Background: an optimization exercise with open tools, aiming at small area. Do not read the settings as production practice. In this exercise RTL edits were held to simulation tests only and were not proved equivalent to the original. The series may have gaps, and a smaller design here may also do less where the tests do not look. No activity file was given, so power comes from the tool's default toggle rates.

run_1/registers.png
Scale: 1 px per um.
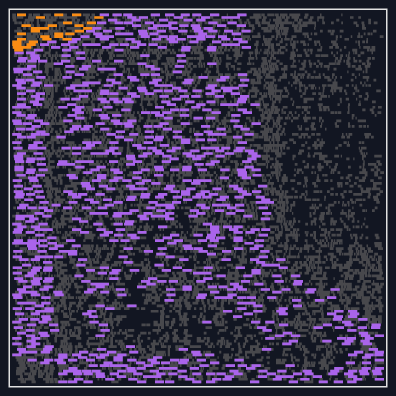
run_1/final_clocks.png
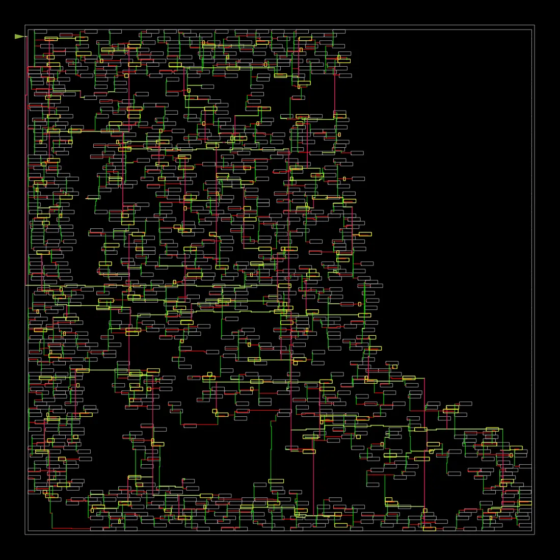
run_1/met4.png
Scale: 1 px per um.
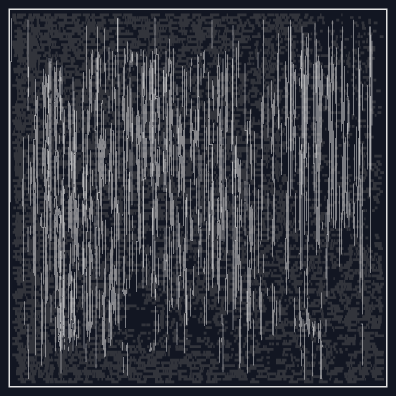
[design/flow/config.mk]
export PLATFORM = sky130hd
export DESIGN_NAME = cpu_top
export DESIGN_NICKNAME = cpu_top
export VERILOG_FILES = /design/flow/design.v
export SDC_FILE = /design/flow/constraint.sdc
export NUM_CORES = 4
export LEC_CHECK = 0
export CAP_MARGIN = 20
export CORE_MARGIN = 2
export CORE_UTILIZATION = 45
export PLACE_DENSITY = 0.6
export SETUP_SLACK_MARGIN = 0.5
export SLEW_MARGIN = 20
[design/flow/constraint.sdc]
create_clock -name core_clock -period 14.0 [get_ports {clk_i}]
set_input_delay 2.8000 -clock core_clock [delete_from_list [all_inputs] [get_ports {clk_i}]]
set_output_delay 2.8000 -clock core_clock [all_outputs]
set_load 0.01 [all_outputs]
[design/flow/design.v]
`timescale 1ns/100ps
module reg32bit #(parameter [31:0] RESET_VALUE = 32'h00000000) (
  input        clk,
  input        rst_n,
  input        wr_en_i,
  input  wire [31:0] reg_i,
  output reg  [31:0] reg_o
);
  always @(posedge clk or negedge rst_n) begin
    if (!rst_n)
      reg_o <= RESET_VALUE;
    else if (wr_en_i)
      reg_o <= reg_i;
    else
      reg_o <= reg_o;
  end
endmodule
`timescale 1ns/100ps
module ifu (
  input   clk,
  input   rst_n,
  output  [31:0] pc_o
);
  wire [31:0] next_pc;
  reg32bit #(.RESET_VALUE(32'h00000000))  
           reg32bit_pc_inst(.clk  (clk),
                            .rst_n(rst_n),
                            .wr_en_i(1'b1),  
                            .reg_i(next_pc),
                            .reg_o(pc_o));
  assign next_pc = pc_o + 32'd4;  
endmodule
`timescale 1ns/100ps
module regfile #(parameter NUM_REGS=32)
(
  input          clk,      
  input          rst_n,    
  input          wr_en,    
  input   [ 4:0] rs1_i,    
  input   [ 4:0] rs2_i,    
  input   [ 4:0] rd_i,    
  input   [31:0] wdata_i,  
  output  wire [31:0] rs1_o,    
  output  wire [31:0] rs2_o     
);
  reg [31:0] x [0:NUM_REGS-1];
  always @(posedge clk or negedge rst_n) begin
    if (!rst_n)
    begin
      x[ 0] <= 32'd0;
      x[ 1] <= 32'd0;
      x[ 2] <= 32'd0;
      x[ 3] <= 32'd0;
      x[ 4] <= 32'd0;
      x[ 5] <= 32'd0;
      x[ 6] <= 32'd0;
      x[ 7] <= 32'd0;
      x[ 8] <= 32'd0;
      x[ 9] <= 32'd0;
      x[10] <= 32'd0;
      x[11] <= 32'd0;
      x[12] <= 32'd0;
      x[13] <= 32'd0;
      x[14] <= 32'd0;
      x[15] <= 32'd0;
      x[16] <= 32'd0;
      x[17] <= 32'd0;
      x[18] <= 32'd0;
      x[19] <= 32'd0;
      x[20] <= 32'd0;
      x[21] <= 32'd0;
      x[22] <= 32'd0;
      x[23] <= 32'd0;
      x[24] <= 32'd0;
      x[25] <= 32'd0;
      x[26] <= 32'd0;
      x[27] <= 32'd0;
      x[28] <= 32'd0;
      x[29] <= 32'd0;
      x[30] <= 32'd0;
      x[31] <= 32'd0;
    end
    else if (wr_en && (rd_i != 5'd0)) begin
      x[rd_i] <= wdata_i;
    end
  end
  assign rs1_o = x[rs1_i];
  assign rs2_o = x[rs2_i];
endmodule
`timescale 1ns/100ps
module decode 
  (
    input              clk_i,
    input              rst_n_i,
    input              wr_en_i,
    input       [31:0] instruction_i,
    input       [31:0] alu_result_i,
    input       [31:0] load_data_i,
    output      [ 2:0] funct3_o,
    output             op_type_o,
    output      [11:0] imm_o,
    output reg  [ 4:0] shamt_o,
    output reg         load_en_o,
    output      [31:0] rs1_data_o,
    output reg  [31:0] operand2_o
  );
  wire [ 6:0] opcode_s;
  wire [31:0] rs2_data_s;
  reg [31:0] rf_wdata_q;
  always @*
  begin
      rf_wdata_q = 32'd0;
      rf_wdata_q = load_en_o ? load_data_i : alu_result_i;
  end
  regfile regfile_inst(.clk    (clk_i),
                       .rst_n  (rst_n_i),
                       .wr_en  (wr_en_i),
                       .rs1_i  (instruction_i[19:15]),
                       .rs2_i  (instruction_i[24:20]),
                       .rd_i   (instruction_i[11: 7]),
                       .wdata_i(rf_wdata_q),
                       .rs1_o  (rs1_data_o),
                       .rs2_o  (rs2_data_s)
                       );
  assign op_type_o = instruction_i[30] &
                     ((opcode_s == 7'b0110011) ||
                      ((opcode_s == 7'b0010011) && (funct3_o == 3'b101)));
  assign imm_o     = instruction_i[31:20];
  assign opcode_s  = instruction_i[ 6: 0];
  assign funct3_o  = instruction_i[14:12];
  always @(*)
  begin
    operand2_o   = 32'd0;
    shamt_o      = 5'd0;
    load_en_o    = 1'b0;
    case(opcode_s)
      7'b0110011:
      begin
        operand2_o   = rs2_data_s;
        shamt_o      = rs2_data_s[4:0];
      end
      7'b0010011: 
      begin
        operand2_o   = {{20{imm_o[11]}}, imm_o};
        shamt_o      = instruction_i[24:20];
      end
      7'b0000011: 
      begin
        load_en_o   = 1'b1;
      end
      default: begin end
    endcase
  end
endmodule
`timescale 1ns/100ps
module alu (
  input              op_type_i,
  input  wire [31:0] rs1_data_i,
  input       [31:0] operand2_i,
  input  wire [ 2:0] funct3_i,
  input  wire [ 4:0] shamt_i,
  output reg  [31:0] alu_result_o
);
  wire signed [31:0] rs1_signed_s = rs1_data_i;
  wire        [31:0] sra_result_s = rs1_signed_s >>> shamt_i;
  always @(*) 
  begin
    case (funct3_i)
      3'b000: alu_result_o = (op_type_i) ? (rs1_data_i - operand2_i) : (rs1_data_i + operand2_i); 
      3'b010: alu_result_o = { 31'd0, ($signed(rs1_data_i) < $signed(operand2_i)) }; 
      3'b011: alu_result_o = { 31'd0, (rs1_data_i < operand2_i) }; 
      3'b100: alu_result_o = rs1_data_i ^  operand2_i;
      3'b110: alu_result_o = rs1_data_i |  operand2_i;
      3'b111: alu_result_o = rs1_data_i &  operand2_i;  
      3'b001: alu_result_o = (rs1_data_i << shamt_i);
      3'b101: alu_result_o = (op_type_i) ? sra_result_s : (rs1_data_i >> shamt_i);
      default:
        alu_result_o = 32'hDEADC0DE; 
    endcase
  end
endmodule
`timescale 1ns/100ps
module ld_st_unit (
  input             clk_i,
  input             rst_n_i,
  input             load_en_i,
  input      [11:0] offset_i,
  input      [ 2:0] funct3_i,
  input      [31:0] rs1_data_i,
  output reg [31:0] ld_address_o
  );
  always @(*)
  begin
    ld_address_o = 32'd0;
    if (load_en_i)
    begin
      case (funct3_i)
        3'b010: ld_address_o = rs1_data_i + {{20{offset_i[11]}}, offset_i}; 
        default: begin end
      endcase
    end
  end
endmodule
`timescale 1ns/100ps
module cpu_top(
  input         clk_i,
  input         rst_n_i,
  input         wr_en_i,
  input  [31:0] instr_i,
  input  [31:0] mem_rdata_i,
  output [31:0] pc_o,
  output [31:0] mem_addr_o,
  output        mem_rd_o,
  output [31:0] alu_result_o,
  output        z_flag_o
);
  wire sysclk, op_type_s, data_read_en_s, load_en_s;
  wire [31:0] rs1_data_s, operand2_s, instruction_s, alu_result_s, ld_address_s;
  wire [ 4:0] shamt_s;
  wire [11:0] imm_s;
  wire [ 2:0] funct3_s;
  wire [31:0] pc_s, data_address_s, load_data_s;
  assign alu_result_o = alu_result_s;
  assign z_flag_o     = ~(|alu_result_s);
  assign sysclk = clk_i;
  ifu i_ifu(
    .clk  (sysclk),
    .rst_n(rst_n_i),
    .pc_o (pc_s)
  );
  assign data_address_s = ld_address_s;
  assign data_read_en_s = load_en_s;
  assign pc_o           = pc_s;
  assign mem_addr_o     = data_address_s;
  assign mem_rd_o       = data_read_en_s;
  assign instruction_s  = instr_i;
  assign load_data_s    = mem_rdata_i;
  decode i_decode(
    .clk_i         (sysclk),
    .rst_n_i       (rst_n_i),
    .wr_en_i       (wr_en_i),
    .instruction_i (instruction_s),
    .alu_result_i  (alu_result_s),
    .load_data_i   (load_data_s),
    .funct3_o      (funct3_s),
    .op_type_o     (op_type_s),
    .imm_o         (imm_s),
    .shamt_o       (shamt_s),
    .load_en_o     (load_en_s),
    .rs1_data_o    (rs1_data_s),
    .operand2_o    (operand2_s)
  );
  alu i_alu(
    .op_type_i    (op_type_s),
    .rs1_data_i   (rs1_data_s),
    .operand2_i   (operand2_s),
    .funct3_i     (funct3_s),
    .shamt_i      (shamt_s),
    .alu_result_o (alu_result_s)
  );
  ld_st_unit i_ld_st_unit(
    .clk_i        (sysclk),
    .rst_n_i      (rst_n_i),
    .load_en_i    (load_en_s),
    .funct3_i     (funct3_s),
    .offset_i     (imm_s),
    .rs1_data_i   (rs1_data_s),
    .ld_address_o (ld_address_s)
  );
endmodule
[design/flow/run.sh]
#!/bin/bash
# synth_recipe.tcl (not shown) runs the flow's synth.tcl, then flattens the netlist and writes it again
# the make line also repeats each setting of config.mk as NAME=value (left out here)
make -C /OpenROAD-flow-scripts/flow DESIGN_CONFIG=/design/flow/config.mk WORK_HOME=/design/flow/orfs CLKGATE_MAP_FILE= SYNTH_SCRIPT=/design/flow/synth_recipe.tcl finish
==> results.cfg, run 1 <==
[status]
result_of_the_run = complete, no violations

[power]
power_uw = 7410
p_leak_uw = 0.0328
power_density_cells_nw_per_um2 = 103
vdd_ir_drop_max_mv = 0.107

[final_layout]
drive_above_1_share_pct = 11.6
syn2layout_area_growth_pct = 15.2
final_net_count = 7726
most-common-layout-cells = sky130_fd_sc_hd__nand2_1 (1,407), sky130_fd_sc_hd__o21ai_0 (1,136), sky130_fd_sc_hd__dfrtp_1 (1,054)
mostFrequentLayoutCell = sky130_fd_sc_hd__nand2_1

[clock_tree]
cts_inserted_buffers = 114
clock-sinks = 1054
cts.root.buffer_cell = sky130_fd_sc_hd__clkbuf_16
path_clk_slew_ns = 0.06
cts_max_path_buffers = 3
cts_tree = done
cts_hold_buffers_added = 0
post_cts_resize_count = 1

[die]
placement_rows = 136
die-height_um = 376
floorplan.io_pins = 165
design.die.area_sq_um = 141000

[hold_path]
min_path_type = reg2reg
hold_path_startpoint = i_decode.regfile_inst.x[0][29]

[setup_path]
critical_path.startpoint_type = primary input
crit_path_start = instr_i[17]
timing.setup.critical_path_class = in2out
cpMostUsedCell = sky130_fd_sc_hd__buf_4
cp-end-kind = output port
cp.arrival_ns = 10.47
cp.required_ns = 11.20
timing.critical_path.slowest_cell_delay_ns = 0.56

[placement]
place_congestion = 1.07
dp.final_hpwl_mm = 250

[synthesis]
post_syn_area_sq_um = 62300
synth-simple-area-share_pct = 21.9
synth_top_area_share_pct = 42.3
synthesis.yosys.warnings = 6
ys_async_sr_fraction_pct = 100
gate_count_post_synth = 7531
ys_ff_latch = 1054
synth_top_family_by_area = compound AO/OA/AOI/OAI gates
part_of_the_yosys_area_used_for_sequential_elements_pct = 42.3
synth_cell_type_count = 96
xor_xnor_portion_of_the_synthesized_cell_area_pct = 1.14
biggest_area_contributors_in_the_synthesized_netlist = sky130_fd_sc_hd__dfrtp_1 (42%), sky130_fd_sc_hd__o21ai_0 (9.2%), sky130_fd_sc_hd__nand2_1 (8.6%)
synth.most_common_cell = sky130_fd_sc_hd__nand2_1
yosys-top-cells-count = sky130_fd_sc_hd__nand2_1 (1,431), sky130_fd_sc_hd__o21ai_0 (1,143), sky130_fd_sc_hd__dfrtp_1 (1,054), sky130_fd_sc_hd__clkbuf_1 (607), sky130_fd_sc_hd__a22oi_1 (532)
yosys_most_used_dff = sky130_fd_sc_hd__dfrtp_1
postSynthAreaPerCell_sq_um = 8.27
synth.mux.area_fraction_pct = 2.37
yosys.area_share.adder_pct = 2.69

[timing]
max-slew-margin-rel_pct = 14.3
worst_slew_pin_slew_ns = 1.28
hold_viol_final = 0
period_needed_ns = 13.27
slew_viol_final = 0

[route]
final_antenna_net_count = 0
number_of_vias_per_cell_after_detailed_routing = 7.19
drc = 0
dr.pass1.iters = 8
dr_total_vias = 67900
drt_first_iter_violations = 11500

[global_route]
grt-ovfl-total = 0
grt_pass1_wl_mm = 508
-- registers.png (at the start) --
color	signal	flops	where
orange	i_ifu.reg32bit_pc_inst.reg_o	30	north-west
purple	i_decode.regfile_inst.x	1,024	widely spread

-- final_clocks.png (at the start) --
Skew-Pair Late Insertion Delay: 0.83 ns
number of clock buffers in the layout: 156
count of sequential standard cells: 1,054

-- met4.png (at the start) --
nets with wire on the layer	434
longest straight run	305 um

[run 1: registers in the layout (all words and copies together), names as in the netlist]
name and cells:
i_ifu.reg32bit_pc_inst.reg_o 30, i_decode.regfile_inst.x 1024
[run 1: worst max-delay path: cells and delay by family]
kind | cells | cell delay (ns)
adder cells (fa/ha/maj) | 1 | 0.38
buffers and inverters | 7 | 2.26
AND/OR/NAND/NOR | 6 | 1.34
XOR/XNOR | 1 | 0.17
AO/OA/AOI/OAI | 13 | 3.43
[run 1: metal layers]
layer / share of wire [%] / up-vias / global-route usage [%]
met2: 40 / 6136 / 71.4
li1: - / 27300 / -
met1: 36 / 32600 / 63.6
met5: 0.069 / - / 0.823
met4: 9.4 / 12 / 37.2
met3: 15 / 1814 / 20.5
[run 1: layout make-up]
cell class                 count  area (sq um)
clock buffer                 156          3210
timing repair buffer         598          5140
fill                       13100         65700
multi-input combinational   5644         33500
clock inverter                58           756
inverter                     115           432
antenna                       28          70.1
sequential                  1054         26400
tap                         1794          2240
[run 1: metrics by stage]
stage | worst slack, ns | instance area, sq um | cells | util [%] | hold slack [ns]
finish | 0.731 | 71800 | 9447 | 52.2 | 0.399
detailed placement | 0.506 | 67400 | 9176 | 49.0 | 0.385
CTS | 0.544 | 71300 | 9390 | 51.9 | 0.398
floorplan | 2.46 | 62300 | 7532 | - | 0.442
global route | 0.518 | 71700 | 9421 | 52.1 | 0.408
global placement | 0.393 | 67400 | 9176 | 49.0 | 0.384
[run 1: report_power, final]
part / switching, uW / total [uW] / internal (uW)
clock: 1410 / 3230 / 1820
combinational: 666 / 900 / 235
sequential: 123 / 3280 / 3150
total: 2200 / 7410 / 5210
[run 1: cell families (layout without fill, tap and decap cells)]
kind of cell               count (synthesis)  count (layout)
other                                      1              30
adders and majority gates                132             132
muxes                                    138             138
buffers and inverters                    835             927
DFF                                     1054            1054
AOI/OAI and AO/OA                       2400            2400
xor gates and xnor gates                  81              81
and+or+nand+nor                         2890            2891
[run 1: worst paths after layout]
path                                                        end  slack (ns)  depth (start not counted)
worst max-delay path                                   z_flag_o        0.73                         28
worst max register to register   i_decode.regfile_inst.x[5][25]        6.93                         24
min in group asynchronous       i_decode.regfile_inst.x[15][18]        2.02                          1
worst min-delay path             i_decode.regfile_inst.x[0][29]        0.40                          0
max in group asynchronous       i_decode.regfile_inst.x[21][20]        9.44                          3
worst min register to register   i_decode.regfile_inst.x[0][29]        0.40                          0
==> run 2: a larger rewrite; changed files in full <==
==> design/flow/design.v <==
`timescale 1ns/100ps
module aoi222 (input a0, b0, a1, b1, a2, b2, output y);
  assign y = ~((a0 & b0) | (a1 & b1) | (a2 & b2));
endmodule
module nand2 (input a, b, output y);
  assign y = ~(a & b);
endmodule
module nand3 (input a, b, c, output y);
  assign y = ~(a & b & c);
endmodule
module nand4 (input a, b, c, d, output y);
  assign y = ~(a & b & c & d);
endmodule
module or3 (input a, b, c, output y);
  assign y = a | b | c;
endmodule
`timescale 1ns/100ps
module ifu (
  input  [29:0] pc_i,
  output [29:0] next_pc_o
);
  assign next_pc_o = pc_i + 30'd1;
endmodule
`timescale 1ns/100ps
module rf_read (
  input  [991:0] data_i,    
  input  [ 31:1] valid_i,
  input  [  4:0] addr_i,
  output [ 31:0] data_o
);
  wire [31:1] sel_s;
  genvar i, j;
  generate
    for (i = 1; i < 32; i = i + 1) begin : g_sel
      assign sel_s[i] = valid_i[i] & (addr_i == i);
    end
    for (j = 0; j < 32; j = j + 1) begin : g_bit
      wire [31:1] col_s;
      for (i = 1; i < 32; i = i + 1) begin : g_col
        assign col_s[i] = data_i[32*(i-1)+j];
      end
      rdmux31 u_mux(.sel_i(sel_s), .d_i(col_s), .q_o(data_o[j]));
    end
  endgenerate
endmodule
module rdmux31 (
  input  [31:1] sel_i,
  input  [31:1] d_i,
  output        q_o
);
  wire [10:0] n_s;
  wire [ 2:0] m_s;
  genvar k;
  generate
    for (k = 0; k < 10; k = k + 1) begin : g_aoi
      aoi222 u_aoi(.a0(sel_i[3*k+1]), .b0(d_i[3*k+1]),
                   .a1(sel_i[3*k+2]), .b1(d_i[3*k+2]),
                   .a2(sel_i[3*k+3]), .b2(d_i[3*k+3]), .y(n_s[k]));
    end
  endgenerate
  nand2 u_last(.a(sel_i[31]), .b(d_i[31]), .y(n_s[10]));
  nand4 u_m0(.a(n_s[0]), .b(n_s[1]), .c(n_s[2]), .d(n_s[3]), .y(m_s[0]));
  nand4 u_m1(.a(n_s[4]), .b(n_s[5]), .c(n_s[6]), .d(n_s[7]), .y(m_s[1]));
  nand3 u_m2(.a(n_s[8]), .b(n_s[9]), .c(n_s[10]), .y(m_s[2]));
  or3   u_o (.a(m_s[0]), .b(m_s[1]), .c(m_s[2]), .y(q_o));
endmodule
`timescale 1ns/100ps
module decode (
  input  [31:0] instruction_i,
  input  [31:0] rs2_data_i,
  output        load_en_o,    
  output        ld_addr_o,    
  output        sub_o,        
  output        sra_o,        
  output        f_add_o,      
  output        f_sll_o,      
  output        f_sr_o,       
  output        f_p_o,        
  output        f_g_o,        
  output        f_slt_o,      
  output        f_sltu_o,     
  output [31:0] operand2_o
);
  wire [6:0] opcode_s = instruction_i[6:0];
  wire [2:0] f3_s     = instruction_i[14:12];
  wire       is_op_s  = (opcode_s == 7'b0110011);
  wire       is_imm_s = (opcode_s == 7'b0010011);
  wire       alt_s    = instruction_i[30] &
                        (is_op_s | (is_imm_s & (f3_s == 3'b101)));
  assign load_en_o = (opcode_s == 7'b0000011);
  assign ld_addr_o = load_en_o & (f3_s == 3'b010);
  assign sub_o     = ((f3_s == 3'b000) & alt_s) | (f3_s == 3'b011) |
                     ((f3_s == 3'b010) & ~load_en_o);
  assign sra_o     = alt_s & (f3_s == 3'b101);
  assign f_add_o  = (f3_s == 3'b000);
  assign f_sll_o  = (f3_s == 3'b001);
  assign f_slt_o  = (f3_s == 3'b010);
  assign f_sltu_o = (f3_s == 3'b011);
  assign f_sr_o   = (f3_s == 3'b101);
  assign f_p_o    = (f3_s == 3'b100) | (f3_s == 3'b110);
  assign f_g_o    = (f3_s == 3'b110) | (f3_s == 3'b111);
  assign operand2_o = (is_imm_s | ld_addr_o) ? {{20{instruction_i[31]}}, instruction_i[31:20]} :
                      is_op_s                ? rs2_data_i : 32'd0;
endmodule
`timescale 1ns/100ps
module alu (
  input         sub_i,
  input         ld_addr_i,
  input         sra_i,
  input         f_add_i,
  input         f_sll_i,
  input         f_sr_i,
  input         f_p_i,
  input         f_g_i,
  input         f_slt_i,
  input         f_sltu_i,
  input  [31:0] rs1_data_i,
  input  [31:0] operand2_i,
  output [31:0] sum_o,
  output [31:0] alu_result_o
);
  wire [31:0] a  = rs1_data_i;
  wire [31:0] b  = operand2_i ^ {32{sub_i}};
  wire [31:0] p  = a ^ b;
  wire [31:0] g  = a & b;
  wire [32:0] c;
  assign c[0] = sub_i;
  genvar k;
  generate
    for (k = 0; k < 8; k = k + 1) begin : g_blk
      wire [3:0] bp = p[4*k+3:4*k];
      wire [3:0] bg = g[4*k+3:4*k];
      wire       blk_p = &bp;
      wire       blk_g = bg[3] | (bp[3] & bg[2]) | (bp[3] & bp[2] & bg[1]) |
                         (bp[3] & bp[2] & bp[1] & bg[0]);
      assign c[4*k+1] = bg[0] | (bp[0] & c[4*k]);
      assign c[4*k+2] = bg[1] | (bp[1] & c[4*k+1]);
      assign c[4*k+3] = bg[2] | (bp[2] & c[4*k+2]);
      assign c[4*k+4] = blk_g | (blk_p & c[4*k]);
    end
  endgenerate
  assign sum_o = p ^ c[31:0];
  wire lt_s  = ld_addr_i ? a[31] :
               ((a[31] ^ operand2_i[31]) ? a[31] : sum_o[31]);
  wire ltu_s = ~c[32];
  function automatic [31:0] rev32(input [31:0] v);
    integer n;
    for (n = 0; n < 32; n = n + 1) rev32[n] = v[31-n];
  endfunction
  wire        fill_s = sra_i & a[31];
  wire [31:0] shin_s = f_sll_i ? rev32(a) : a;
  wire [63:0] shx_s  = {{32{fill_s}}, shin_s} >> operand2_i[4:0];
  wire [31:0] sr_s   = shx_s[31:0];
  wire [31:0] sl_s   = rev32(sr_s);
  assign alu_result_o = ({32{f_add_i}} & sum_o) |
                        ({32{f_p_i}}   & p) |
                        ({32{f_g_i}}   & g) |
                        ({32{f_sll_i}} & sl_s) |
                        ({32{f_sr_i}}  & sr_s) |
                        {31'd0, (f_slt_i & lt_s) | (f_sltu_i & ltu_s)};
endmodule
`timescale 1ns/100ps
module ld_st_unit (
  input         ld_addr_i,
  input  [31:0] sum_i,
  output [31:0] ld_address_o
);
  assign ld_address_o = {32{ld_addr_i}} & sum_i;
endmodule
`timescale 1ns/100ps
module cpu_top(
  input         clk_i,
  input         rst_n_i,
  input         wr_en_i,
  input  [31:0] instr_i,
  input  [31:0] mem_rdata_i,
  output [31:0] pc_o,
  output [31:0] mem_addr_o,
  output        mem_rd_o,
  output [31:0] alu_result_o,
  output        z_flag_o
);
  reg  [29:0] pc_q;
  wire [29:0] next_pc_s;
  always @(posedge clk_i or negedge rst_n_i)
    if (!rst_n_i)
      pc_q <= 30'd0;
    else
      pc_q <= next_pc_s;
  ifu i_ifu(.pc_i(pc_q), .next_pc_o(next_pc_s));
  assign pc_o = {pc_q, 2'b00};
  wire [ 4:0] rd_s = instr_i[11:7];
  wire [31:0] wdata_s;
  wire [991:0] rf_data_s;
  reg  [ 31:1] valid_q;
  genvar i;
  generate
    for (i = 1; i < 32; i = i + 1) begin : g_reg
      reg  [31:0] x_q;
      wire        we_s = wr_en_i & (rd_s == i);
      always @(posedge clk_i)
        if (we_s)
          x_q <= wdata_s;
      always @(posedge clk_i or negedge rst_n_i)
        if (!rst_n_i)
          valid_q[i] <= 1'b0;
        else if (we_s)
          valid_q[i] <= 1'b1;
      assign rf_data_s[32*(i-1) +: 32] = x_q;
    end
  endgenerate
  wire [31:0] rs1_data_s, rs2_data_s;
  rf_read i_rd1(.data_i(rf_data_s), .valid_i(valid_q), .addr_i(instr_i[19:15]), .data_o(rs1_data_s));
  rf_read i_rd2(.data_i(rf_data_s), .valid_i(valid_q), .addr_i(instr_i[24:20]), .data_o(rs2_data_s));
  wire        load_en_s, ld_addr_s, sub_s, sra_s;
  wire        f_add_s, f_sll_s, f_sr_s, f_p_s, f_g_s, f_slt_s, f_sltu_s;
  wire [31:0] operand2_s, sum_s, alu_result_s;
  decode i_decode(
    .instruction_i (instr_i),
    .rs2_data_i    (rs2_data_s),
    .load_en_o     (load_en_s),
    .ld_addr_o     (ld_addr_s),
    .sub_o         (sub_s),
    .sra_o         (sra_s),
    .f_add_o       (f_add_s),
    .f_sll_o       (f_sll_s),
    .f_sr_o        (f_sr_s),
    .f_p_o         (f_p_s),
    .f_g_o         (f_g_s),
    .f_slt_o       (f_slt_s),
    .f_sltu_o      (f_sltu_s),
    .operand2_o    (operand2_s)
  );
  alu i_alu(
    .sub_i        (sub_s),
    .ld_addr_i    (ld_addr_s),
    .sra_i        (sra_s),
    .f_add_i      (f_add_s),
    .f_sll_i      (f_sll_s),
    .f_sr_i       (f_sr_s),
    .f_p_i        (f_p_s),
    .f_g_i        (f_g_s),
    .f_slt_i      (f_slt_s),
    .f_sltu_i     (f_sltu_s),
    .rs1_data_i   (rs1_data_s),
    .operand2_i   (operand2_s),
    .sum_o        (sum_s),
    .alu_result_o (alu_result_s)
  );
  ld_st_unit i_ld_st_unit(
    .ld_addr_i    (ld_addr_s),
    .sum_i        (sum_s),
    .ld_address_o (mem_addr_o)
  );
  assign wdata_s      = load_en_s ? mem_rdata_i : alu_result_s;
  assign alu_result_o = alu_result_s;
  assign z_flag_o     = ~(|alu_result_s);
  assign mem_rd_o     = load_en_s;
endmodule
==> design/flow/config.mk <==
export PLATFORM = sky130hd
export DESIGN_NAME = cpu_top
export DESIGN_NICKNAME = cpu_top
export VERILOG_FILES = /design/flow/design.v
export SDC_FILE = /design/flow/constraint.sdc
export NUM_CORES = 4
export LEC_CHECK = 0
export CAP_MARGIN = 20
export CORE_MARGIN = 2
export CORE_UTILIZATION = 45
export PLACE_DENSITY = 0.6
export SETUP_SLACK_MARGIN = 0.5
export SLEW_MARGIN = 20
export SYNTH_HIERARCHICAL = 1
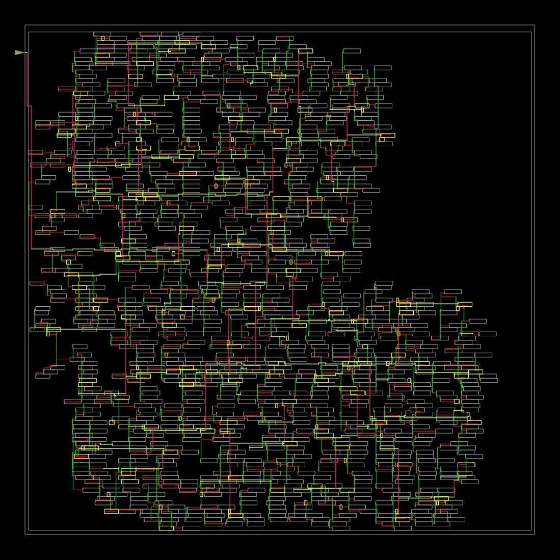
run_2/final_clocks.png
Clock net power: 2860 uW
count of sequential standard cells: 1,053
Skew-Pair Late Insertion Delay: 0.70 ns
number of buffers created by CTS: 107
clock tree skew after final layout: 0.0388 ns

==> run 2 against run 1 <==
Net effect: combinational power increased by 18%; core utilization increased by 2.1 points; first-iteration DRC count decreased by 22%; via count shrank 45%; cell area down 21%; worst setup slack better by 0.041 ns; fmax rose by 0.31%; still clean.
==> results.cfg, run 2 <==
[status]
result_of_the_run = complete, no violations

[timing]
slew_viol_final = 0
setup-tns-final_ns = 0
fin_hold_ws_ns = 0.487
rsz_0062_raised_after_global_routing = yes
timing.fmax_mhz = 75.6
worst_slew_pin_slew_ns = 1.18
final-setup-viol-count = 0
period_needed_ns = 13.23
min_period_over_period_pct = 94.5
max-slew-margin-rel_pct = 21.2
hold_viol_final = 0

[global_route]
number_of_global_route_vias_before_repair = 36000
gr-usage-met3_pct = 9.17
grt_antenna_before_repair = 13
busiest_layer = met2
grt_start_max_net_pins = 62
gr-usage-met2_pct = 53.6
grt-ovfl-total = 0
grt_usage_pct = 34.7
grt_use_met1_pct = 45.1
grt_pass1_wl_mm = 267

[route]
final_antenna_net_count = 0
met3WireLength_mm = 26.8
drt_first_iter_violations = 8962
drt_wl_total_mm = 191
routed_wirelength_normalized_by_instance_count_um = 38.7
drc = 0
m1WireLength_mm = 66.4
route.met2.wl_mm = 85.6
dr.pass1.iters = 14
number_of_vias_per_cell_after_detailed_routing = 7.51
top_signal_layer_used = met5
dr_total_vias = 37100

[placement]
dpl.cell_count = 4727
io_buffers = 162
placed_cell_area_sq_um = 52800
place_congestion = 1.04
detailedPlace.worstSlack_ns = -0.148
dp.final_hpwl_mm = 130

[setup_path]
timing.rr.start = valid_q[19]
critical_path_peak_fanout = 15
path_depth = 25
cp-end-kind = output port
path_buf_inv = 4
critical_path.startpoint_type = primary input
cp.required_ns = 11.20
crit_family = simple AND/OR/NAND/NOR gates
critical_path.slowest_cell = sky130_fd_sc_hd__or3_1
cp.arrival_ns = 10.43
timing.critical_path.slowest_cell_delay_ns = 0.65
worst_r2r_path_depth = 27
crit_path_start = instr_i[17]
timing.setup.critical_path_class = in2out

[clock_tree]
clock-sinks = 1053
ctsHtreeMaxLevel = 3
cts.root.buffer_cell = sky130_fd_sc_hd__clkbuf_16
path_clk_slew_ns = 0.06
cts_setup_buffers = 0
cts_max_path_buffers = 3
cts_tree = done

[synthesis]
area_leader_netlist = sky130_fd_sc_hd__edfxtp_1
post_syn_area_sq_um = 47300
synth_cell_type_count = 74
yosys-top-cells-count = sky130_fd_sc_hd__edfxtp_1 (992), sky130_fd_sc_hd__a222oi_1 (669), sky130_fd_sc_hd__nand2_1 (142), sky130_fd_sc_hd__nand4_1 (142), sky130_fd_sc_hd__nand3_1 (82)
part_of_the_yosys_area_used_for_sequential_elements_pct = 66.2
synth_top_area_share_pct = 63.0
biggest_area_contributors_in_the_synthesized_netlist = sky130_fd_sc_hd__edfxtp_1 (63%), sky130_fd_sc_hd__a222oi_1 (14%), sky130_fd_sc_hd__dfrtp_1 (3.2%)
synth_edf_count = 992
synth.most_common_cell = sky130_fd_sc_hd__edfxtp_1
ys_async_sr_fraction_pct = 5.79
ys_ff_latch = 1053
yosys_most_used_dff = sky130_fd_sc_hd__edfxtp_1
synthesis.yosys.warnings = 8
gate_count_post_synth = 2970
postSynthAreaPerCell_sq_um = 15.9

[hold_path]
min_path_type = reg2reg
worst_hold_path_cell_count = 1
hold_path_startpoint = valid_q[12]

[power]
pwr-share-seq_pct = 48.3
logic_pwr_share_pct = 14.0
internal_power_uw = 5590
power.group.top = registers
p_leak_uw = 0.0192
sequentialPower_uw = 3660
power_uw = 7570
combinationalPower_uw = 1060
power.switching_fraction_pct = 26.2
net-switching-power_uw = 1980
power_density_cells_nw_per_um2 = 134
vdd_ir_drop_max_mv = 0.106
clkPwrFrac_pct = 37.8

[die]
floorplan.initialDensity_pct = 45.5
placement_rows = 118
floorplan.io_pins = 165
die-height_um = 328
die_width_um = 328
design.die.area_sq_um = 108000
core_region_area_sq_um = 104000

[final_layout]
design_area_sq_um = 56400
regMostFlops = g.x_q
number_of_flip_flops_under_the_largest_register_name = 992
layout.cells.non_filler = 4936
final_net_count = 3582
syn2layout_area_growth_pct = 19.4
mostFrequentLayoutCell = sky130_fd_sc_hd__edfxtp_1
layout_top_registers = g.x_q x992, valid_q x31, pc_q x30
drive_above_1_share_pct = 19.4
most-common-layout-cells = sky130_fd_sc_hd__edfxtp_1 (992), sky130_fd_sc_hd__a222oi_1 (669), sky130_fd_sc_hd__buf_4 (276)

[job]
maxCapViolations = 0
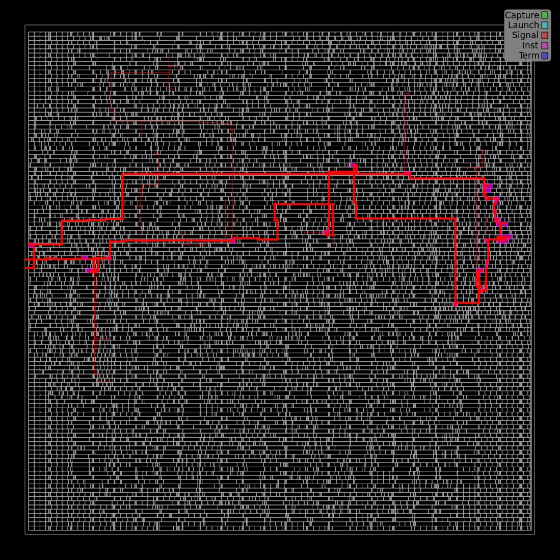
run_2/final_worst_path.png
share of the core filled with cells: 54.3%
minimum setup slack in the final design: 0.772 ns

==> run 2: cell count changes in the layout (fill, tap and decap cells not counted), moves of 96 or more <==
| cell | before | now |
|---|---|---|
| sky130_fd_sc_hd__inv_1 | 111 | 12 |
| sky130_fd_sc_hd__buf_4 | 414 | 276 |
| sky130_fd_sc_hd__nand2_1 | 1407 | 142 |
| sky130_fd_sc_hd__nand3_1 | 284 | 82 |
| sky130_fd_sc_hd__a2111oi_0 | 103 | 0 |
| sky130_fd_sc_hd__a22oi_1 | 532 | 14 |
| sky130_fd_sc_hd__dfrtp_1 | 1054 | 61 |
| sky130_fd_sc_hd__nor2_1 | 244 | 42 |
| sky130_fd_sc_hd__o21ai_0 | 1136 | 16 |
| sky130_fd_sc_hd__a222oi_1 | 10 | 669 |
| sky130_fd_sc_hd__edfxtp_1 | 0 | 992 |
| sky130_fd_sc_hd__and3_1 | 372 | 51 |
| sky130_fd_sc_hd__ha_1 | 129 | 33 |
| sky130_fd_sc_hd__a21oi_1 | 163 | 45 |
==> run 2: path summary, 6_finish.rpt <==
check / to / slack, ns
hold reg to reg: valid_q[12] / 0.49
setup reg to reg: g_reg[23].x_q[0] / 6.36
setup / recovery: alu_result_o[0] / 0.77
hold / removal: valid_q[12] / 0.49
max in group asynchronous: valid_q[13] / 11.21
min in group asynchronous: pc_q[28] / 2.29
==> run 2: kinds of logic (layout without fill, tap and decap cells) <==
group / Yosys count / in the layout / share of synthesized area, %
other: 1 / 10 / 0.00793
DFF: 1053 / 1053 / 66.2
AOI/OAI and AO/OA: 831 / 831 / 16.4
xor gates and xnor gates: 70 / 70 / 1.30
muxes: 165 / 165 / 4.73
and+or+nand+nor: 708 / 708 / 8.46
adders and majority gates: 56 / 56 / 1.85
buffers and inverters: 86 / 663 / 1.04
==> run 2: final cells by class <==
type	instances	area [sq um]
sequential	1053	31300
clock buffer	125	2770
inverter	12	45.0
antenna	8	20.0
clock inverter	73	729
multi-input combinational	1832	15900
fill	8419	47500
tap	1380	1730
timing repair buffer	453	3960
==> run 2: what timing repair did <==
| action | in CTS | in global routing |
|---|---|---|
| gates resized for setup | 19 | 24 |
| pin swaps | 4 | 9 |
| endpoints found under the setup margin | 2 | 2 |
| hold buffers | 0 | 0 |
| cloned | 0 | 0 |
==> run 3: a larger rewrite; changed files in full <==
removed: design/flow/run.sh
==> design/flow/design.v <==
`timescale 1ns/100ps
module aoi222 (input a0, b0, a1, b1, a2, b2, output y);
  assign y = ~((a0 & b0) | (a1 & b1) | (a2 & b2));
endmodule
module nand2 (input a, b, output y);
  assign y = ~(a & b);
endmodule
module nand3 (input a, b, c, output y);
  assign y = ~(a & b & c);
endmodule
module nand4 (input a, b, c, d, output y);
  assign y = ~(a & b & c & d);
endmodule
module or3 (input a, b, c, output y);
  assign y = a | b | c;
endmodule
module aoi22 (input a0, b0, a1, b1, output y);
  assign y = ~((a0 & b0) | (a1 & b1));
endmodule
module ao21 (input a0, b0, c, output y);
  assign y = (a0 & b0) | c;
endmodule
module and2 (input a, b, output y);
  assign y = a & b;
endmodule
module and4 (input a, b, c, d, output y);
  assign y = a & b & c & d;
endmodule
module xor2 (input a, b, output y);
  assign y = a ^ b;
endmodule
module mux2 (input a0, a1, s, output y);
  assign y = s ? a1 : a0;
endmodule
module oai22 (input a0, b0, a1, b1, output y);
  assign y = ~((a0 | b0) & (a1 | b1));
endmodule
module nor2 (input a, b, output y);
  assign y = ~(a | b);
endmodule
module or2 (input a, b, output y);
  assign y = a | b;
endmodule
module mux2i (input a0, a1, s, output y);
  assign y = ~(s ? a1 : a0);
endmodule
module ha (input a, b, output s, output co);
  assign {co, s} = a + b;
endmodule
module or4 (input a, b, c, d, output y);
  assign y = a | b | c | d;
endmodule
`timescale 1ns/100ps
module ifu (
  input  [29:0] pc_i,
  output [29:0] next_pc_o
);
  wire [29:0] c_s;
  assign next_pc_o[0] = ~pc_i[0];
  assign c_s[0]       = pc_i[0];
  genvar i;
  generate
    for (i = 1; i < 30; i = i + 1) begin : g_inc
      ha u_ha(.a(pc_i[i]), .b(c_s[i-1]), .s(next_pc_o[i]), .co(c_s[i]));
    end
  endgenerate
endmodule
`timescale 1ns/100ps
module rf_read (
  input  [991:0] data_i,    
  input  [ 31:1] valid_i,
  input  [  4:0] addr_i,
  output [ 31:0] data_o
);
  wire [31:1] sel_s;
  genvar i, j;
  generate
    for (i = 1; i < 32; i = i + 1) begin : g_sel
      assign sel_s[i] = valid_i[i] & (addr_i == i);
    end
    for (j = 0; j < 32; j = j + 1) begin : g_bit
      wire [31:1] col_s;
      for (i = 1; i < 32; i = i + 1) begin : g_col
        assign col_s[i] = data_i[32*(i-1)+j];
      end
      rdmux31 u_mux(.sel_i(sel_s), .d_i(col_s), .q_o(data_o[j]));
    end
  endgenerate
endmodule
module rdmux31 (
  input  [31:1] sel_i,
  input  [31:1] d_i,
  output        q_o
);
  wire [10:0] n_s;
  wire [ 2:0] m_s;
  genvar k;
  generate
    for (k = 0; k < 10; k = k + 1) begin : g_aoi
      aoi222 u_aoi(.a0(sel_i[3*k+1]), .b0(d_i[3*k+1]),
                   .a1(sel_i[3*k+2]), .b1(d_i[3*k+2]),
                   .a2(sel_i[3*k+3]), .b2(d_i[3*k+3]), .y(n_s[k]));
    end
  endgenerate
  nand2 u_last(.a(sel_i[31]), .b(d_i[31]), .y(n_s[10]));
  nand4 u_m0(.a(n_s[0]), .b(n_s[1]), .c(n_s[2]), .d(n_s[3]), .y(m_s[0]));
  nand4 u_m1(.a(n_s[4]), .b(n_s[5]), .c(n_s[6]), .d(n_s[7]), .y(m_s[1]));
  nand3 u_m2(.a(n_s[8]), .b(n_s[9]), .c(n_s[10]), .y(m_s[2]));
  or3   u_o (.a(m_s[0]), .b(m_s[1]), .c(m_s[2]), .y(q_o));
endmodule
module rf_read_op2 (
  input  [991:0] data_i,    
  input  [ 31:1] valid_i,
  input  [  4:0] addr_i,
  input          en_i,
  input  [ 31:0] ext_i,
  output [ 31:0] data_o
);
  wire [31:1] sel_s;
  genvar i, j;
  generate
    for (i = 1; i < 32; i = i + 1) begin : g_sel
      assign sel_s[i] = en_i & valid_i[i] & (addr_i == i);
    end
    for (j = 0; j < 32; j = j + 1) begin : g_bit
      wire [31:1] col_s;
      for (i = 1; i < 32; i = i + 1) begin : g_col
        assign col_s[i] = data_i[32*(i-1)+j];
      end
      rdmux31x u_mux(.sel_i(sel_s), .d_i(col_s), .ext_i(ext_i[j]), .q_o(data_o[j]));
    end
  endgenerate
endmodule
module rdmux31x (
  input  [31:1] sel_i,
  input  [31:1] d_i,
  input         ext_i,
  output        q_o
);
  wire [10:0] n_s;
  wire [ 2:0] m_s;
  genvar k;
  generate
    for (k = 0; k < 10; k = k + 1) begin : g_aoi
      aoi222 u_aoi(.a0(sel_i[3*k+1]), .b0(d_i[3*k+1]),
                   .a1(sel_i[3*k+2]), .b1(d_i[3*k+2]),
                   .a2(sel_i[3*k+3]), .b2(d_i[3*k+3]), .y(n_s[k]));
    end
  endgenerate
  nand2 u_last(.a(sel_i[31]), .b(d_i[31]), .y(n_s[10]));
  nand4 u_m0(.a(n_s[0]), .b(n_s[1]), .c(n_s[2]), .d(n_s[3]), .y(m_s[0]));
  nand4 u_m1(.a(n_s[4]), .b(n_s[5]), .c(n_s[6]), .d(n_s[7]), .y(m_s[1]));
  nand3 u_m2(.a(n_s[8]), .b(n_s[9]), .c(n_s[10]), .y(m_s[2]));
  or4   u_o (.a(m_s[0]), .b(m_s[1]), .c(m_s[2]), .d(ext_i), .y(q_o));
endmodule
`timescale 1ns/100ps
module decode (
  input  [31:0] instruction_i,
  output        load_en_o,    
  output        ld_addr_o,    
  output        sub_o,        
  output        sra_o,        
  output        f_add_o,      
  output        f_sll_o,      
  output        f_sr_o,       
  output        f_p_o,        
  output        f_g_o,        
  output        f_slt_o,      
  output        f_sltu_o,     
  output        rs2_en_o,
  output [31:0] imm_o
);
  wire [6:0] opcode_s = instruction_i[6:0];
  wire [2:0] f3_s     = instruction_i[14:12];
  wire       is_op_s  = (opcode_s == 7'b0110011);
  wire       is_imm_s = (opcode_s == 7'b0010011);
  wire       alt_s    = instruction_i[30] &
                        (is_op_s | (is_imm_s & (f3_s == 3'b101)));
  assign load_en_o = (opcode_s == 7'b0000011);
  assign ld_addr_o = load_en_o & (f3_s == 3'b010);
  assign sub_o     = ((f3_s == 3'b000) & alt_s) | (f3_s == 3'b011) |
                     ((f3_s == 3'b010) & ~load_en_o);
  assign sra_o     = alt_s & (f3_s == 3'b101);
  assign f_add_o  = (f3_s == 3'b000);
  assign f_sll_o  = (f3_s == 3'b001);
  assign f_slt_o  = (f3_s == 3'b010);
  assign f_sltu_o = (f3_s == 3'b011);
  assign f_sr_o   = (f3_s == 3'b101);
  assign f_p_o    = (f3_s == 3'b100) | (f3_s == 3'b110);
  assign f_g_o    = (f3_s == 3'b110) | (f3_s == 3'b111);
  wire imm_en_s = is_imm_s | ld_addr_o;
  assign rs2_en_o = is_op_s;
  assign imm_o    = {32{imm_en_s}} & {{20{instruction_i[31]}}, instruction_i[31:20]};
endmodule
`timescale 1ns/100ps
module alu (
  input         sub_i,
  input         ld_addr_i,
  input         sra_i,
  input         f_add_i,
  input         f_sll_i,
  input         f_sr_i,
  input         f_p_i,
  input         f_g_i,
  input         f_slt_i,
  input         f_sltu_i,
  input  [31:0] rs1_data_i,
  input  [31:0] operand2_i,
  output [31:0] sum_o,
  output [31:0] alu_result_o
);
  wire [31:0] a = rs1_data_i;
  wire [31:0] bx, p, g;
  wire [32:0] c;
  assign c[0] = sub_i;
  genvar i, k;
  generate
    for (i = 0; i < 32; i = i + 1) begin : g_pg
      xor2 u_bx(.a(operand2_i[i]), .b(sub_i), .y(bx[i]));
      xor2 u_p (.a(a[i]), .b(bx[i]), .y(p[i]));
      and2 u_g (.a(a[i]), .b(bx[i]), .y(g[i]));
      xor2 u_s (.a(p[i]), .b(c[i]), .y(sum_o[i]));
    end
    for (k = 0; k < 8; k = k + 1) begin : g_blk
      wire g01, g012, g0123, pblk;
      ao21 u_g1(.a0(p[4*k+1]), .b0(g[4*k]),  .c(g[4*k+1]), .y(g01));
      ao21 u_g2(.a0(p[4*k+2]), .b0(g01),     .c(g[4*k+2]), .y(g012));
      ao21 u_g3(.a0(p[4*k+3]), .b0(g012),    .c(g[4*k+3]), .y(g0123));
      and4 u_p (.a(p[4*k]), .b(p[4*k+1]), .c(p[4*k+2]), .d(p[4*k+3]), .y(pblk));
      ao21 u_c1(.a0(p[4*k]),   .b0(c[4*k]),   .c(g[4*k]),   .y(c[4*k+1]));
      ao21 u_c2(.a0(p[4*k+1]), .b0(c[4*k+1]), .c(g[4*k+1]), .y(c[4*k+2]));
      ao21 u_c3(.a0(p[4*k+2]), .b0(c[4*k+2]), .c(g[4*k+2]), .y(c[4*k+3]));
      ao21 u_co(.a0(pblk),     .b0(c[4*k]),   .c(g0123),    .y(c[4*k+4]));
    end
  endgenerate
  wire lt_s  = ld_addr_i ? a[31] :
               ((a[31] ^ operand2_i[31]) ? a[31] : sum_o[31]);
  wire ltu_s = ~c[32];
  wire cmp_s = (f_slt_i & lt_s) | (f_sltu_i & ltu_s);
  wire        fill_s  = sra_i & a[31];
  wire        nfill_s = ~fill_s;
  wire [ 3:0] nd0_s = ~(4'b0001 << operand2_i[1:0]);
  wire [ 3:0] nd1_s = ~(4'b0001 << operand2_i[3:2]);
  wire [31:0] nshin_s, ns1_s, s2_s;
  wire [34:0] nx0_s;
  wire [43:0] nx1_s;
  wire [47:0] x2_s;
  generate
    for (i = 0; i < 32; i = i + 1) begin : g_sh
      wire n0, n1, m0, m1;
      mux2i u_rev(.a0(a[i]), .a1(a[31-i]), .s(f_sll_i), .y(nshin_s[i]));
      oai22 u_a0(.a0(nd0_s[0]), .b0(nx0_s[i]),   .a1(nd0_s[1]), .b1(nx0_s[i+1]), .y(n0));
      oai22 u_a1(.a0(nd0_s[2]), .b0(nx0_s[i+2]), .a1(nd0_s[3]), .b1(nx0_s[i+3]), .y(n1));
      nor2  u_a (.a(n0), .b(n1), .y(ns1_s[i]));
      oai22 u_b0(.a0(nd1_s[0]), .b0(nx1_s[i]),   .a1(nd1_s[1]), .b1(nx1_s[i+4]),  .y(m0));
      oai22 u_b1(.a0(nd1_s[2]), .b0(nx1_s[i+8]), .a1(nd1_s[3]), .b1(nx1_s[i+12]), .y(m1));
      or2   u_b (.a(m0), .b(m1), .y(s2_s[i]));
    end
  endgenerate
  assign nx0_s = {{3{nfill_s}}, nshin_s};
  assign nx1_s = {{12{nfill_s}}, ns1_s};
  assign x2_s  = {{16{fill_s}}, s2_s};
  wire sr_lo = f_sr_i  & ~operand2_i[4];
  wire sr_hi = f_sr_i  &  operand2_i[4];
  wire sl_lo = f_sll_i & ~operand2_i[4];
  wire sl_hi = f_sll_i &  operand2_i[4];
  generate
    for (i = 0; i < 32; i = i + 1) begin : g_res
      wire r0, r1, r2, r3;
      aoi222 u_r0(.a0(f_add_i), .b0(sum_o[i]), .a1(f_p_i), .b1(p[i]),
                  .a2(f_g_i), .b2(g[i]), .y(r0));
      aoi222 u_r1(.a0(sr_lo), .b0(x2_s[i]), .a1(sr_hi), .b1(x2_s[i+16]),
                  .a2(sl_lo), .b2(x2_s[31-i]), .y(r1));
      if (i == 0) begin : g_cmp
        assign r2 = ~cmp_s;
        nand3 u_r(.a(r0), .b(r1), .c(r2), .y(alu_result_o[i]));
      end else if (i <= 15) begin : g_lo
        nand2 u_r(.a(r0), .b(r1), .y(alu_result_o[i]));
      end else begin : g_hi
        nand2 u_r2(.a(sl_hi), .b(x2_s[47-i]), .y(r2));
        nand3 u_r(.a(r0), .b(r1), .c(r2), .y(alu_result_o[i]));
      end
    end
  endgenerate
endmodule
`timescale 1ns/100ps
module ld_st_unit (
  input         ld_addr_i,
  input  [31:0] sum_i,
  output [31:0] ld_address_o
);
  genvar i;
  generate
    for (i = 0; i < 32; i = i + 1) begin : g_and
      and2 u_and(.a(ld_addr_i), .b(sum_i[i]), .y(ld_address_o[i]));
    end
  endgenerate
endmodule
`timescale 1ns/100ps
module cpu_top(
  input         clk_i,
  input         rst_n_i,
  input         wr_en_i,
  input  [31:0] instr_i,
  input  [31:0] mem_rdata_i,
  output [31:0] pc_o,
  output [31:0] mem_addr_o,
  output        mem_rd_o,
  output [31:0] alu_result_o,
  output        z_flag_o
);
  reg  [29:0] pc_q;
  wire [29:0] next_pc_s;
  always @(posedge clk_i or negedge rst_n_i)
    if (!rst_n_i)
      pc_q <= 30'd0;
    else
      pc_q <= next_pc_s;
  ifu i_ifu(.pc_i(pc_q), .next_pc_o(next_pc_s));
  assign pc_o = {pc_q, 2'b00};
  wire [ 4:0] rd_s = instr_i[11:7];
  wire [31:0] wdata_s;
  wire [991:0] rf_data_s;
  reg  [ 31:1] valid_q;
  genvar i;
  generate
    for (i = 1; i < 32; i = i + 1) begin : g_reg
      reg  [31:0] x_q;
      wire        we_s = wr_en_i & (rd_s == i);
      always @(posedge clk_i)
        if (we_s)
          x_q <= wdata_s;
      always @(posedge clk_i or negedge rst_n_i)
        if (!rst_n_i)
          valid_q[i] <= 1'b0;
        else if (we_s)
          valid_q[i] <= 1'b1;
      assign rf_data_s[32*(i-1) +: 32] = x_q;
    end
  endgenerate
  wire [31:0] rs1_data_s, operand2_s, imm_s;
  wire        rs2_en_s;
  rf_read     i_rd1(.data_i(rf_data_s), .valid_i(valid_q), .addr_i(instr_i[19:15]),
                    .data_o(rs1_data_s));
  rf_read_op2 i_rd2(.data_i(rf_data_s), .valid_i(valid_q), .addr_i(instr_i[24:20]),
                    .en_i(rs2_en_s), .ext_i(imm_s), .data_o(operand2_s));
  wire        load_en_s, ld_addr_s, sub_s, sra_s;
  wire        f_add_s, f_sll_s, f_sr_s, f_p_s, f_g_s, f_slt_s, f_sltu_s;
  wire [31:0] sum_s, alu_result_s;
  decode i_decode(
    .instruction_i (instr_i),
    .load_en_o     (load_en_s),
    .ld_addr_o     (ld_addr_s),
    .sub_o         (sub_s),
    .sra_o         (sra_s),
    .f_add_o       (f_add_s),
    .f_sll_o       (f_sll_s),
    .f_sr_o        (f_sr_s),
    .f_p_o         (f_p_s),
    .f_g_o         (f_g_s),
    .f_slt_o       (f_slt_s),
    .f_sltu_o      (f_sltu_s),
    .rs2_en_o      (rs2_en_s),
    .imm_o         (imm_s)
  );
  alu i_alu(
    .sub_i        (sub_s),
    .ld_addr_i    (ld_addr_s),
    .sra_i        (sra_s),
    .f_add_i      (f_add_s),
    .f_sll_i      (f_sll_s),
    .f_sr_i       (f_sr_s),
    .f_p_i        (f_p_s),
    .f_g_i        (f_g_s),
    .f_slt_i      (f_slt_s),
    .f_sltu_i     (f_sltu_s),
    .rs1_data_i   (rs1_data_s),
    .operand2_i   (operand2_s),
    .sum_o        (sum_s),
    .alu_result_o (alu_result_s)
  );
  ld_st_unit i_ld_st_unit(
    .ld_addr_i    (ld_addr_s),
    .sum_i        (sum_s),
    .ld_address_o (mem_addr_o)
  );
  assign wdata_s      = load_en_s ? mem_rdata_i : alu_result_s;
  assign alu_result_o = alu_result_s;
  assign z_flag_o     = ~(|alu_result_s);
  assign mem_rd_o     = load_en_s;
endmodule
==> design/flow/flow/run.sh <==
#!/bin/bash
# Own layout flow: the standard ORFS flow (standard.sh, with the standard
# synthesis), changed only through ORFS's own variables:
#  - port buffers use the smallest buffer cell instead of the default,
#  - clock tree synthesis inserts no dummy loads and uses clkbuf_4 with
#    smaller sink clusters,

# Each tool's full output is in ORFS's logs under orfs/logs/; make's own
# output is in flow_make.log in this folder.
set -euo pipefail
cd "$(dirname "$0")/.."

export BUFFER_PORTS_ARGS="-buffer_cell sky130_fd_sc_hd__buf_1"
export CTS_ARGS="-sink_clustering_enable -repair_clock_nets -dont_use_dummy_load -buf_list sky130_fd_sc_hd__clkbuf_4 -sink_clustering_size 9 -sink_clustering_max_diameter 45"

bash standard.sh > flow_make.log 2>&1
==> design/flow/standard.sh <==
#!/bin/bash
# synth_recipe.tcl (not shown) runs the flow's synth.tcl, then flattens the netlist and writes it again
# the make line also repeats each setting of config.mk as NAME=value (left out here)
make -C /OpenROAD-flow-scripts/flow DESIGN_CONFIG=/design/flow/config.mk WORK_HOME=/design/flow/orfs CLKGATE_MAP_FILE= SYNTH_SCRIPT=/design/flow/synth_recipe.tcl "${@:-finish}"
==> design/flow/config.mk <==
export PLATFORM = sky130hd
export DESIGN_NAME = cpu_top
export DESIGN_NICKNAME = cpu_top
export VERILOG_FILES = /design/flow/design.v
export SDC_FILE = /design/flow/constraint.sdc
export NUM_CORES = 4
export LEC_CHECK = 0
export CAP_MARGIN = 20
export CORE_MARGIN = 2
export CORE_UTILIZATION = 40
export PLACE_DENSITY = 0.55
export SETUP_SLACK_MARGIN = 0.2
export SLEW_MARGIN = 20
export SYNTH_HIERARCHICAL = 1
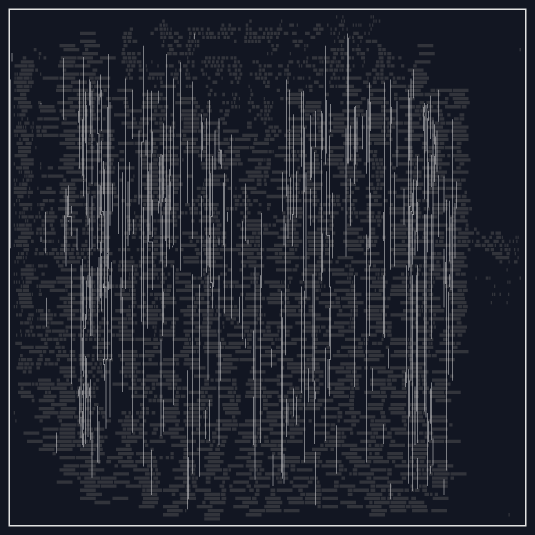
run_3/met4.png
Scale: 1.5 px per um.
share of all routed wire	7.3%
main direction	vertical
longest straight run	180 um

==> run 3 against run 2 <==
Net effect: wire length increased by 3.7%; via count decreased by 0.13%; largest cell class unchanged; combinational power decreased by 17%; flip-flop and latch count stayed put.
==> results.cfg, run 3 <==
[setup_path]
critical_path.slowest_cell = sky130_fd_sc_hd__or4_4
path_depth = 31
path_buf_inv = 4
cpMostUsedCell = sky130_fd_sc_hd__a21o_1
critical_path.startpoint_type = primary input
crit_family = simple AND/OR/NAND/NOR gates
critical_path_peak_fanout = 25
r2r_setup_slack_ns = 6.39
cp-end-kind = output port
worst_r2r_path_depth = 24
timing.rr.start = valid_q[22]
cp.required_ns = 11.20
timing.setup.critical_path_class = in2out
crit-reg2reg-capture = g_reg[7].x_q[0]
cp.arrival_ns = 10.72
timing.critical_path.slowest_cell_delay_ns = 0.73

[synthesis]
gate_count_post_synth = 2906
postSynthAreaPerCell_sq_um = 15.8
post_syn_area_sq_um = 46000
synthesis.yosys.warnings = 7
ys_async_sr_fraction_pct = 5.79
yosys-top-cells-count = sky130_fd_sc_hd__edfxtp_1 (992), sky130_fd_sc_hd__a222oi_1 (704), sky130_fd_sc_hd__nand4_1 (131), sky130_fd_sc_hd__o22ai_1 (128), sky130_fd_sc_hd__nand2_1 (101)
part_of_the_yosys_area_used_for_sequential_elements_pct = 68.0
synth_cell_type_count = 54
area_leader_netlist = sky130_fd_sc_hd__edfxtp_1
ys_ff_latch = 1053
synth_top_area_share_pct = 64.7
biggest_area_contributors_in_the_synthesized_netlist = sky130_fd_sc_hd__edfxtp_1 (65%), sky130_fd_sc_hd__a222oi_1 (15%), sky130_fd_sc_hd__dfrtp_1 (3.3%)
synth_edf_count = 992
synth.most_common_cell = sky130_fd_sc_hd__edfxtp_1
yosys_most_used_dff = sky130_fd_sc_hd__edfxtp_1

[hold_path]
worst_hold_path_cell_count = 1
hold_path_startpoint = pc_q[0]
min_path_type = reg2reg
hold-path-endpoint = pc_q[0]

[power]
clkPwrFrac_pct = 24.7
vdd_ir_drop_max_mv = 0.0902
pwr-share-seq_pct = 60.7
power_density_cells_nw_per_um2 = 119
p_leak_uw = 0.0171
power.switching_fraction_pct = 28.4
internal_power_uw = 4320
logic_pwr_share_pct = 14.6
power_uw = 6030
net-switching-power_uw = 1710

[global_route]
gr-usage-met3_pct = 9.37
busiest_layer = met2
gr-usage-met2_pct = 49.7
grt_use_met1_pct = 42.1
number_of_global_route_vias_before_repair = 35700
grt_usage_pct = 32.8
grt_start_max_net_pins = 62
grt_antenna_before_repair = 16
grt_pass1_wl_mm = 272
grt-ovfl-total = 0

[route]
dr.pass1.iters = 15
drc = 0
routed_wirelength_normalized_by_instance_count_um = 41.0
final_antenna_net_count = 0
drt_first_iter_violations = 9423
dr_total_vias = 37000
number_of_vias_per_cell_after_detailed_routing = 7.65
drt_wl_total_mm = 198

[placement]
detailedPlace.worstSlack_ns = 0.270
io_buffers = 162
dp.final_hpwl_mm = 127
place_congestion = 1.01
placed_cell_area_sq_um = 49600
dpl.cell_count = 4677

[timing]
worst_slew_pin_slew_ns = 1.18
hold_viol_final = 0
rsz_0062_raised_after_global_routing = no
fin_skew_ns = 0.119
postLayoutSetupSlackWorst_ns = 0.479
slew_viol_final = 0
setup-tns-final_ns = 0
min_period_over_period_pct = 96.6
period_needed_ns = 13.52
timing.fmax_mhz = 74.0
final-setup-viol-count = 0
max-slew-margin-rel_pct = 21.2

[final_layout]
layout_top_registers = g.x_q x992, valid_q x31, pc_q x30
layout.cells.non_filler = 4838
regArea_sq_um = 31300
most-common-layout-cells = sky130_fd_sc_hd__edfxtp_1 (992), sky130_fd_sc_hd__a222oi_1 (704), sky130_fd_sc_hd__buf_1 (161)
regMostFlops = g.x_q
num-fill-cells = 10300
design_area_sq_um = 50700
drive_above_1_share_pct = 12.0
multi_input_comb_area_sq_um = 14800
final_net_count = 3413
mostFrequentLayoutCell = sky130_fd_sc_hd__edfxtp_1
number_of_flip_flops_under_the_largest_register_name = 992
syn2layout_area_growth_pct = 10.2

[clock_tree]
cts_tree = done
ctsHtreeMaxLevel = 4
cts.root.buffer_cell = sky130_fd_sc_hd__clkbuf_4
skew_pair_late_insertion_delay_ns = 1.11
cts_inserted_buffers = 150
cts_max_path_buffers = 3
cts_hold_buffers_added = 0
path_clk_slew_ns = 0.07
clock-sinks = 1053

[status]
result_of_the_run = complete, no violations

[die]
design.die.area_sq_um = 118000
die_width_um = 343
floorplan.initialDensity_pct = 40.3
floorplan.io_pins = 165
die-height_um = 343
core_region_area_sq_um = 114000
placement_rows = 124

[job]
maxCapViolations = 0
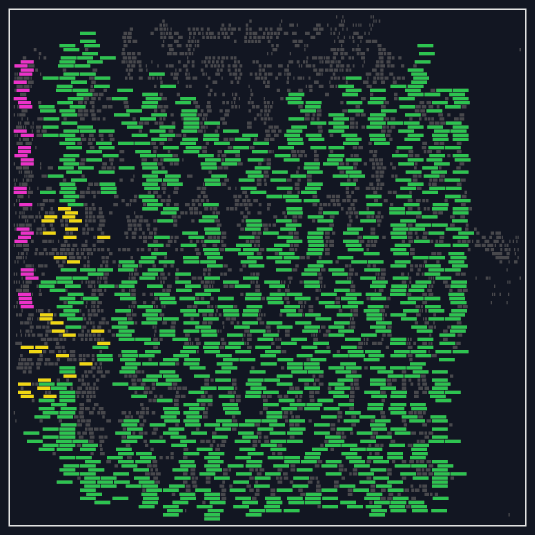
run_3/registers.png
Scale: 1.5 px per um.
color	signal	flops
yellow	valid_q	31
green	g_reg.x_q	992
magenta	pc_q	30
sequential share of cell area: 61.7%
sequential-cell power consumption: 3660 uW

run 3: changes by cell type after synthesis, moves of 35 or more:
cell                       before  now
sky130_fd_sc_hd__a21o_1         8   56
sky130_fd_sc_hd__o22ai_1        0  128
sky130_fd_sc_hd__a21oi_1       46    1
sky130_fd_sc_hd__mux2_2        73   30
sky130_fd_sc_hd__xor2_1        51   96
sky130_fd_sc_hd__and2_1         8   82
sky130_fd_sc_hd__a222oi_1     669  704
sky130_fd_sc_hd__nand2_1      142  101
run 3: how the worst max path moves through the flow:
stage | slack (ns) | startpoint | end
floorplan | 0.38 | instr_i[12] | z_flag_o
global placement | 0.39 | instr_i[6] | z_flag_o
detailed placement | 0.27 | instr_i[6] | z_flag_o
CTS | 0.24 | instr_i[6] | z_flag_o
global route | 0.16 | instr_i[6] | z_flag_o
finish | 0.48 | instr_i[6] | z_flag_o
run 3: metrics by stage:
step	utilization (%)	hold WS, ns
CTS	44.4	0.477
detailed placement	43.4	0.464
global placement	43.4	0.447
finish	44.4	0.472
floorplan	-	0.439
global route	44.4	0.510
run 3: area by class of cell:
type	instances	area share [%]
sequential	1053	61.7
multi-input combinational	1815	29.1
tap	1512	3.73
timing repair buffer	291	3.11
clock buffer	150	2.22
antenna	11	0.0542
inverter	6	0.0444
run 3: logic make-up after synthesis:
| group | Yosys count | share of synthesized area (%) |
|---|---|---|
| compound gates | 909 | 18.3 |
| xor+xnor | 96 | 1.83 |
| flops | 1053 | 68.0 |
| mux | 64 | 1.48 |
| fa+ha+maj | 29 | 0.788 |
| other cells | 1 | 0.00814 |
| simple gates | 715 | 8.99 |
| buf+inv | 39 | 0.598 |
run 3: repair_timing:
action | in CTS | in global routing
setup endpoints to repair | 0 | 1
buffers inserted | 0 | 0
endpoints found under the hold margin | 0 | 0
resized for setup | 0 | 3
run 3: power groups by stage:
stage | registers (uW) | logic, uW | clock network (uW)
after floorplan | 3710 | 430 | 0
after global placement | 3730 | 830 | 0
after detailed placement | 3730 | 844 | 0
after CTS | 3660 | 847 | 1510
after global routing | 3670 | 903 | 1630
final | 3660 | 878 | 1490
run 3: per-layer routing:
layer / vias to the layer above / part of all wire (%)
li1: 14500 / -
met1: 18300 / 35
met2: 3528 / 44
met3: 686 / 15
met4: 14 / 7.3
met5: - / 0.041
## Run 4: what changed since run 3
--- a/design/flow/config.mk
+++ b/design/flow/config.mk
@@ -11,3 +11,3 @@
 export PLACE_DENSITY = 0.55
-export SETUP_SLACK_MARGIN = 0.2
+export SETUP_SLACK_MARGIN = 0.1
 export SLEW_MARGIN = 20
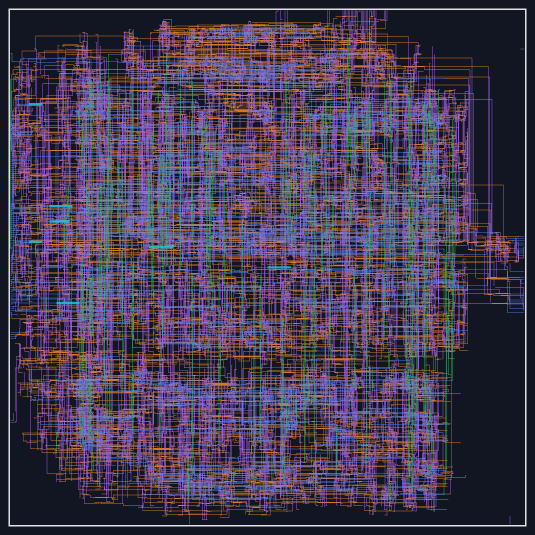
run_4/metal_stack.png
Scale: 1.5 px per um.
color	layer	wire length
purple	met2	86.2 mm
cyan	met5	82.8 um
green	met4	14,400 um
orange	met1	68.6 mm
blue	met3	28.8 mm
routed wirelength normalized by instance count: 41.0 um
wirelength, routed: 198 mm
Global Route Usage Sum: 32.8%

==> run 4 against run 3 <==
Net effect: via count is the same; highest routed layer unchanged; still clean; clock skew is the same; critical path depth is the same; synthesized area is the same.
==> results.cfg, run 4 <==
[timing]
fin_skew_ns = 0.119
worst_slew_pin_slew_ns = 1.18
fin_hold_ws_ns = 0.472
max-slew-margin-rel_pct = 21.2
slew_viol_final = 0
timing.fmax_mhz = 74.0
final-setup-viol-count = 0
min_period_over_period_pct = 96.6
hold_viol_final = 0
rsz_0062_raised_after_global_routing = no

[route]
drc = 0
dr.pass1.iters = 15
number_of_vias_per_cell_after_detailed_routing = 7.65
drt_first_iter_violations = 9423
dr_total_vias = 37000
final_antenna_net_count = 0

[die]
design.die.area_sq_um = 118000
die_width_um = 343
floorplan.io_pins = 165
die-height_um = 343
placement_rows = 124
floorplan.initialDensity_pct = 40.3
core_region_area_sq_um = 114000

[synthesis]
post_syn_area_sq_um = 46000
synth_edf_count = 992
synth_cell_type_count = 54
synthesis.yosys.warnings = 7
yosys_most_used_dff = sky130_fd_sc_hd__edfxtp_1
ys_async_sr_fraction_pct = 5.79
part_of_the_yosys_area_used_for_sequential_elements_pct = 68.0
ys_ff_latch = 1053
gate_count_post_synth = 2906
postSynthAreaPerCell_sq_um = 15.8
area_leader_netlist = sky130_fd_sc_hd__edfxtp_1
biggest_area_contributors_in_the_synthesized_netlist = sky130_fd_sc_hd__edfxtp_1 (65%), sky130_fd_sc_hd__a222oi_1 (15%), sky130_fd_sc_hd__dfrtp_1 (3.3%)
synth_top_area_share_pct = 64.7
yosys-top-cells-count = sky130_fd_sc_hd__edfxtp_1 (992), sky130_fd_sc_hd__a222oi_1 (704), sky130_fd_sc_hd__nand4_1 (131), sky130_fd_sc_hd__o22ai_1 (128), sky130_fd_sc_hd__nand2_1 (101)
synth.most_common_cell = sky130_fd_sc_hd__edfxtp_1

[setup_path]
cp-end-kind = output port
cp.arrival_ns = 10.72
crit-reg2reg-capture = g_reg[7].x_q[0]
critical_path_peak_fanout = 25
worst_r2r_path_depth = 24
cpMostUsedCell = sky130_fd_sc_hd__a21o_1
timing.setup.critical_path_class = in2out
timing.rr.start = valid_q[22]
crit_path_start = instr_i[6]
timing.critical_path.slowest_cell_delay_ns = 0.73
cp.required_ns = 11.20
critical_path.slowest_cell = sky130_fd_sc_hd__or4_4
r2r_setup_slack_ns = 6.39
critical_path.startpoint_type = primary input

[global_route]
grt_start_max_net_pins = 62
grt-ovfl-total = 0
grt_antenna_before_repair = 16
grt_pass1_wl_mm = 272
number_of_global_route_vias_before_repair = 35700

[hold_path]
hold-path-endpoint = pc_q[0]
min_path_type = reg2reg
hold_path_startpoint = pc_q[0]
worst_hold_path_cell_count = 1

[clock_tree]
skew_pair_late_insertion_delay_ns = 1.11
cts_hold_buffers_added = 0
cts.root.buffer_cell = sky130_fd_sc_hd__clkbuf_4
ctsHtreeMaxLevel = 4
clock-sinks = 1053
path_clk_slew_ns = 0.07
cts_setup_buffers = 0
post_cts_resize_count = 0
cts_tree = done
cts_inserted_buffers = 150
cts_max_path_buffers = 3

[final_layout]
layout_top_registers = g.x_q x992, valid_q x31, pc_q x30
number_of_flip_flops_under_the_largest_register_name = 992
regMostFlops = g.x_q
syn2layout_area_growth_pct = 10.2
drive_above_1_share_pct = 12.0
final_net_count = 3413
most-common-layout-cells = sky130_fd_sc_hd__edfxtp_1 (992), sky130_fd_sc_hd__a222oi_1 (704), sky130_fd_sc_hd__buf_1 (161)
mostFrequentLayoutCell = sky130_fd_sc_hd__edfxtp_1

[job]
maxCapViolations = 0

[power]
power_density_cells_nw_per_um2 = 119
p_leak_uw = 0.0171
power_uw = 6030
vdd_ir_drop_max_mv = 0.0902

[placement]
detailedPlace.worstSlack_ns = 0.270
place_congestion = 1.01
io_buffers = 162
dp.final_hpwl_mm = 127

[status]
result_of_the_run = complete, no violations
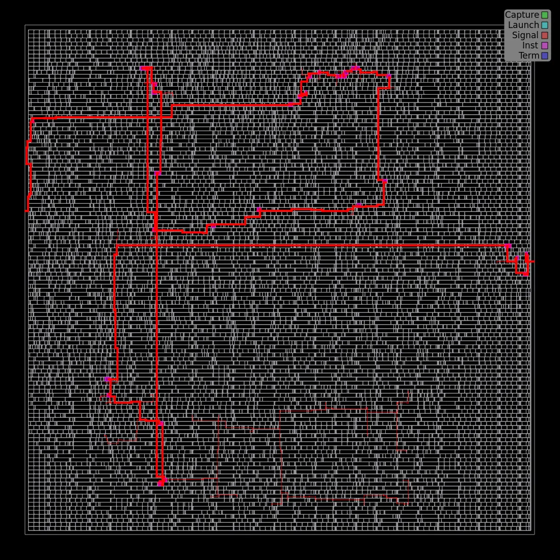
run_4/final_worst_path.png
crit path time final: 13.52 ns
accumulated negative setup slack: 0 ns
share of the core filled with cells: 44.4%
minimum setup slack in the final design: 0.479 ns

run 4: cell counts after synthesis:
Identical to the previous run, type by type.
run 4: cell families after synthesis:
family          share of synthesized area [%]
fa+ha+maj                               0.788
other cells                           0.00814
buf+inv                                 0.598
mux                                      1.48
compound gates                           18.3
flops                                    68.0
simple gates                             8.99
xor+xnor                                 1.83
run 4: routing by layer:
layer,global-route usage [%],wire length [um],up-vias
li1,-,-,14500
met1,42.1,68600,18300
met2,49.7,86200,3528
met3,9.37,28800,686
met4,19.7,14400,14
met5,0,82,-
run 4: per-stage QoR:
step | std cells | utilization (%) | cell area, sq um
after floorplan | 2907 | - | 46100
after global placement | 4677 | 43.4 | 49600
after detailed placement | 4677 | 43.4 | 49600
after CTS | 4827 | 44.4 | 50700
after global routing | 4831 | 44.4 | 50700
final | 4838 | 44.4 | 50700
run 4: layout make-up:
type,count,area [sq um]
multi-input cells,1815,14800
repair buffers,291,1580
inverters,6,22.5
diodes,11,27.5
flip-flops and latches,1053,31300
well taps,1512,1890
fillers,10300,63400
clock buffers,150,1130
run 4: worst max path at each step:
stage	slack, ns	endpoint	depth (start not counted)
global route	0.16	z_flag_o	32
global placement	0.39	z_flag_o	31
finish	0.48	z_flag_o	31
floorplan	0.38	z_flag_o	24
detailed placement	0.27	z_flag_o	31
CTS	0.24	z_flag_o	31
run 4: critical path: cells and delay by family:
kind                   cells  cell delay (ns)
buffers and inverters      4             0.84
XOR/XNOR                   3             0.63
AO/OA/AOI/OAI             12             3.01
AND/OR/NAND/NOR           12             3.40
run 4: where the power goes:
part           internal [uW]  total [uW]  switching (uW)  leakage [uW]
Clock                    491        1490             998      0.000690
Sequential              3630        3660            33.3       0.00986
Combinational            199         878             679       0.00658
Total                   4320        6030            1710        0.0171
run 4: per-module statistics from Yosys (local to each module, per instance), a selection:
module       flip-flops and latches  times used
aoi222                            0         704
and4                              0           8
or3                               0          32
nand3                             0          81
ha                                0          29
rf_read_op2                       0           1
and2                              0          64
cpu_top                        1053           1
mux2i                             0          32
ifu                               0           1
## Run 5: what changed since run 4
--- a/design/flow/config.mk
+++ b/design/flow/config.mk
@@ -9,5 +9,5 @@
 export CORE_MARGIN = 2
-export CORE_UTILIZATION = 40
-export PLACE_DENSITY = 0.55
-export SETUP_SLACK_MARGIN = 0.1
+export CORE_UTILIZATION = 45
+export PLACE_DENSITY = 0.6
+export SETUP_SLACK_MARGIN = 0.2
 export SLEW_MARGIN = 20
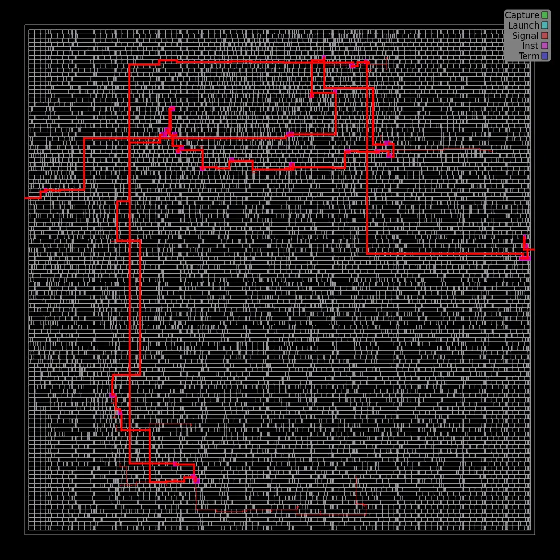
run_5/final_worst_path.png
non-filler cells, final: 4,707
share of the core filled with cells: 49.8%
crit path time final: 13.55 ns
minimum setup slack in the final design: 0.454 ns

==> run 5 against run 4 <==
Net effect: worst setup slack worse by 0.025 ns; flip-flop and latch count is the same; sequential power hardly changed; cell area shrank 0.21%; hold slack worse by 0.0011 ns; clock-buffer cell count fell by 1; wire length is 4.9% lower; first-iteration DRC count up 6.8%; critical endpoint unchanged; largest power group unchanged.
==> results.cfg, run 5 <==
[route]
drt_wl_total_mm = 189
dr.pass1.iters = 14
drt_first_iter_violations = 10100

[synthesis]
synth.most_common_cell = sky130_fd_sc_hd__edfxtp_1
synth-compound-area-share_pct = 18.3
postSynthAreaPerCell_sq_um = 15.8
part_of_the_yosys_area_used_for_sequential_elements_pct = 68.0
yosys-top-cells-count = sky130_fd_sc_hd__edfxtp_1 (992), sky130_fd_sc_hd__a222oi_1 (704), sky130_fd_sc_hd__nand4_1 (131), sky130_fd_sc_hd__o22ai_1 (128), sky130_fd_sc_hd__nand2_1 (101)
area_leader_netlist = sky130_fd_sc_hd__edfxtp_1
synth_edf_count = 992
ys_ff_latch = 1053
biggest_area_contributors_in_the_synthesized_netlist = sky130_fd_sc_hd__edfxtp_1 (65%), sky130_fd_sc_hd__a222oi_1 (15%), sky130_fd_sc_hd__dfrtp_1 (3.3%)
yosys.area_share.adder_pct = 0.788
synth_cell_type_count = 54

[clock_tree]
cts_max_path_buffers = 3
path_clk_slew_ns = 0.09
ctsHtreeMaxLevel = 4
post_cts_resize_count = 2
cts_setup_buffers = 0
clock-sinks = 1053

[final_layout]
syn2layout_area_growth_pct = 9.96
most-common-layout-cells = sky130_fd_sc_hd__edfxtp_1 (992), sky130_fd_sc_hd__a222oi_1 (704), sky130_fd_sc_hd__buf_1 (161)
seq_area_share_pct = 61.8
clock_area_share_pct = 2.21
regArea_sq_um = 31300
n_sequential_cell = 1053
final_net_count = 3423
drive_above_1_share_pct = 11.8

[die]
core_region_area_sq_um = 102000
floorplan.io_pins = 165
placement_rows = 117

[timing]
fin_hold_ws_ns = 0.471
hold_viol_final = 0
fin_skew_ns = 0.0892
max-slew-margin-rel_pct = 23.7
setup-tns-final_ns = 0
final-setup-viol-count = 0
rsz_0062_raised_after_global_routing = no

[power]
pwr-share-seq_pct = 61.0
power_uw = 6000
power.group.top = registers
combinationalPower_uw = 856
power.switching_fraction_pct = 28.2
p_leak_uw = 0.0172
sequentialPower_uw = 3660

[placement]
dp.final_hpwl_mm = 125
dpl.cell_count = 4542
place_congestion = 1.05

[global_route]
grt-ovfl-total = 0
grt_start_max_net_pins = 62
grt_usage_pct = 35.5

[setup_path]
critical_path_peak_fanout = 9
critical_path.startpoint_type = primary input
r2r_setup_slack_ns = 6.81
timing.setup.critical_path_class = in2out
timing.rr.start = valid_q[18]
cp-end-kind = output port
crit_path_start = instr_i[6]

[status]
result_of_the_run = complete, no violations

[job]
maxCapViolations = 0
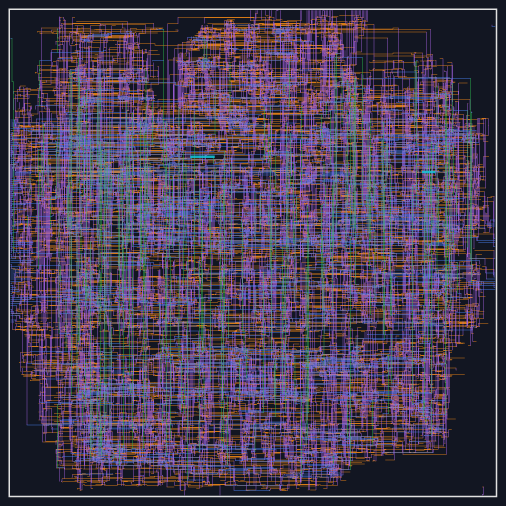
run_5/metal_stack.png
Scale: 1.5 px per um.
color	layer	wire length
purple	met2	82.2 mm
cyan	met5	22.1 um
orange	met1	65.7 mm
blue	met3	26.9 mm
green	met4	13,700 um

[run 5: logic make-up after synthesis]
group / Yosys count
AND/OR/NAND/NOR: 715
adder cells (fa/ha/maj): 29
flip-flops: 1053
AO/OA/AOI/OAI: 909
multiplexers: 64
other: 1
buffers and inverters: 39
XOR/XNOR: 96
[run 5: worst max-delay path, stage by stage]
cell                       delay [ns]
sky130_fd_sc_hd__buf_1           0.06
sky130_fd_sc_hd__nand3b_1        0.15
sky130_fd_sc_hd__buf_12          0.15
sky130_fd_sc_hd__nor3_1          0.06
sky130_fd_sc_hd__and3_2          0.36
sky130_fd_sc_hd__and4b_1         0.30
sky130_fd_sc_hd__and3_1          0.35
sky130_fd_sc_hd__buf_4           0.27
sky130_fd_sc_hd__a222oi_1        0.32
sky130_fd_sc_hd__nand4_1         0.53
sky130_fd_sc_hd__or4_4           0.68
sky130_fd_sc_hd__xor2_1          0.18
sky130_fd_sc_hd__xor2_1          0.27
sky130_fd_sc_hd__a21o_1          0.22
sky130_fd_sc_hd__a21o_1          0.15
sky130_fd_sc_hd__a21o_1          0.20
sky130_fd_sc_hd__a21o_1          0.21
sky130_fd_sc_hd__a21o_1          0.23
sky130_fd_sc_hd__a21o_1          0.23
sky130_fd_sc_hd__a21o_1          0.22
sky130_fd_sc_hd__a21o_1          0.19
sky130_fd_sc_hd__xor2_1          0.22
sky130_fd_sc_hd__a222oi_1        0.70
sky130_fd_sc_hd__nand3_1         0.37
sky130_fd_sc_hd__nor4_1          0.44
sky130_fd_sc_hd__nand4_1         0.29
sky130_fd_sc_hd__nor2_4          0.34
sky130_fd_sc_hd__buf_1           0.21
[run 5: layer usage]
metal / global-route usage, % / share of wire, %
met1: 47.0 / 35
met2: 53.4 / 44
met3: 8.63 / 14
met4: 21.0 / 7.2
met5: 0 / 0.012
[run 5: modules after synthesis (local to each module, per instance), a selection]
module   flops+latches  copies in the design  cells inside  area (sq um)
or2                  0                    32             1          6.26
aoi222               0                   704             1          10.0
mux2i                0                    32             1          10.0
cpu_top           1053                     1          1183         32300
ha                   0                    29             1          12.5
nand2                0                    95             1          3.75
nand4                0                   128             1          6.26
ao21                 0                    56             1          7.51
rf_read              0                     1            47           318
nand3                0                    81             1          5.00
oai22                0                   128             1          6.26
and2                 0                    64             1          6.26
or3                  0                    32             1          6.26
decode               0                     1            57           392
## Run 6: what changed since run 5
--- a/design/flow/flow/run.sh
+++ b/design/flow/flow/run.sh
@@ -13,3 +13,3 @@
 export BUFFER_PORTS_ARGS="-buffer_cell sky130_fd_sc_hd__buf_1"
-export CTS_ARGS="-sink_clustering_enable -repair_clock_nets -dont_use_dummy_load -buf_list sky130_fd_sc_hd__clkbuf_4 -sink_clustering_size 9 -sink_clustering_max_diameter 45"
+export CTS_ARGS="-sink_clustering_enable -repair_clock_nets -dont_use_dummy_load -buf_list sky130_fd_sc_hd__clkbuf_4 -sink_clustering_size 10 -sink_clustering_max_diameter 45"
 
--- a/design/flow/config.mk
+++ b/design/flow/config.mk
@@ -9,4 +9,4 @@
 export CORE_MARGIN = 2
-export CORE_UTILIZATION = 45
-export PLACE_DENSITY = 0.6
+export CORE_UTILIZATION = 40
+export PLACE_DENSITY = 0.55
 export SETUP_SLACK_MARGIN = 0.2
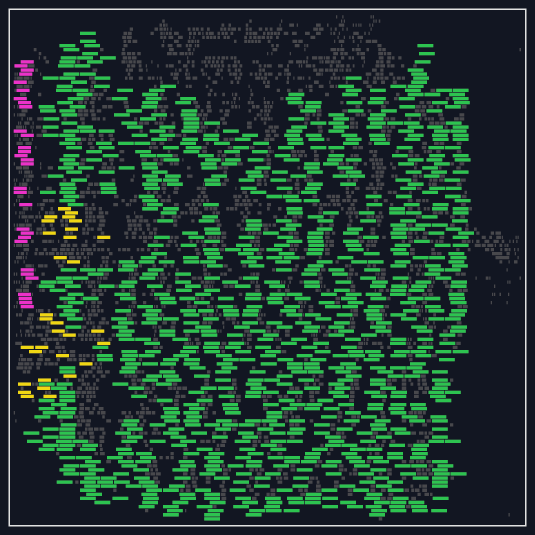
run_6/registers.png
Scale: 1.5 px per um.
color	signal	flops
green	g_reg.x_q	992
yellow	valid_q	31
magenta	pc_q	30
sequential share of cell area: 61.8%
footprint of the flip-flops and latches: 31,300 sq um

==> run 6 against run 5 <==
Net effect: highest routed layer unchanged; first-iteration DRC count decreased by 4.5%; hold slack gained 0.0017 ns; clock skew is 0.045 ns higher; register-to-register slack lost 0.49 ns; die area rose by 12%; largest power group unchanged.
==> results.cfg, run 6 <==
[synthesis]
ys_ff_latch = 1053
synthesis.yosys.warnings = 7
gate_count_post_synth = 2906
area_leader_netlist = sky130_fd_sc_hd__edfxtp_1
synth_top_area_share_pct = 64.7
ys_async_sr_fraction_pct = 5.79
part_of_the_yosys_area_used_for_sequential_elements_pct = 68.0
yosys-top-cells-count = sky130_fd_sc_hd__edfxtp_1 (992), sky130_fd_sc_hd__a222oi_1 (704), sky130_fd_sc_hd__nand4_1 (131), sky130_fd_sc_hd__o22ai_1 (128), sky130_fd_sc_hd__nand2_1 (101)
synth_cell_type_count = 54
synth.most_common_cell = sky130_fd_sc_hd__edfxtp_1
synth_edf_count = 992
postSynthAreaPerCell_sq_um = 15.8
biggest_area_contributors_in_the_synthesized_netlist = sky130_fd_sc_hd__edfxtp_1 (65%), sky130_fd_sc_hd__a222oi_1 (15%), sky130_fd_sc_hd__dfrtp_1 (3.3%)
yosys_most_used_dff = sky130_fd_sc_hd__edfxtp_1

[global_route]
grt_antenna_before_repair = 15
grt_start_max_net_pins = 62
number_of_global_route_vias_before_repair = 35600
grt_pass1_wl_mm = 272
grt-ovfl-total = 0
grt_usage_pct = 32.8

[die]
floorplan.initialDensity_pct = 40.3
design.die.area_sq_um = 118000
die-height_um = 343
placement_rows = 124
core_region_area_sq_um = 114000
floorplan.io_pins = 165

[clock_tree]
cts_inserted_buffers = 142
cts_max_path_buffers = 3
cts_setup_buffers = 0
path_clk_slew_ns = 0.07
clock-sinks = 1053
cts_tree = done
ctsHtreeMaxLevel = 4

[placement]
place_congestion = 1.01
dp.final_hpwl_mm = 127
detailedPlace.worstSlack_ns = 0.270
io_buffers = 162

[power]
power_density_cells_nw_per_um2 = 118
pwr-share-seq_pct = 61.0
logic_pwr_share_pct = 14.7
vdd_ir_drop_max_mv = 0.0726
power.switching_fraction_pct = 28.5
net-switching-power_uw = 1710
clkPwrFrac_pct = 24.3
p_leak_uw = 0.0171
internal_power_uw = 4290

[final_layout]
regMostFlops = g.x_q
most-common-layout-cells = sky130_fd_sc_hd__edfxtp_1 (992), sky130_fd_sc_hd__a222oi_1 (704), sky130_fd_sc_hd__buf_1 (161)
multi_input_comb_area_sq_um = 14800
syn2layout_area_growth_pct = 10.0
drive_above_1_share_pct = 11.8
final_net_count = 3405
num-fill-cells = 10200
layout_top_registers = g.x_q x992, valid_q x31, pc_q x30
number_of_flip_flops_under_the_largest_register_name = 992

[setup_path]
worst_r2r_path_depth = 24
crit_family = simple AND/OR/NAND/NOR gates
critical_path.slowest_cell = sky130_fd_sc_hd__or4_4
critical_path_peak_fanout = 25
critical_path.startpoint_type = primary input
cp.arrival_ns = 10.67
r2r_setup_slack_ns = 6.32
timing.critical_path.slowest_cell_delay_ns = 0.74
timing.setup.critical_path_class = in2out
path_buf_inv = 4
critical_path.endpoint = z_flag_o
crit_path_start = instr_i[6]
crit-reg2reg-capture = g_reg[7].x_q[0]
cp-end-kind = output port
cpMostUsedCell = sky130_fd_sc_hd__a21o_1
timing.rr.start = valid_q[13]
path_depth = 31

[route]
drt_first_iter_violations = 9612
routed_wirelength_normalized_by_instance_count_um = 41.2
number_of_vias_per_cell_after_detailed_routing = 7.64
dr.pass1.iters = 14
drc = 0
final_antenna_net_count = 0
dr_total_vias = 36900
drt_wl_total_mm = 198

[timing]
hold_viol_final = 0
worst_slew_pin_slew_ns = 1.14
setup-tns-final_ns = 0
slew_viol_final = 0
max-slew-margin-rel_pct = 24.1
rsz_0062_raised_after_global_routing = no
timing.fmax_mhz = 74.3
postLayoutSetupSlackWorst_ns = 0.535
period_needed_ns = 13.47
final-setup-viol-count = 0
min_period_over_period_pct = 96.2

[status]
result_of_the_run = complete, no violations

[hold_path]
min_path_type = reg2reg

[job]
maxCapViolations = 0
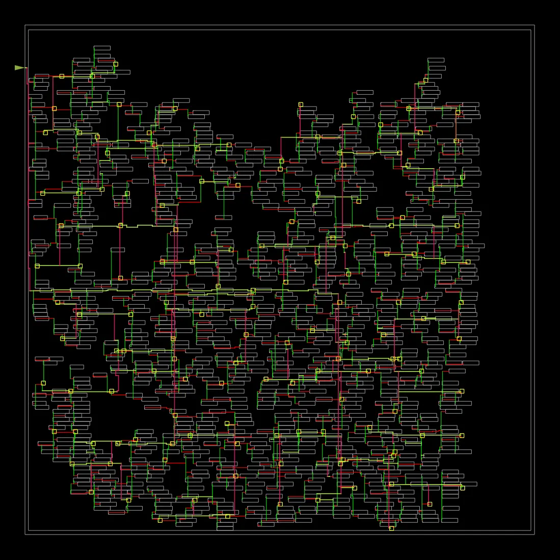
run_6/final_clocks.png
clock tree skew after final layout: 0.135 ns
Skew-Pair Late Insertion Delay: 1.08 ns

run 6: cells by family (layout without fill, tap and decap cells):
| group | after synthesis | count (layout) | synth area share, % |
|---|---|---|---|
| adder cells (fa/ha/maj) | 29 | 29 | 0.788 |
| flip-flops | 1053 | 1053 | 68.0 |
| buffers and inverters | 39 | 439 | 0.598 |
| other | 1 | 5 | 0.00814 |
| AO/OA/AOI/OAI | 909 | 909 | 18.3 |
| multiplexers | 64 | 64 | 1.48 |
| XOR/XNOR | 96 | 96 | 1.83 |
| AND/OR/NAND/NOR | 715 | 715 | 8.99 |
run 6: worst min path at each step:
stage | from | to | slack [ns] | cells past startpoint
after detailed placement | pc_q[0] | pc_q[0] | 0.46 | 1
after global routing | valid_q[24] | valid_q[24] | 0.51 | 1
after CTS | pc_q[0] | pc_q[0] | 0.48 | 1
after floorplan | valid_q[13] | valid_q[13] | 0.44 | 1
final | pc_q[0] | pc_q[0] | 0.47 | 1
after global placement | pc_q[0] | pc_q[0] | 0.45 | 1
run 6: final cells by class:
class                   count  share of cell area (%)
flip-flops and latches   1053                    61.8
well taps                1512                    3.73
repair buffers            291                    3.12
multi-input cells        1815                    29.2
diodes                      3                  0.0148
clock buffers             142                    2.10
inverters                   6                  0.0444
run 6: routing by layer:
metal	vias up	global-route usage (%)	part of all wire, %
li1	14400	-	-
met1	18300	42.0	35
met2	3427	49.7	44
met3	710	9.47	15
met4	14	19.7	7.3
met5	-	0	0.040
run 6: power by group through the flow:
stage	Clock, uW	Combinational (uW)	Sequential, uW
floorplan	0	430	3710
global placement	0	830	3730
detailed placement	0	844	3730
CTS	1480	847	3660
global route	1590	906	3670
finish	1460	880	3660
run 6: repair_timing:
| action | CTS | global route |
|---|---|---|
| hold buffers | 0 | 0 |
| setup endpoints to repair | 0 | 1 |
| resized for setup | 0 | 6 |
run 6: through the flow:
stage | cell area (sq um) | hold WS (ns) | total power (uW) | cells | utilization [%]
after global placement | 49600 | 0.447 | 4560 | 4677 | 43.4
after CTS | 50600 | 0.477 | 5990 | 4819 | 44.3
after detailed placement | 49600 | 0.464 | 4570 | 4677 | 43.4
after floorplan | 46100 | 0.439 | 4140 | 2907 | -
after global routing | 50700 | 0.510 | 6160 | 4820 | 44.4
final | 50700 | 0.473 | 6000 | 4822 | 44.4
## Run 7: what changed since run 6
==> design/flow/run.sh (new file) <==
#!/bin/bash
# synth_recipe.tcl (not shown) runs the flow's synth.tcl, then flattens the netlist and writes it again
# the make line also repeats each setting of config.mk as NAME=value (left out here)
make -C /OpenROAD-flow-scripts/flow DESIGN_CONFIG=/design/flow/config.mk WORK_HOME=/design/flow/orfs CLKGATE_MAP_FILE= SYNTH_SCRIPT=/design/flow/synth_recipe.tcl finish
--- a/design/flow/config.mk
+++ b/design/flow/config.mk
@@ -9,5 +9,8 @@
 export CORE_MARGIN = 2
-export CORE_UTILIZATION = 40
-export PLACE_DENSITY = 0.55
-export SETUP_SLACK_MARGIN = 0.2
+export CORE_UTILIZATION = 45
+export CTS_BUF_LIST = sky130_fd_sc_hd__clkbuf_4
+export CTS_CLUSTER_DIAMETER = 45
+export CTS_CLUSTER_SIZE = 9
+export PLACE_DENSITY = 0.6
+export SETUP_SLACK_MARGIN = 0.3
 export SLEW_MARGIN = 20
removed: design/flow/flow/run.sh
removed: design/flow/standard.sh
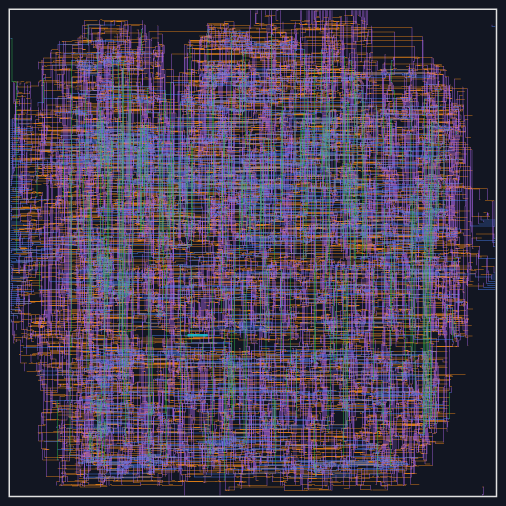
run_7/metal_stack.png
Scale: 1.5 px per um.
color	layer	wire length
green	met4	14,100 um
purple	met2	81.8 mm
orange	met1	65.6 mm
blue	met3	27.4 mm
cyan	met5	12.0 um

==> run 7 against run 6 <==
Net effect: still clean on timing, DRC and antenna; die area decreased by 11%; synthesized area unchanged; wire length down 4.8%; critical endpoint unchanged; largest cell class unchanged.
==> results.cfg, run 7 <==
[status]
result_of_the_run = complete, no violations

[global_route]
grt_use_met1_pct = 46.2
gr-usage-met2_pct = 52.8
grt_pass1_wl_mm = 261
number_of_global_route_vias_before_repair = 35500
gr-usage-met3_pct = 9.07
grt_usage_pct = 35.3
grt_antenna_before_repair = 8
busiest_layer = met2
grt-ovfl-total = 0
grt_start_max_net_pins = 62

[power]
power_density_cells_nw_per_um2 = 121
p_leak_uw = 0.0182
vdd_ir_drop_max_mv = 0.0770

[timing]
hold_viol_final = 0
setup-tns-final_ns = 0
rsz_0062_raised_after_global_routing = no
timing.fmax_mhz = 74.8
max-slew-margin-rel_pct = 25.7
final-setup-viol-count = 0
min_period_over_period_pct = 95.5
fin_skew_ns = 0.0915
period_needed_ns = 13.37
worst_slew_pin_slew_ns = 1.11
slew_viol_final = 0

[setup_path]
r2r_setup_slack_ns = 6.72
cp-end-kind = output port
critical_path_peak_fanout = 10
critical_path.startpoint_type = primary input
critical_path.slowest_cell = sky130_fd_sc_hd__or4_1
cpMostUsedCell = sky130_fd_sc_hd__a21o_1
timing.rr.start = valid_q[17]
timing.setup.critical_path_class = in2out
cp.arrival_ns = 10.57
cp.required_ns = 11.20
worst_r2r_path_depth = 25
crit-reg2reg-capture = g_reg[14].x_q[0]
timing.critical_path.slowest_cell_delay_ns = 0.58

[die]
floorplan.io_pins = 165
tap-cell-count = 1368
die-height_um = 324
core_region_area_sq_um = 102000
design.die.area_sq_um = 105000
placement_rows = 117
die_width_um = 324
floorplan.initialDensity_pct = 45.3

[synthesis]
area_leader_netlist = sky130_fd_sc_hd__edfxtp_1
synth-compound-area-share_pct = 18.3
yosys-top-cells-count = sky130_fd_sc_hd__edfxtp_1 (992), sky130_fd_sc_hd__a222oi_1 (704), sky130_fd_sc_hd__nand4_1 (131), sky130_fd_sc_hd__o22ai_1 (128), sky130_fd_sc_hd__nand2_1 (101)
part_of_the_yosys_area_used_for_sequential_elements_pct = 68.0
biggest_area_contributors_in_the_synthesized_netlist = sky130_fd_sc_hd__edfxtp_1 (65%), sky130_fd_sc_hd__a222oi_1 (15%), sky130_fd_sc_hd__dfrtp_1 (3.3%)
synth_top_family_by_area = compound AO/OA/AOI/OAI gates
synthesis.yosys.warnings = 7
yosys_most_used_dff = sky130_fd_sc_hd__edfxtp_1
synth_top_area_share_pct = 64.7
synth.most_common_cell = sky130_fd_sc_hd__edfxtp_1
postSynthAreaPerCell_sq_um = 15.8
yosys.area_share.adder_pct = 0.788
post_syn_area_sq_um = 46000
ys_async_sr_fraction_pct = 5.79
synth_cell_type_count = 54
xor_xnor_portion_of_the_synthesized_cell_area_pct = 1.83
synth-simple-area-share_pct = 8.99
synth.mux.area_fraction_pct = 1.48
ys_ff_latch = 1053
gate_count_post_synth = 2906
synth_edf_count = 992

[final_layout]
n_sequential_cell = 1053
num-multi-input-gates = 1815
regArea_sq_um = 31300
syn2layout_area_growth_pct = 14.3
nonClkBufAreaFrac_pct = 5.91
multi_input_comb_area_sq_um = 14800
clock_area_share_pct = 3.23
mostFrequentLayoutCell = sky130_fd_sc_hd__edfxtp_1
drive_above_1_share_pct = 15.0
num-fill-cells = 8537
dominant-cell-class = flip-flops and latches
seq_area_share_pct = 59.5
regMostFlops = g.x_q
nNonClkBuffers = 358
layout.cells.non_filler = 4832
nonClockInverterCount = 6
layout_top_registers = g.x_q x992, valid_q x31, pc_q x30
number_of_flip_flops_under_the_largest_register_name = 992
num_antenna_cells = 4
number_of_clock_buffers_in_the_layout = 182
multi_input_area_share_pct = 28.1
final_net_count = 3479
most-common-layout-cells = sky130_fd_sc_hd__edfxtp_1 (992), sky130_fd_sc_hd__a222oi_1 (704), sky130_fd_sc_hd__buf_4 (194)

[placement]
io_buffers = 162
dpl.cell_count = 4599
dp.final_hpwl_mm = 123
place_congestion = 1.04

[clock_tree]
cts_hold_buffers_added = 0
path_clk_slew_ns = 0.08
cts_tree = done
cts_max_path_buffers = 3
clock-sinks = 1053
cts_inserted_buffers = 149
skew_pair_late_insertion_delay_ns = 1.13
ctsHtreeMaxLevel = 4
cts.root.buffer_cell = sky130_fd_sc_hd__clkbuf_4

[hold_path]
hold-path-endpoint = pc_q[0]
min_path_type = reg2reg
worst_hold_path_cell_count = 1
hold_path_startpoint = pc_q[0]

[job]
maxCapViolations = 0

[route]
dr.pass1.iters = 15
drc = 0
number_of_vias_per_cell_after_detailed_routing = 7.69
drt_first_iter_violations = 9464
final_antenna_net_count = 0
routed_wirelength_normalized_by_instance_count_um = 39.1
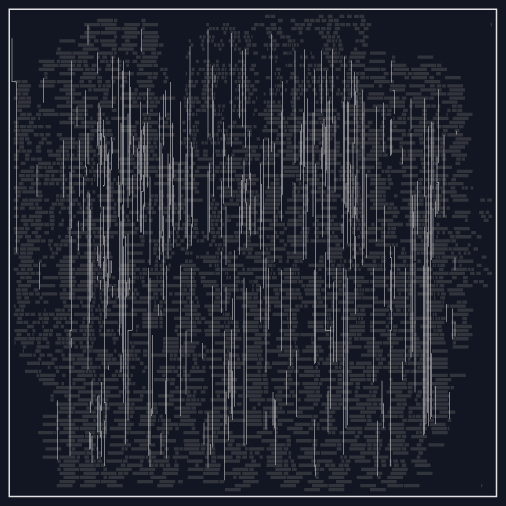
run_7/met4.png
Scale: 1.5 px per um.
nets with wire on the layer	241
main direction	vertical
wirelength, routed: 189 mm
Via Count: 37,200

## run 7: cell counts after synthesis
Identical to the previous run, type by type.
## run 7: modules after synthesis, one instance, submodules excluded, a selection
module	times used	flip-flops and latches	area, sq um
and4	8	0	8.76
or4	32	0	7.51
cpu_top	1	1053	32300
ao21	56	0	7.51
nor2	32	0	3.75
ha	29	0	12.5
decode	1	0	392
or2	32	0	6.26
nand4	128	0	6.26
rf_read_op2	1	0	364
rf_read	1	0	318
mux2i	32	0	10.0
alu	1	0	114
ifu	1	0	3.75
## run 7: power by group
| group | switching [uW] | internal (uW) |
|---|---|---|
| combinational | 688 | 267 |
| clock | 1080 | 676 |
| sequential | 33.4 | 3630 |
| total | 1810 | 4570 |
## run 7: worst max-delay path, delay by kind of cell
kind	cells	cell delay [ns]
xor gates and xnor gates	3	0.58
and+or+nand+nor	11	2.58
AOI/OAI and AO/OA	14	3.09
buffers and inverters	7	1.50
## run 7: how the worst max path moves through the flow
stage | start | endpoint | slack (ns) | cells after the start
finish | instr_i[6] | z_flag_o | 0.63 | 35
global route | instr_i[6] | z_flag_o | 0.41 | 35
CTS | instr_i[6] | z_flag_o | 0.51 | 35
detailed placement | instr_i[6] | z_flag_o | 0.12 | 32
global placement | instr_i[6] | z_flag_o | 0.18 | 34
floorplan | instr_i[12] | z_flag_o | 0.38 | 24
## run 7: stage by stage
stage | hold WS (ns) | power, uW | util (%) | setup WS (ns) | area (sq um)
2_1_floorplan | 0.439 | 4140 | - | 0.377 | 46100
3_3_place_gp | 0.455 | 4630 | 50.1 | 0.182 | 50900
3_5_place_dp | 0.461 | 4640 | 50.1 | 0.119 | 50900
4_1_cts | 0.480 | 6360 | 51.8 | 0.506 | 52600
5_1_grt | 0.495 | 6550 | 51.8 | 0.406 | 52600
6_report | 0.469 | 6380 | 51.8 | 0.625 | 52600
## run 7: kinds of logic after synthesis
logic type | after synthesis
flip-flops | 1053
AO/OA/AOI/OAI | 909
AND/OR/NAND/NOR | 715
XOR/XNOR | 96
multiplexers | 64
buffers and inverters | 39
adder cells (fa/ha/maj) | 29
other | 1
## run 7: metal layers
metal,vias up,part of all wire [%]
li1,14700,-
met1,18200,35
met2,3625,43
met3,661,15
met4,2,7.4
met5,-,0.0058
## run 7: timing repair
item,in CTS,in global routing
setup buffers,1,0
resized for setup,3,4
endpoints found under the setup margin,1,1
pin swaps,3,8

-- port drivers added, routing unchanged --
No port has a modelled driver above. Below, the same layouts with a new extraction and two added sets of constraints. Step 1, drivers: a clkbuf_16 drives clk_i and a buf_2 each remaining input, both assumed. Step 2 adds t to the input delays and takes it off the output delays; t is the mean of the earliest and latest rising clock arrival at the registers after step 1. Input paths then give back, and output paths get back, about the clock's delay inside the block. Three values: no drivers, after step 1, after step 2; two values: the first two.
| run | shift t [ns] | slack for setup (ns) | worst data-port slew with drivers (ns) | pins driven straight from the clock port |
|---|---|---|---|---|
| run 1 | 0.847 | 0.731 / 0.680 / 0.680 | 0.08 | 1 |
| run 2 | 0.753 | 0.772 / 0.728 / 0.728 | 0.07 | 1 |
| run 3 | 1.127 | 0.479 / 0.450 / 0.450 | 0.06 | 1 |
| run 4 | 1.127 | 0.479 / 0.450 / 0.450 | 0.06 | 1 |
| run 5 | 1.141 | 0.454 / 0.424 / 0.424 | 0.11 | 1 |
| run 6 | 1.094 | 0.535 / 0.506 / 0.506 | 0.07 | 1 |
| run 7 | 1.153 | 0.625 / 0.592 / 0.592 | 0.13 | 1 |
After both steps every run listed still meets setup and hold. The setup slack of run 1, which loses most, moves by -0.051 ns with the drivers and by -0.051 ns with both steps.
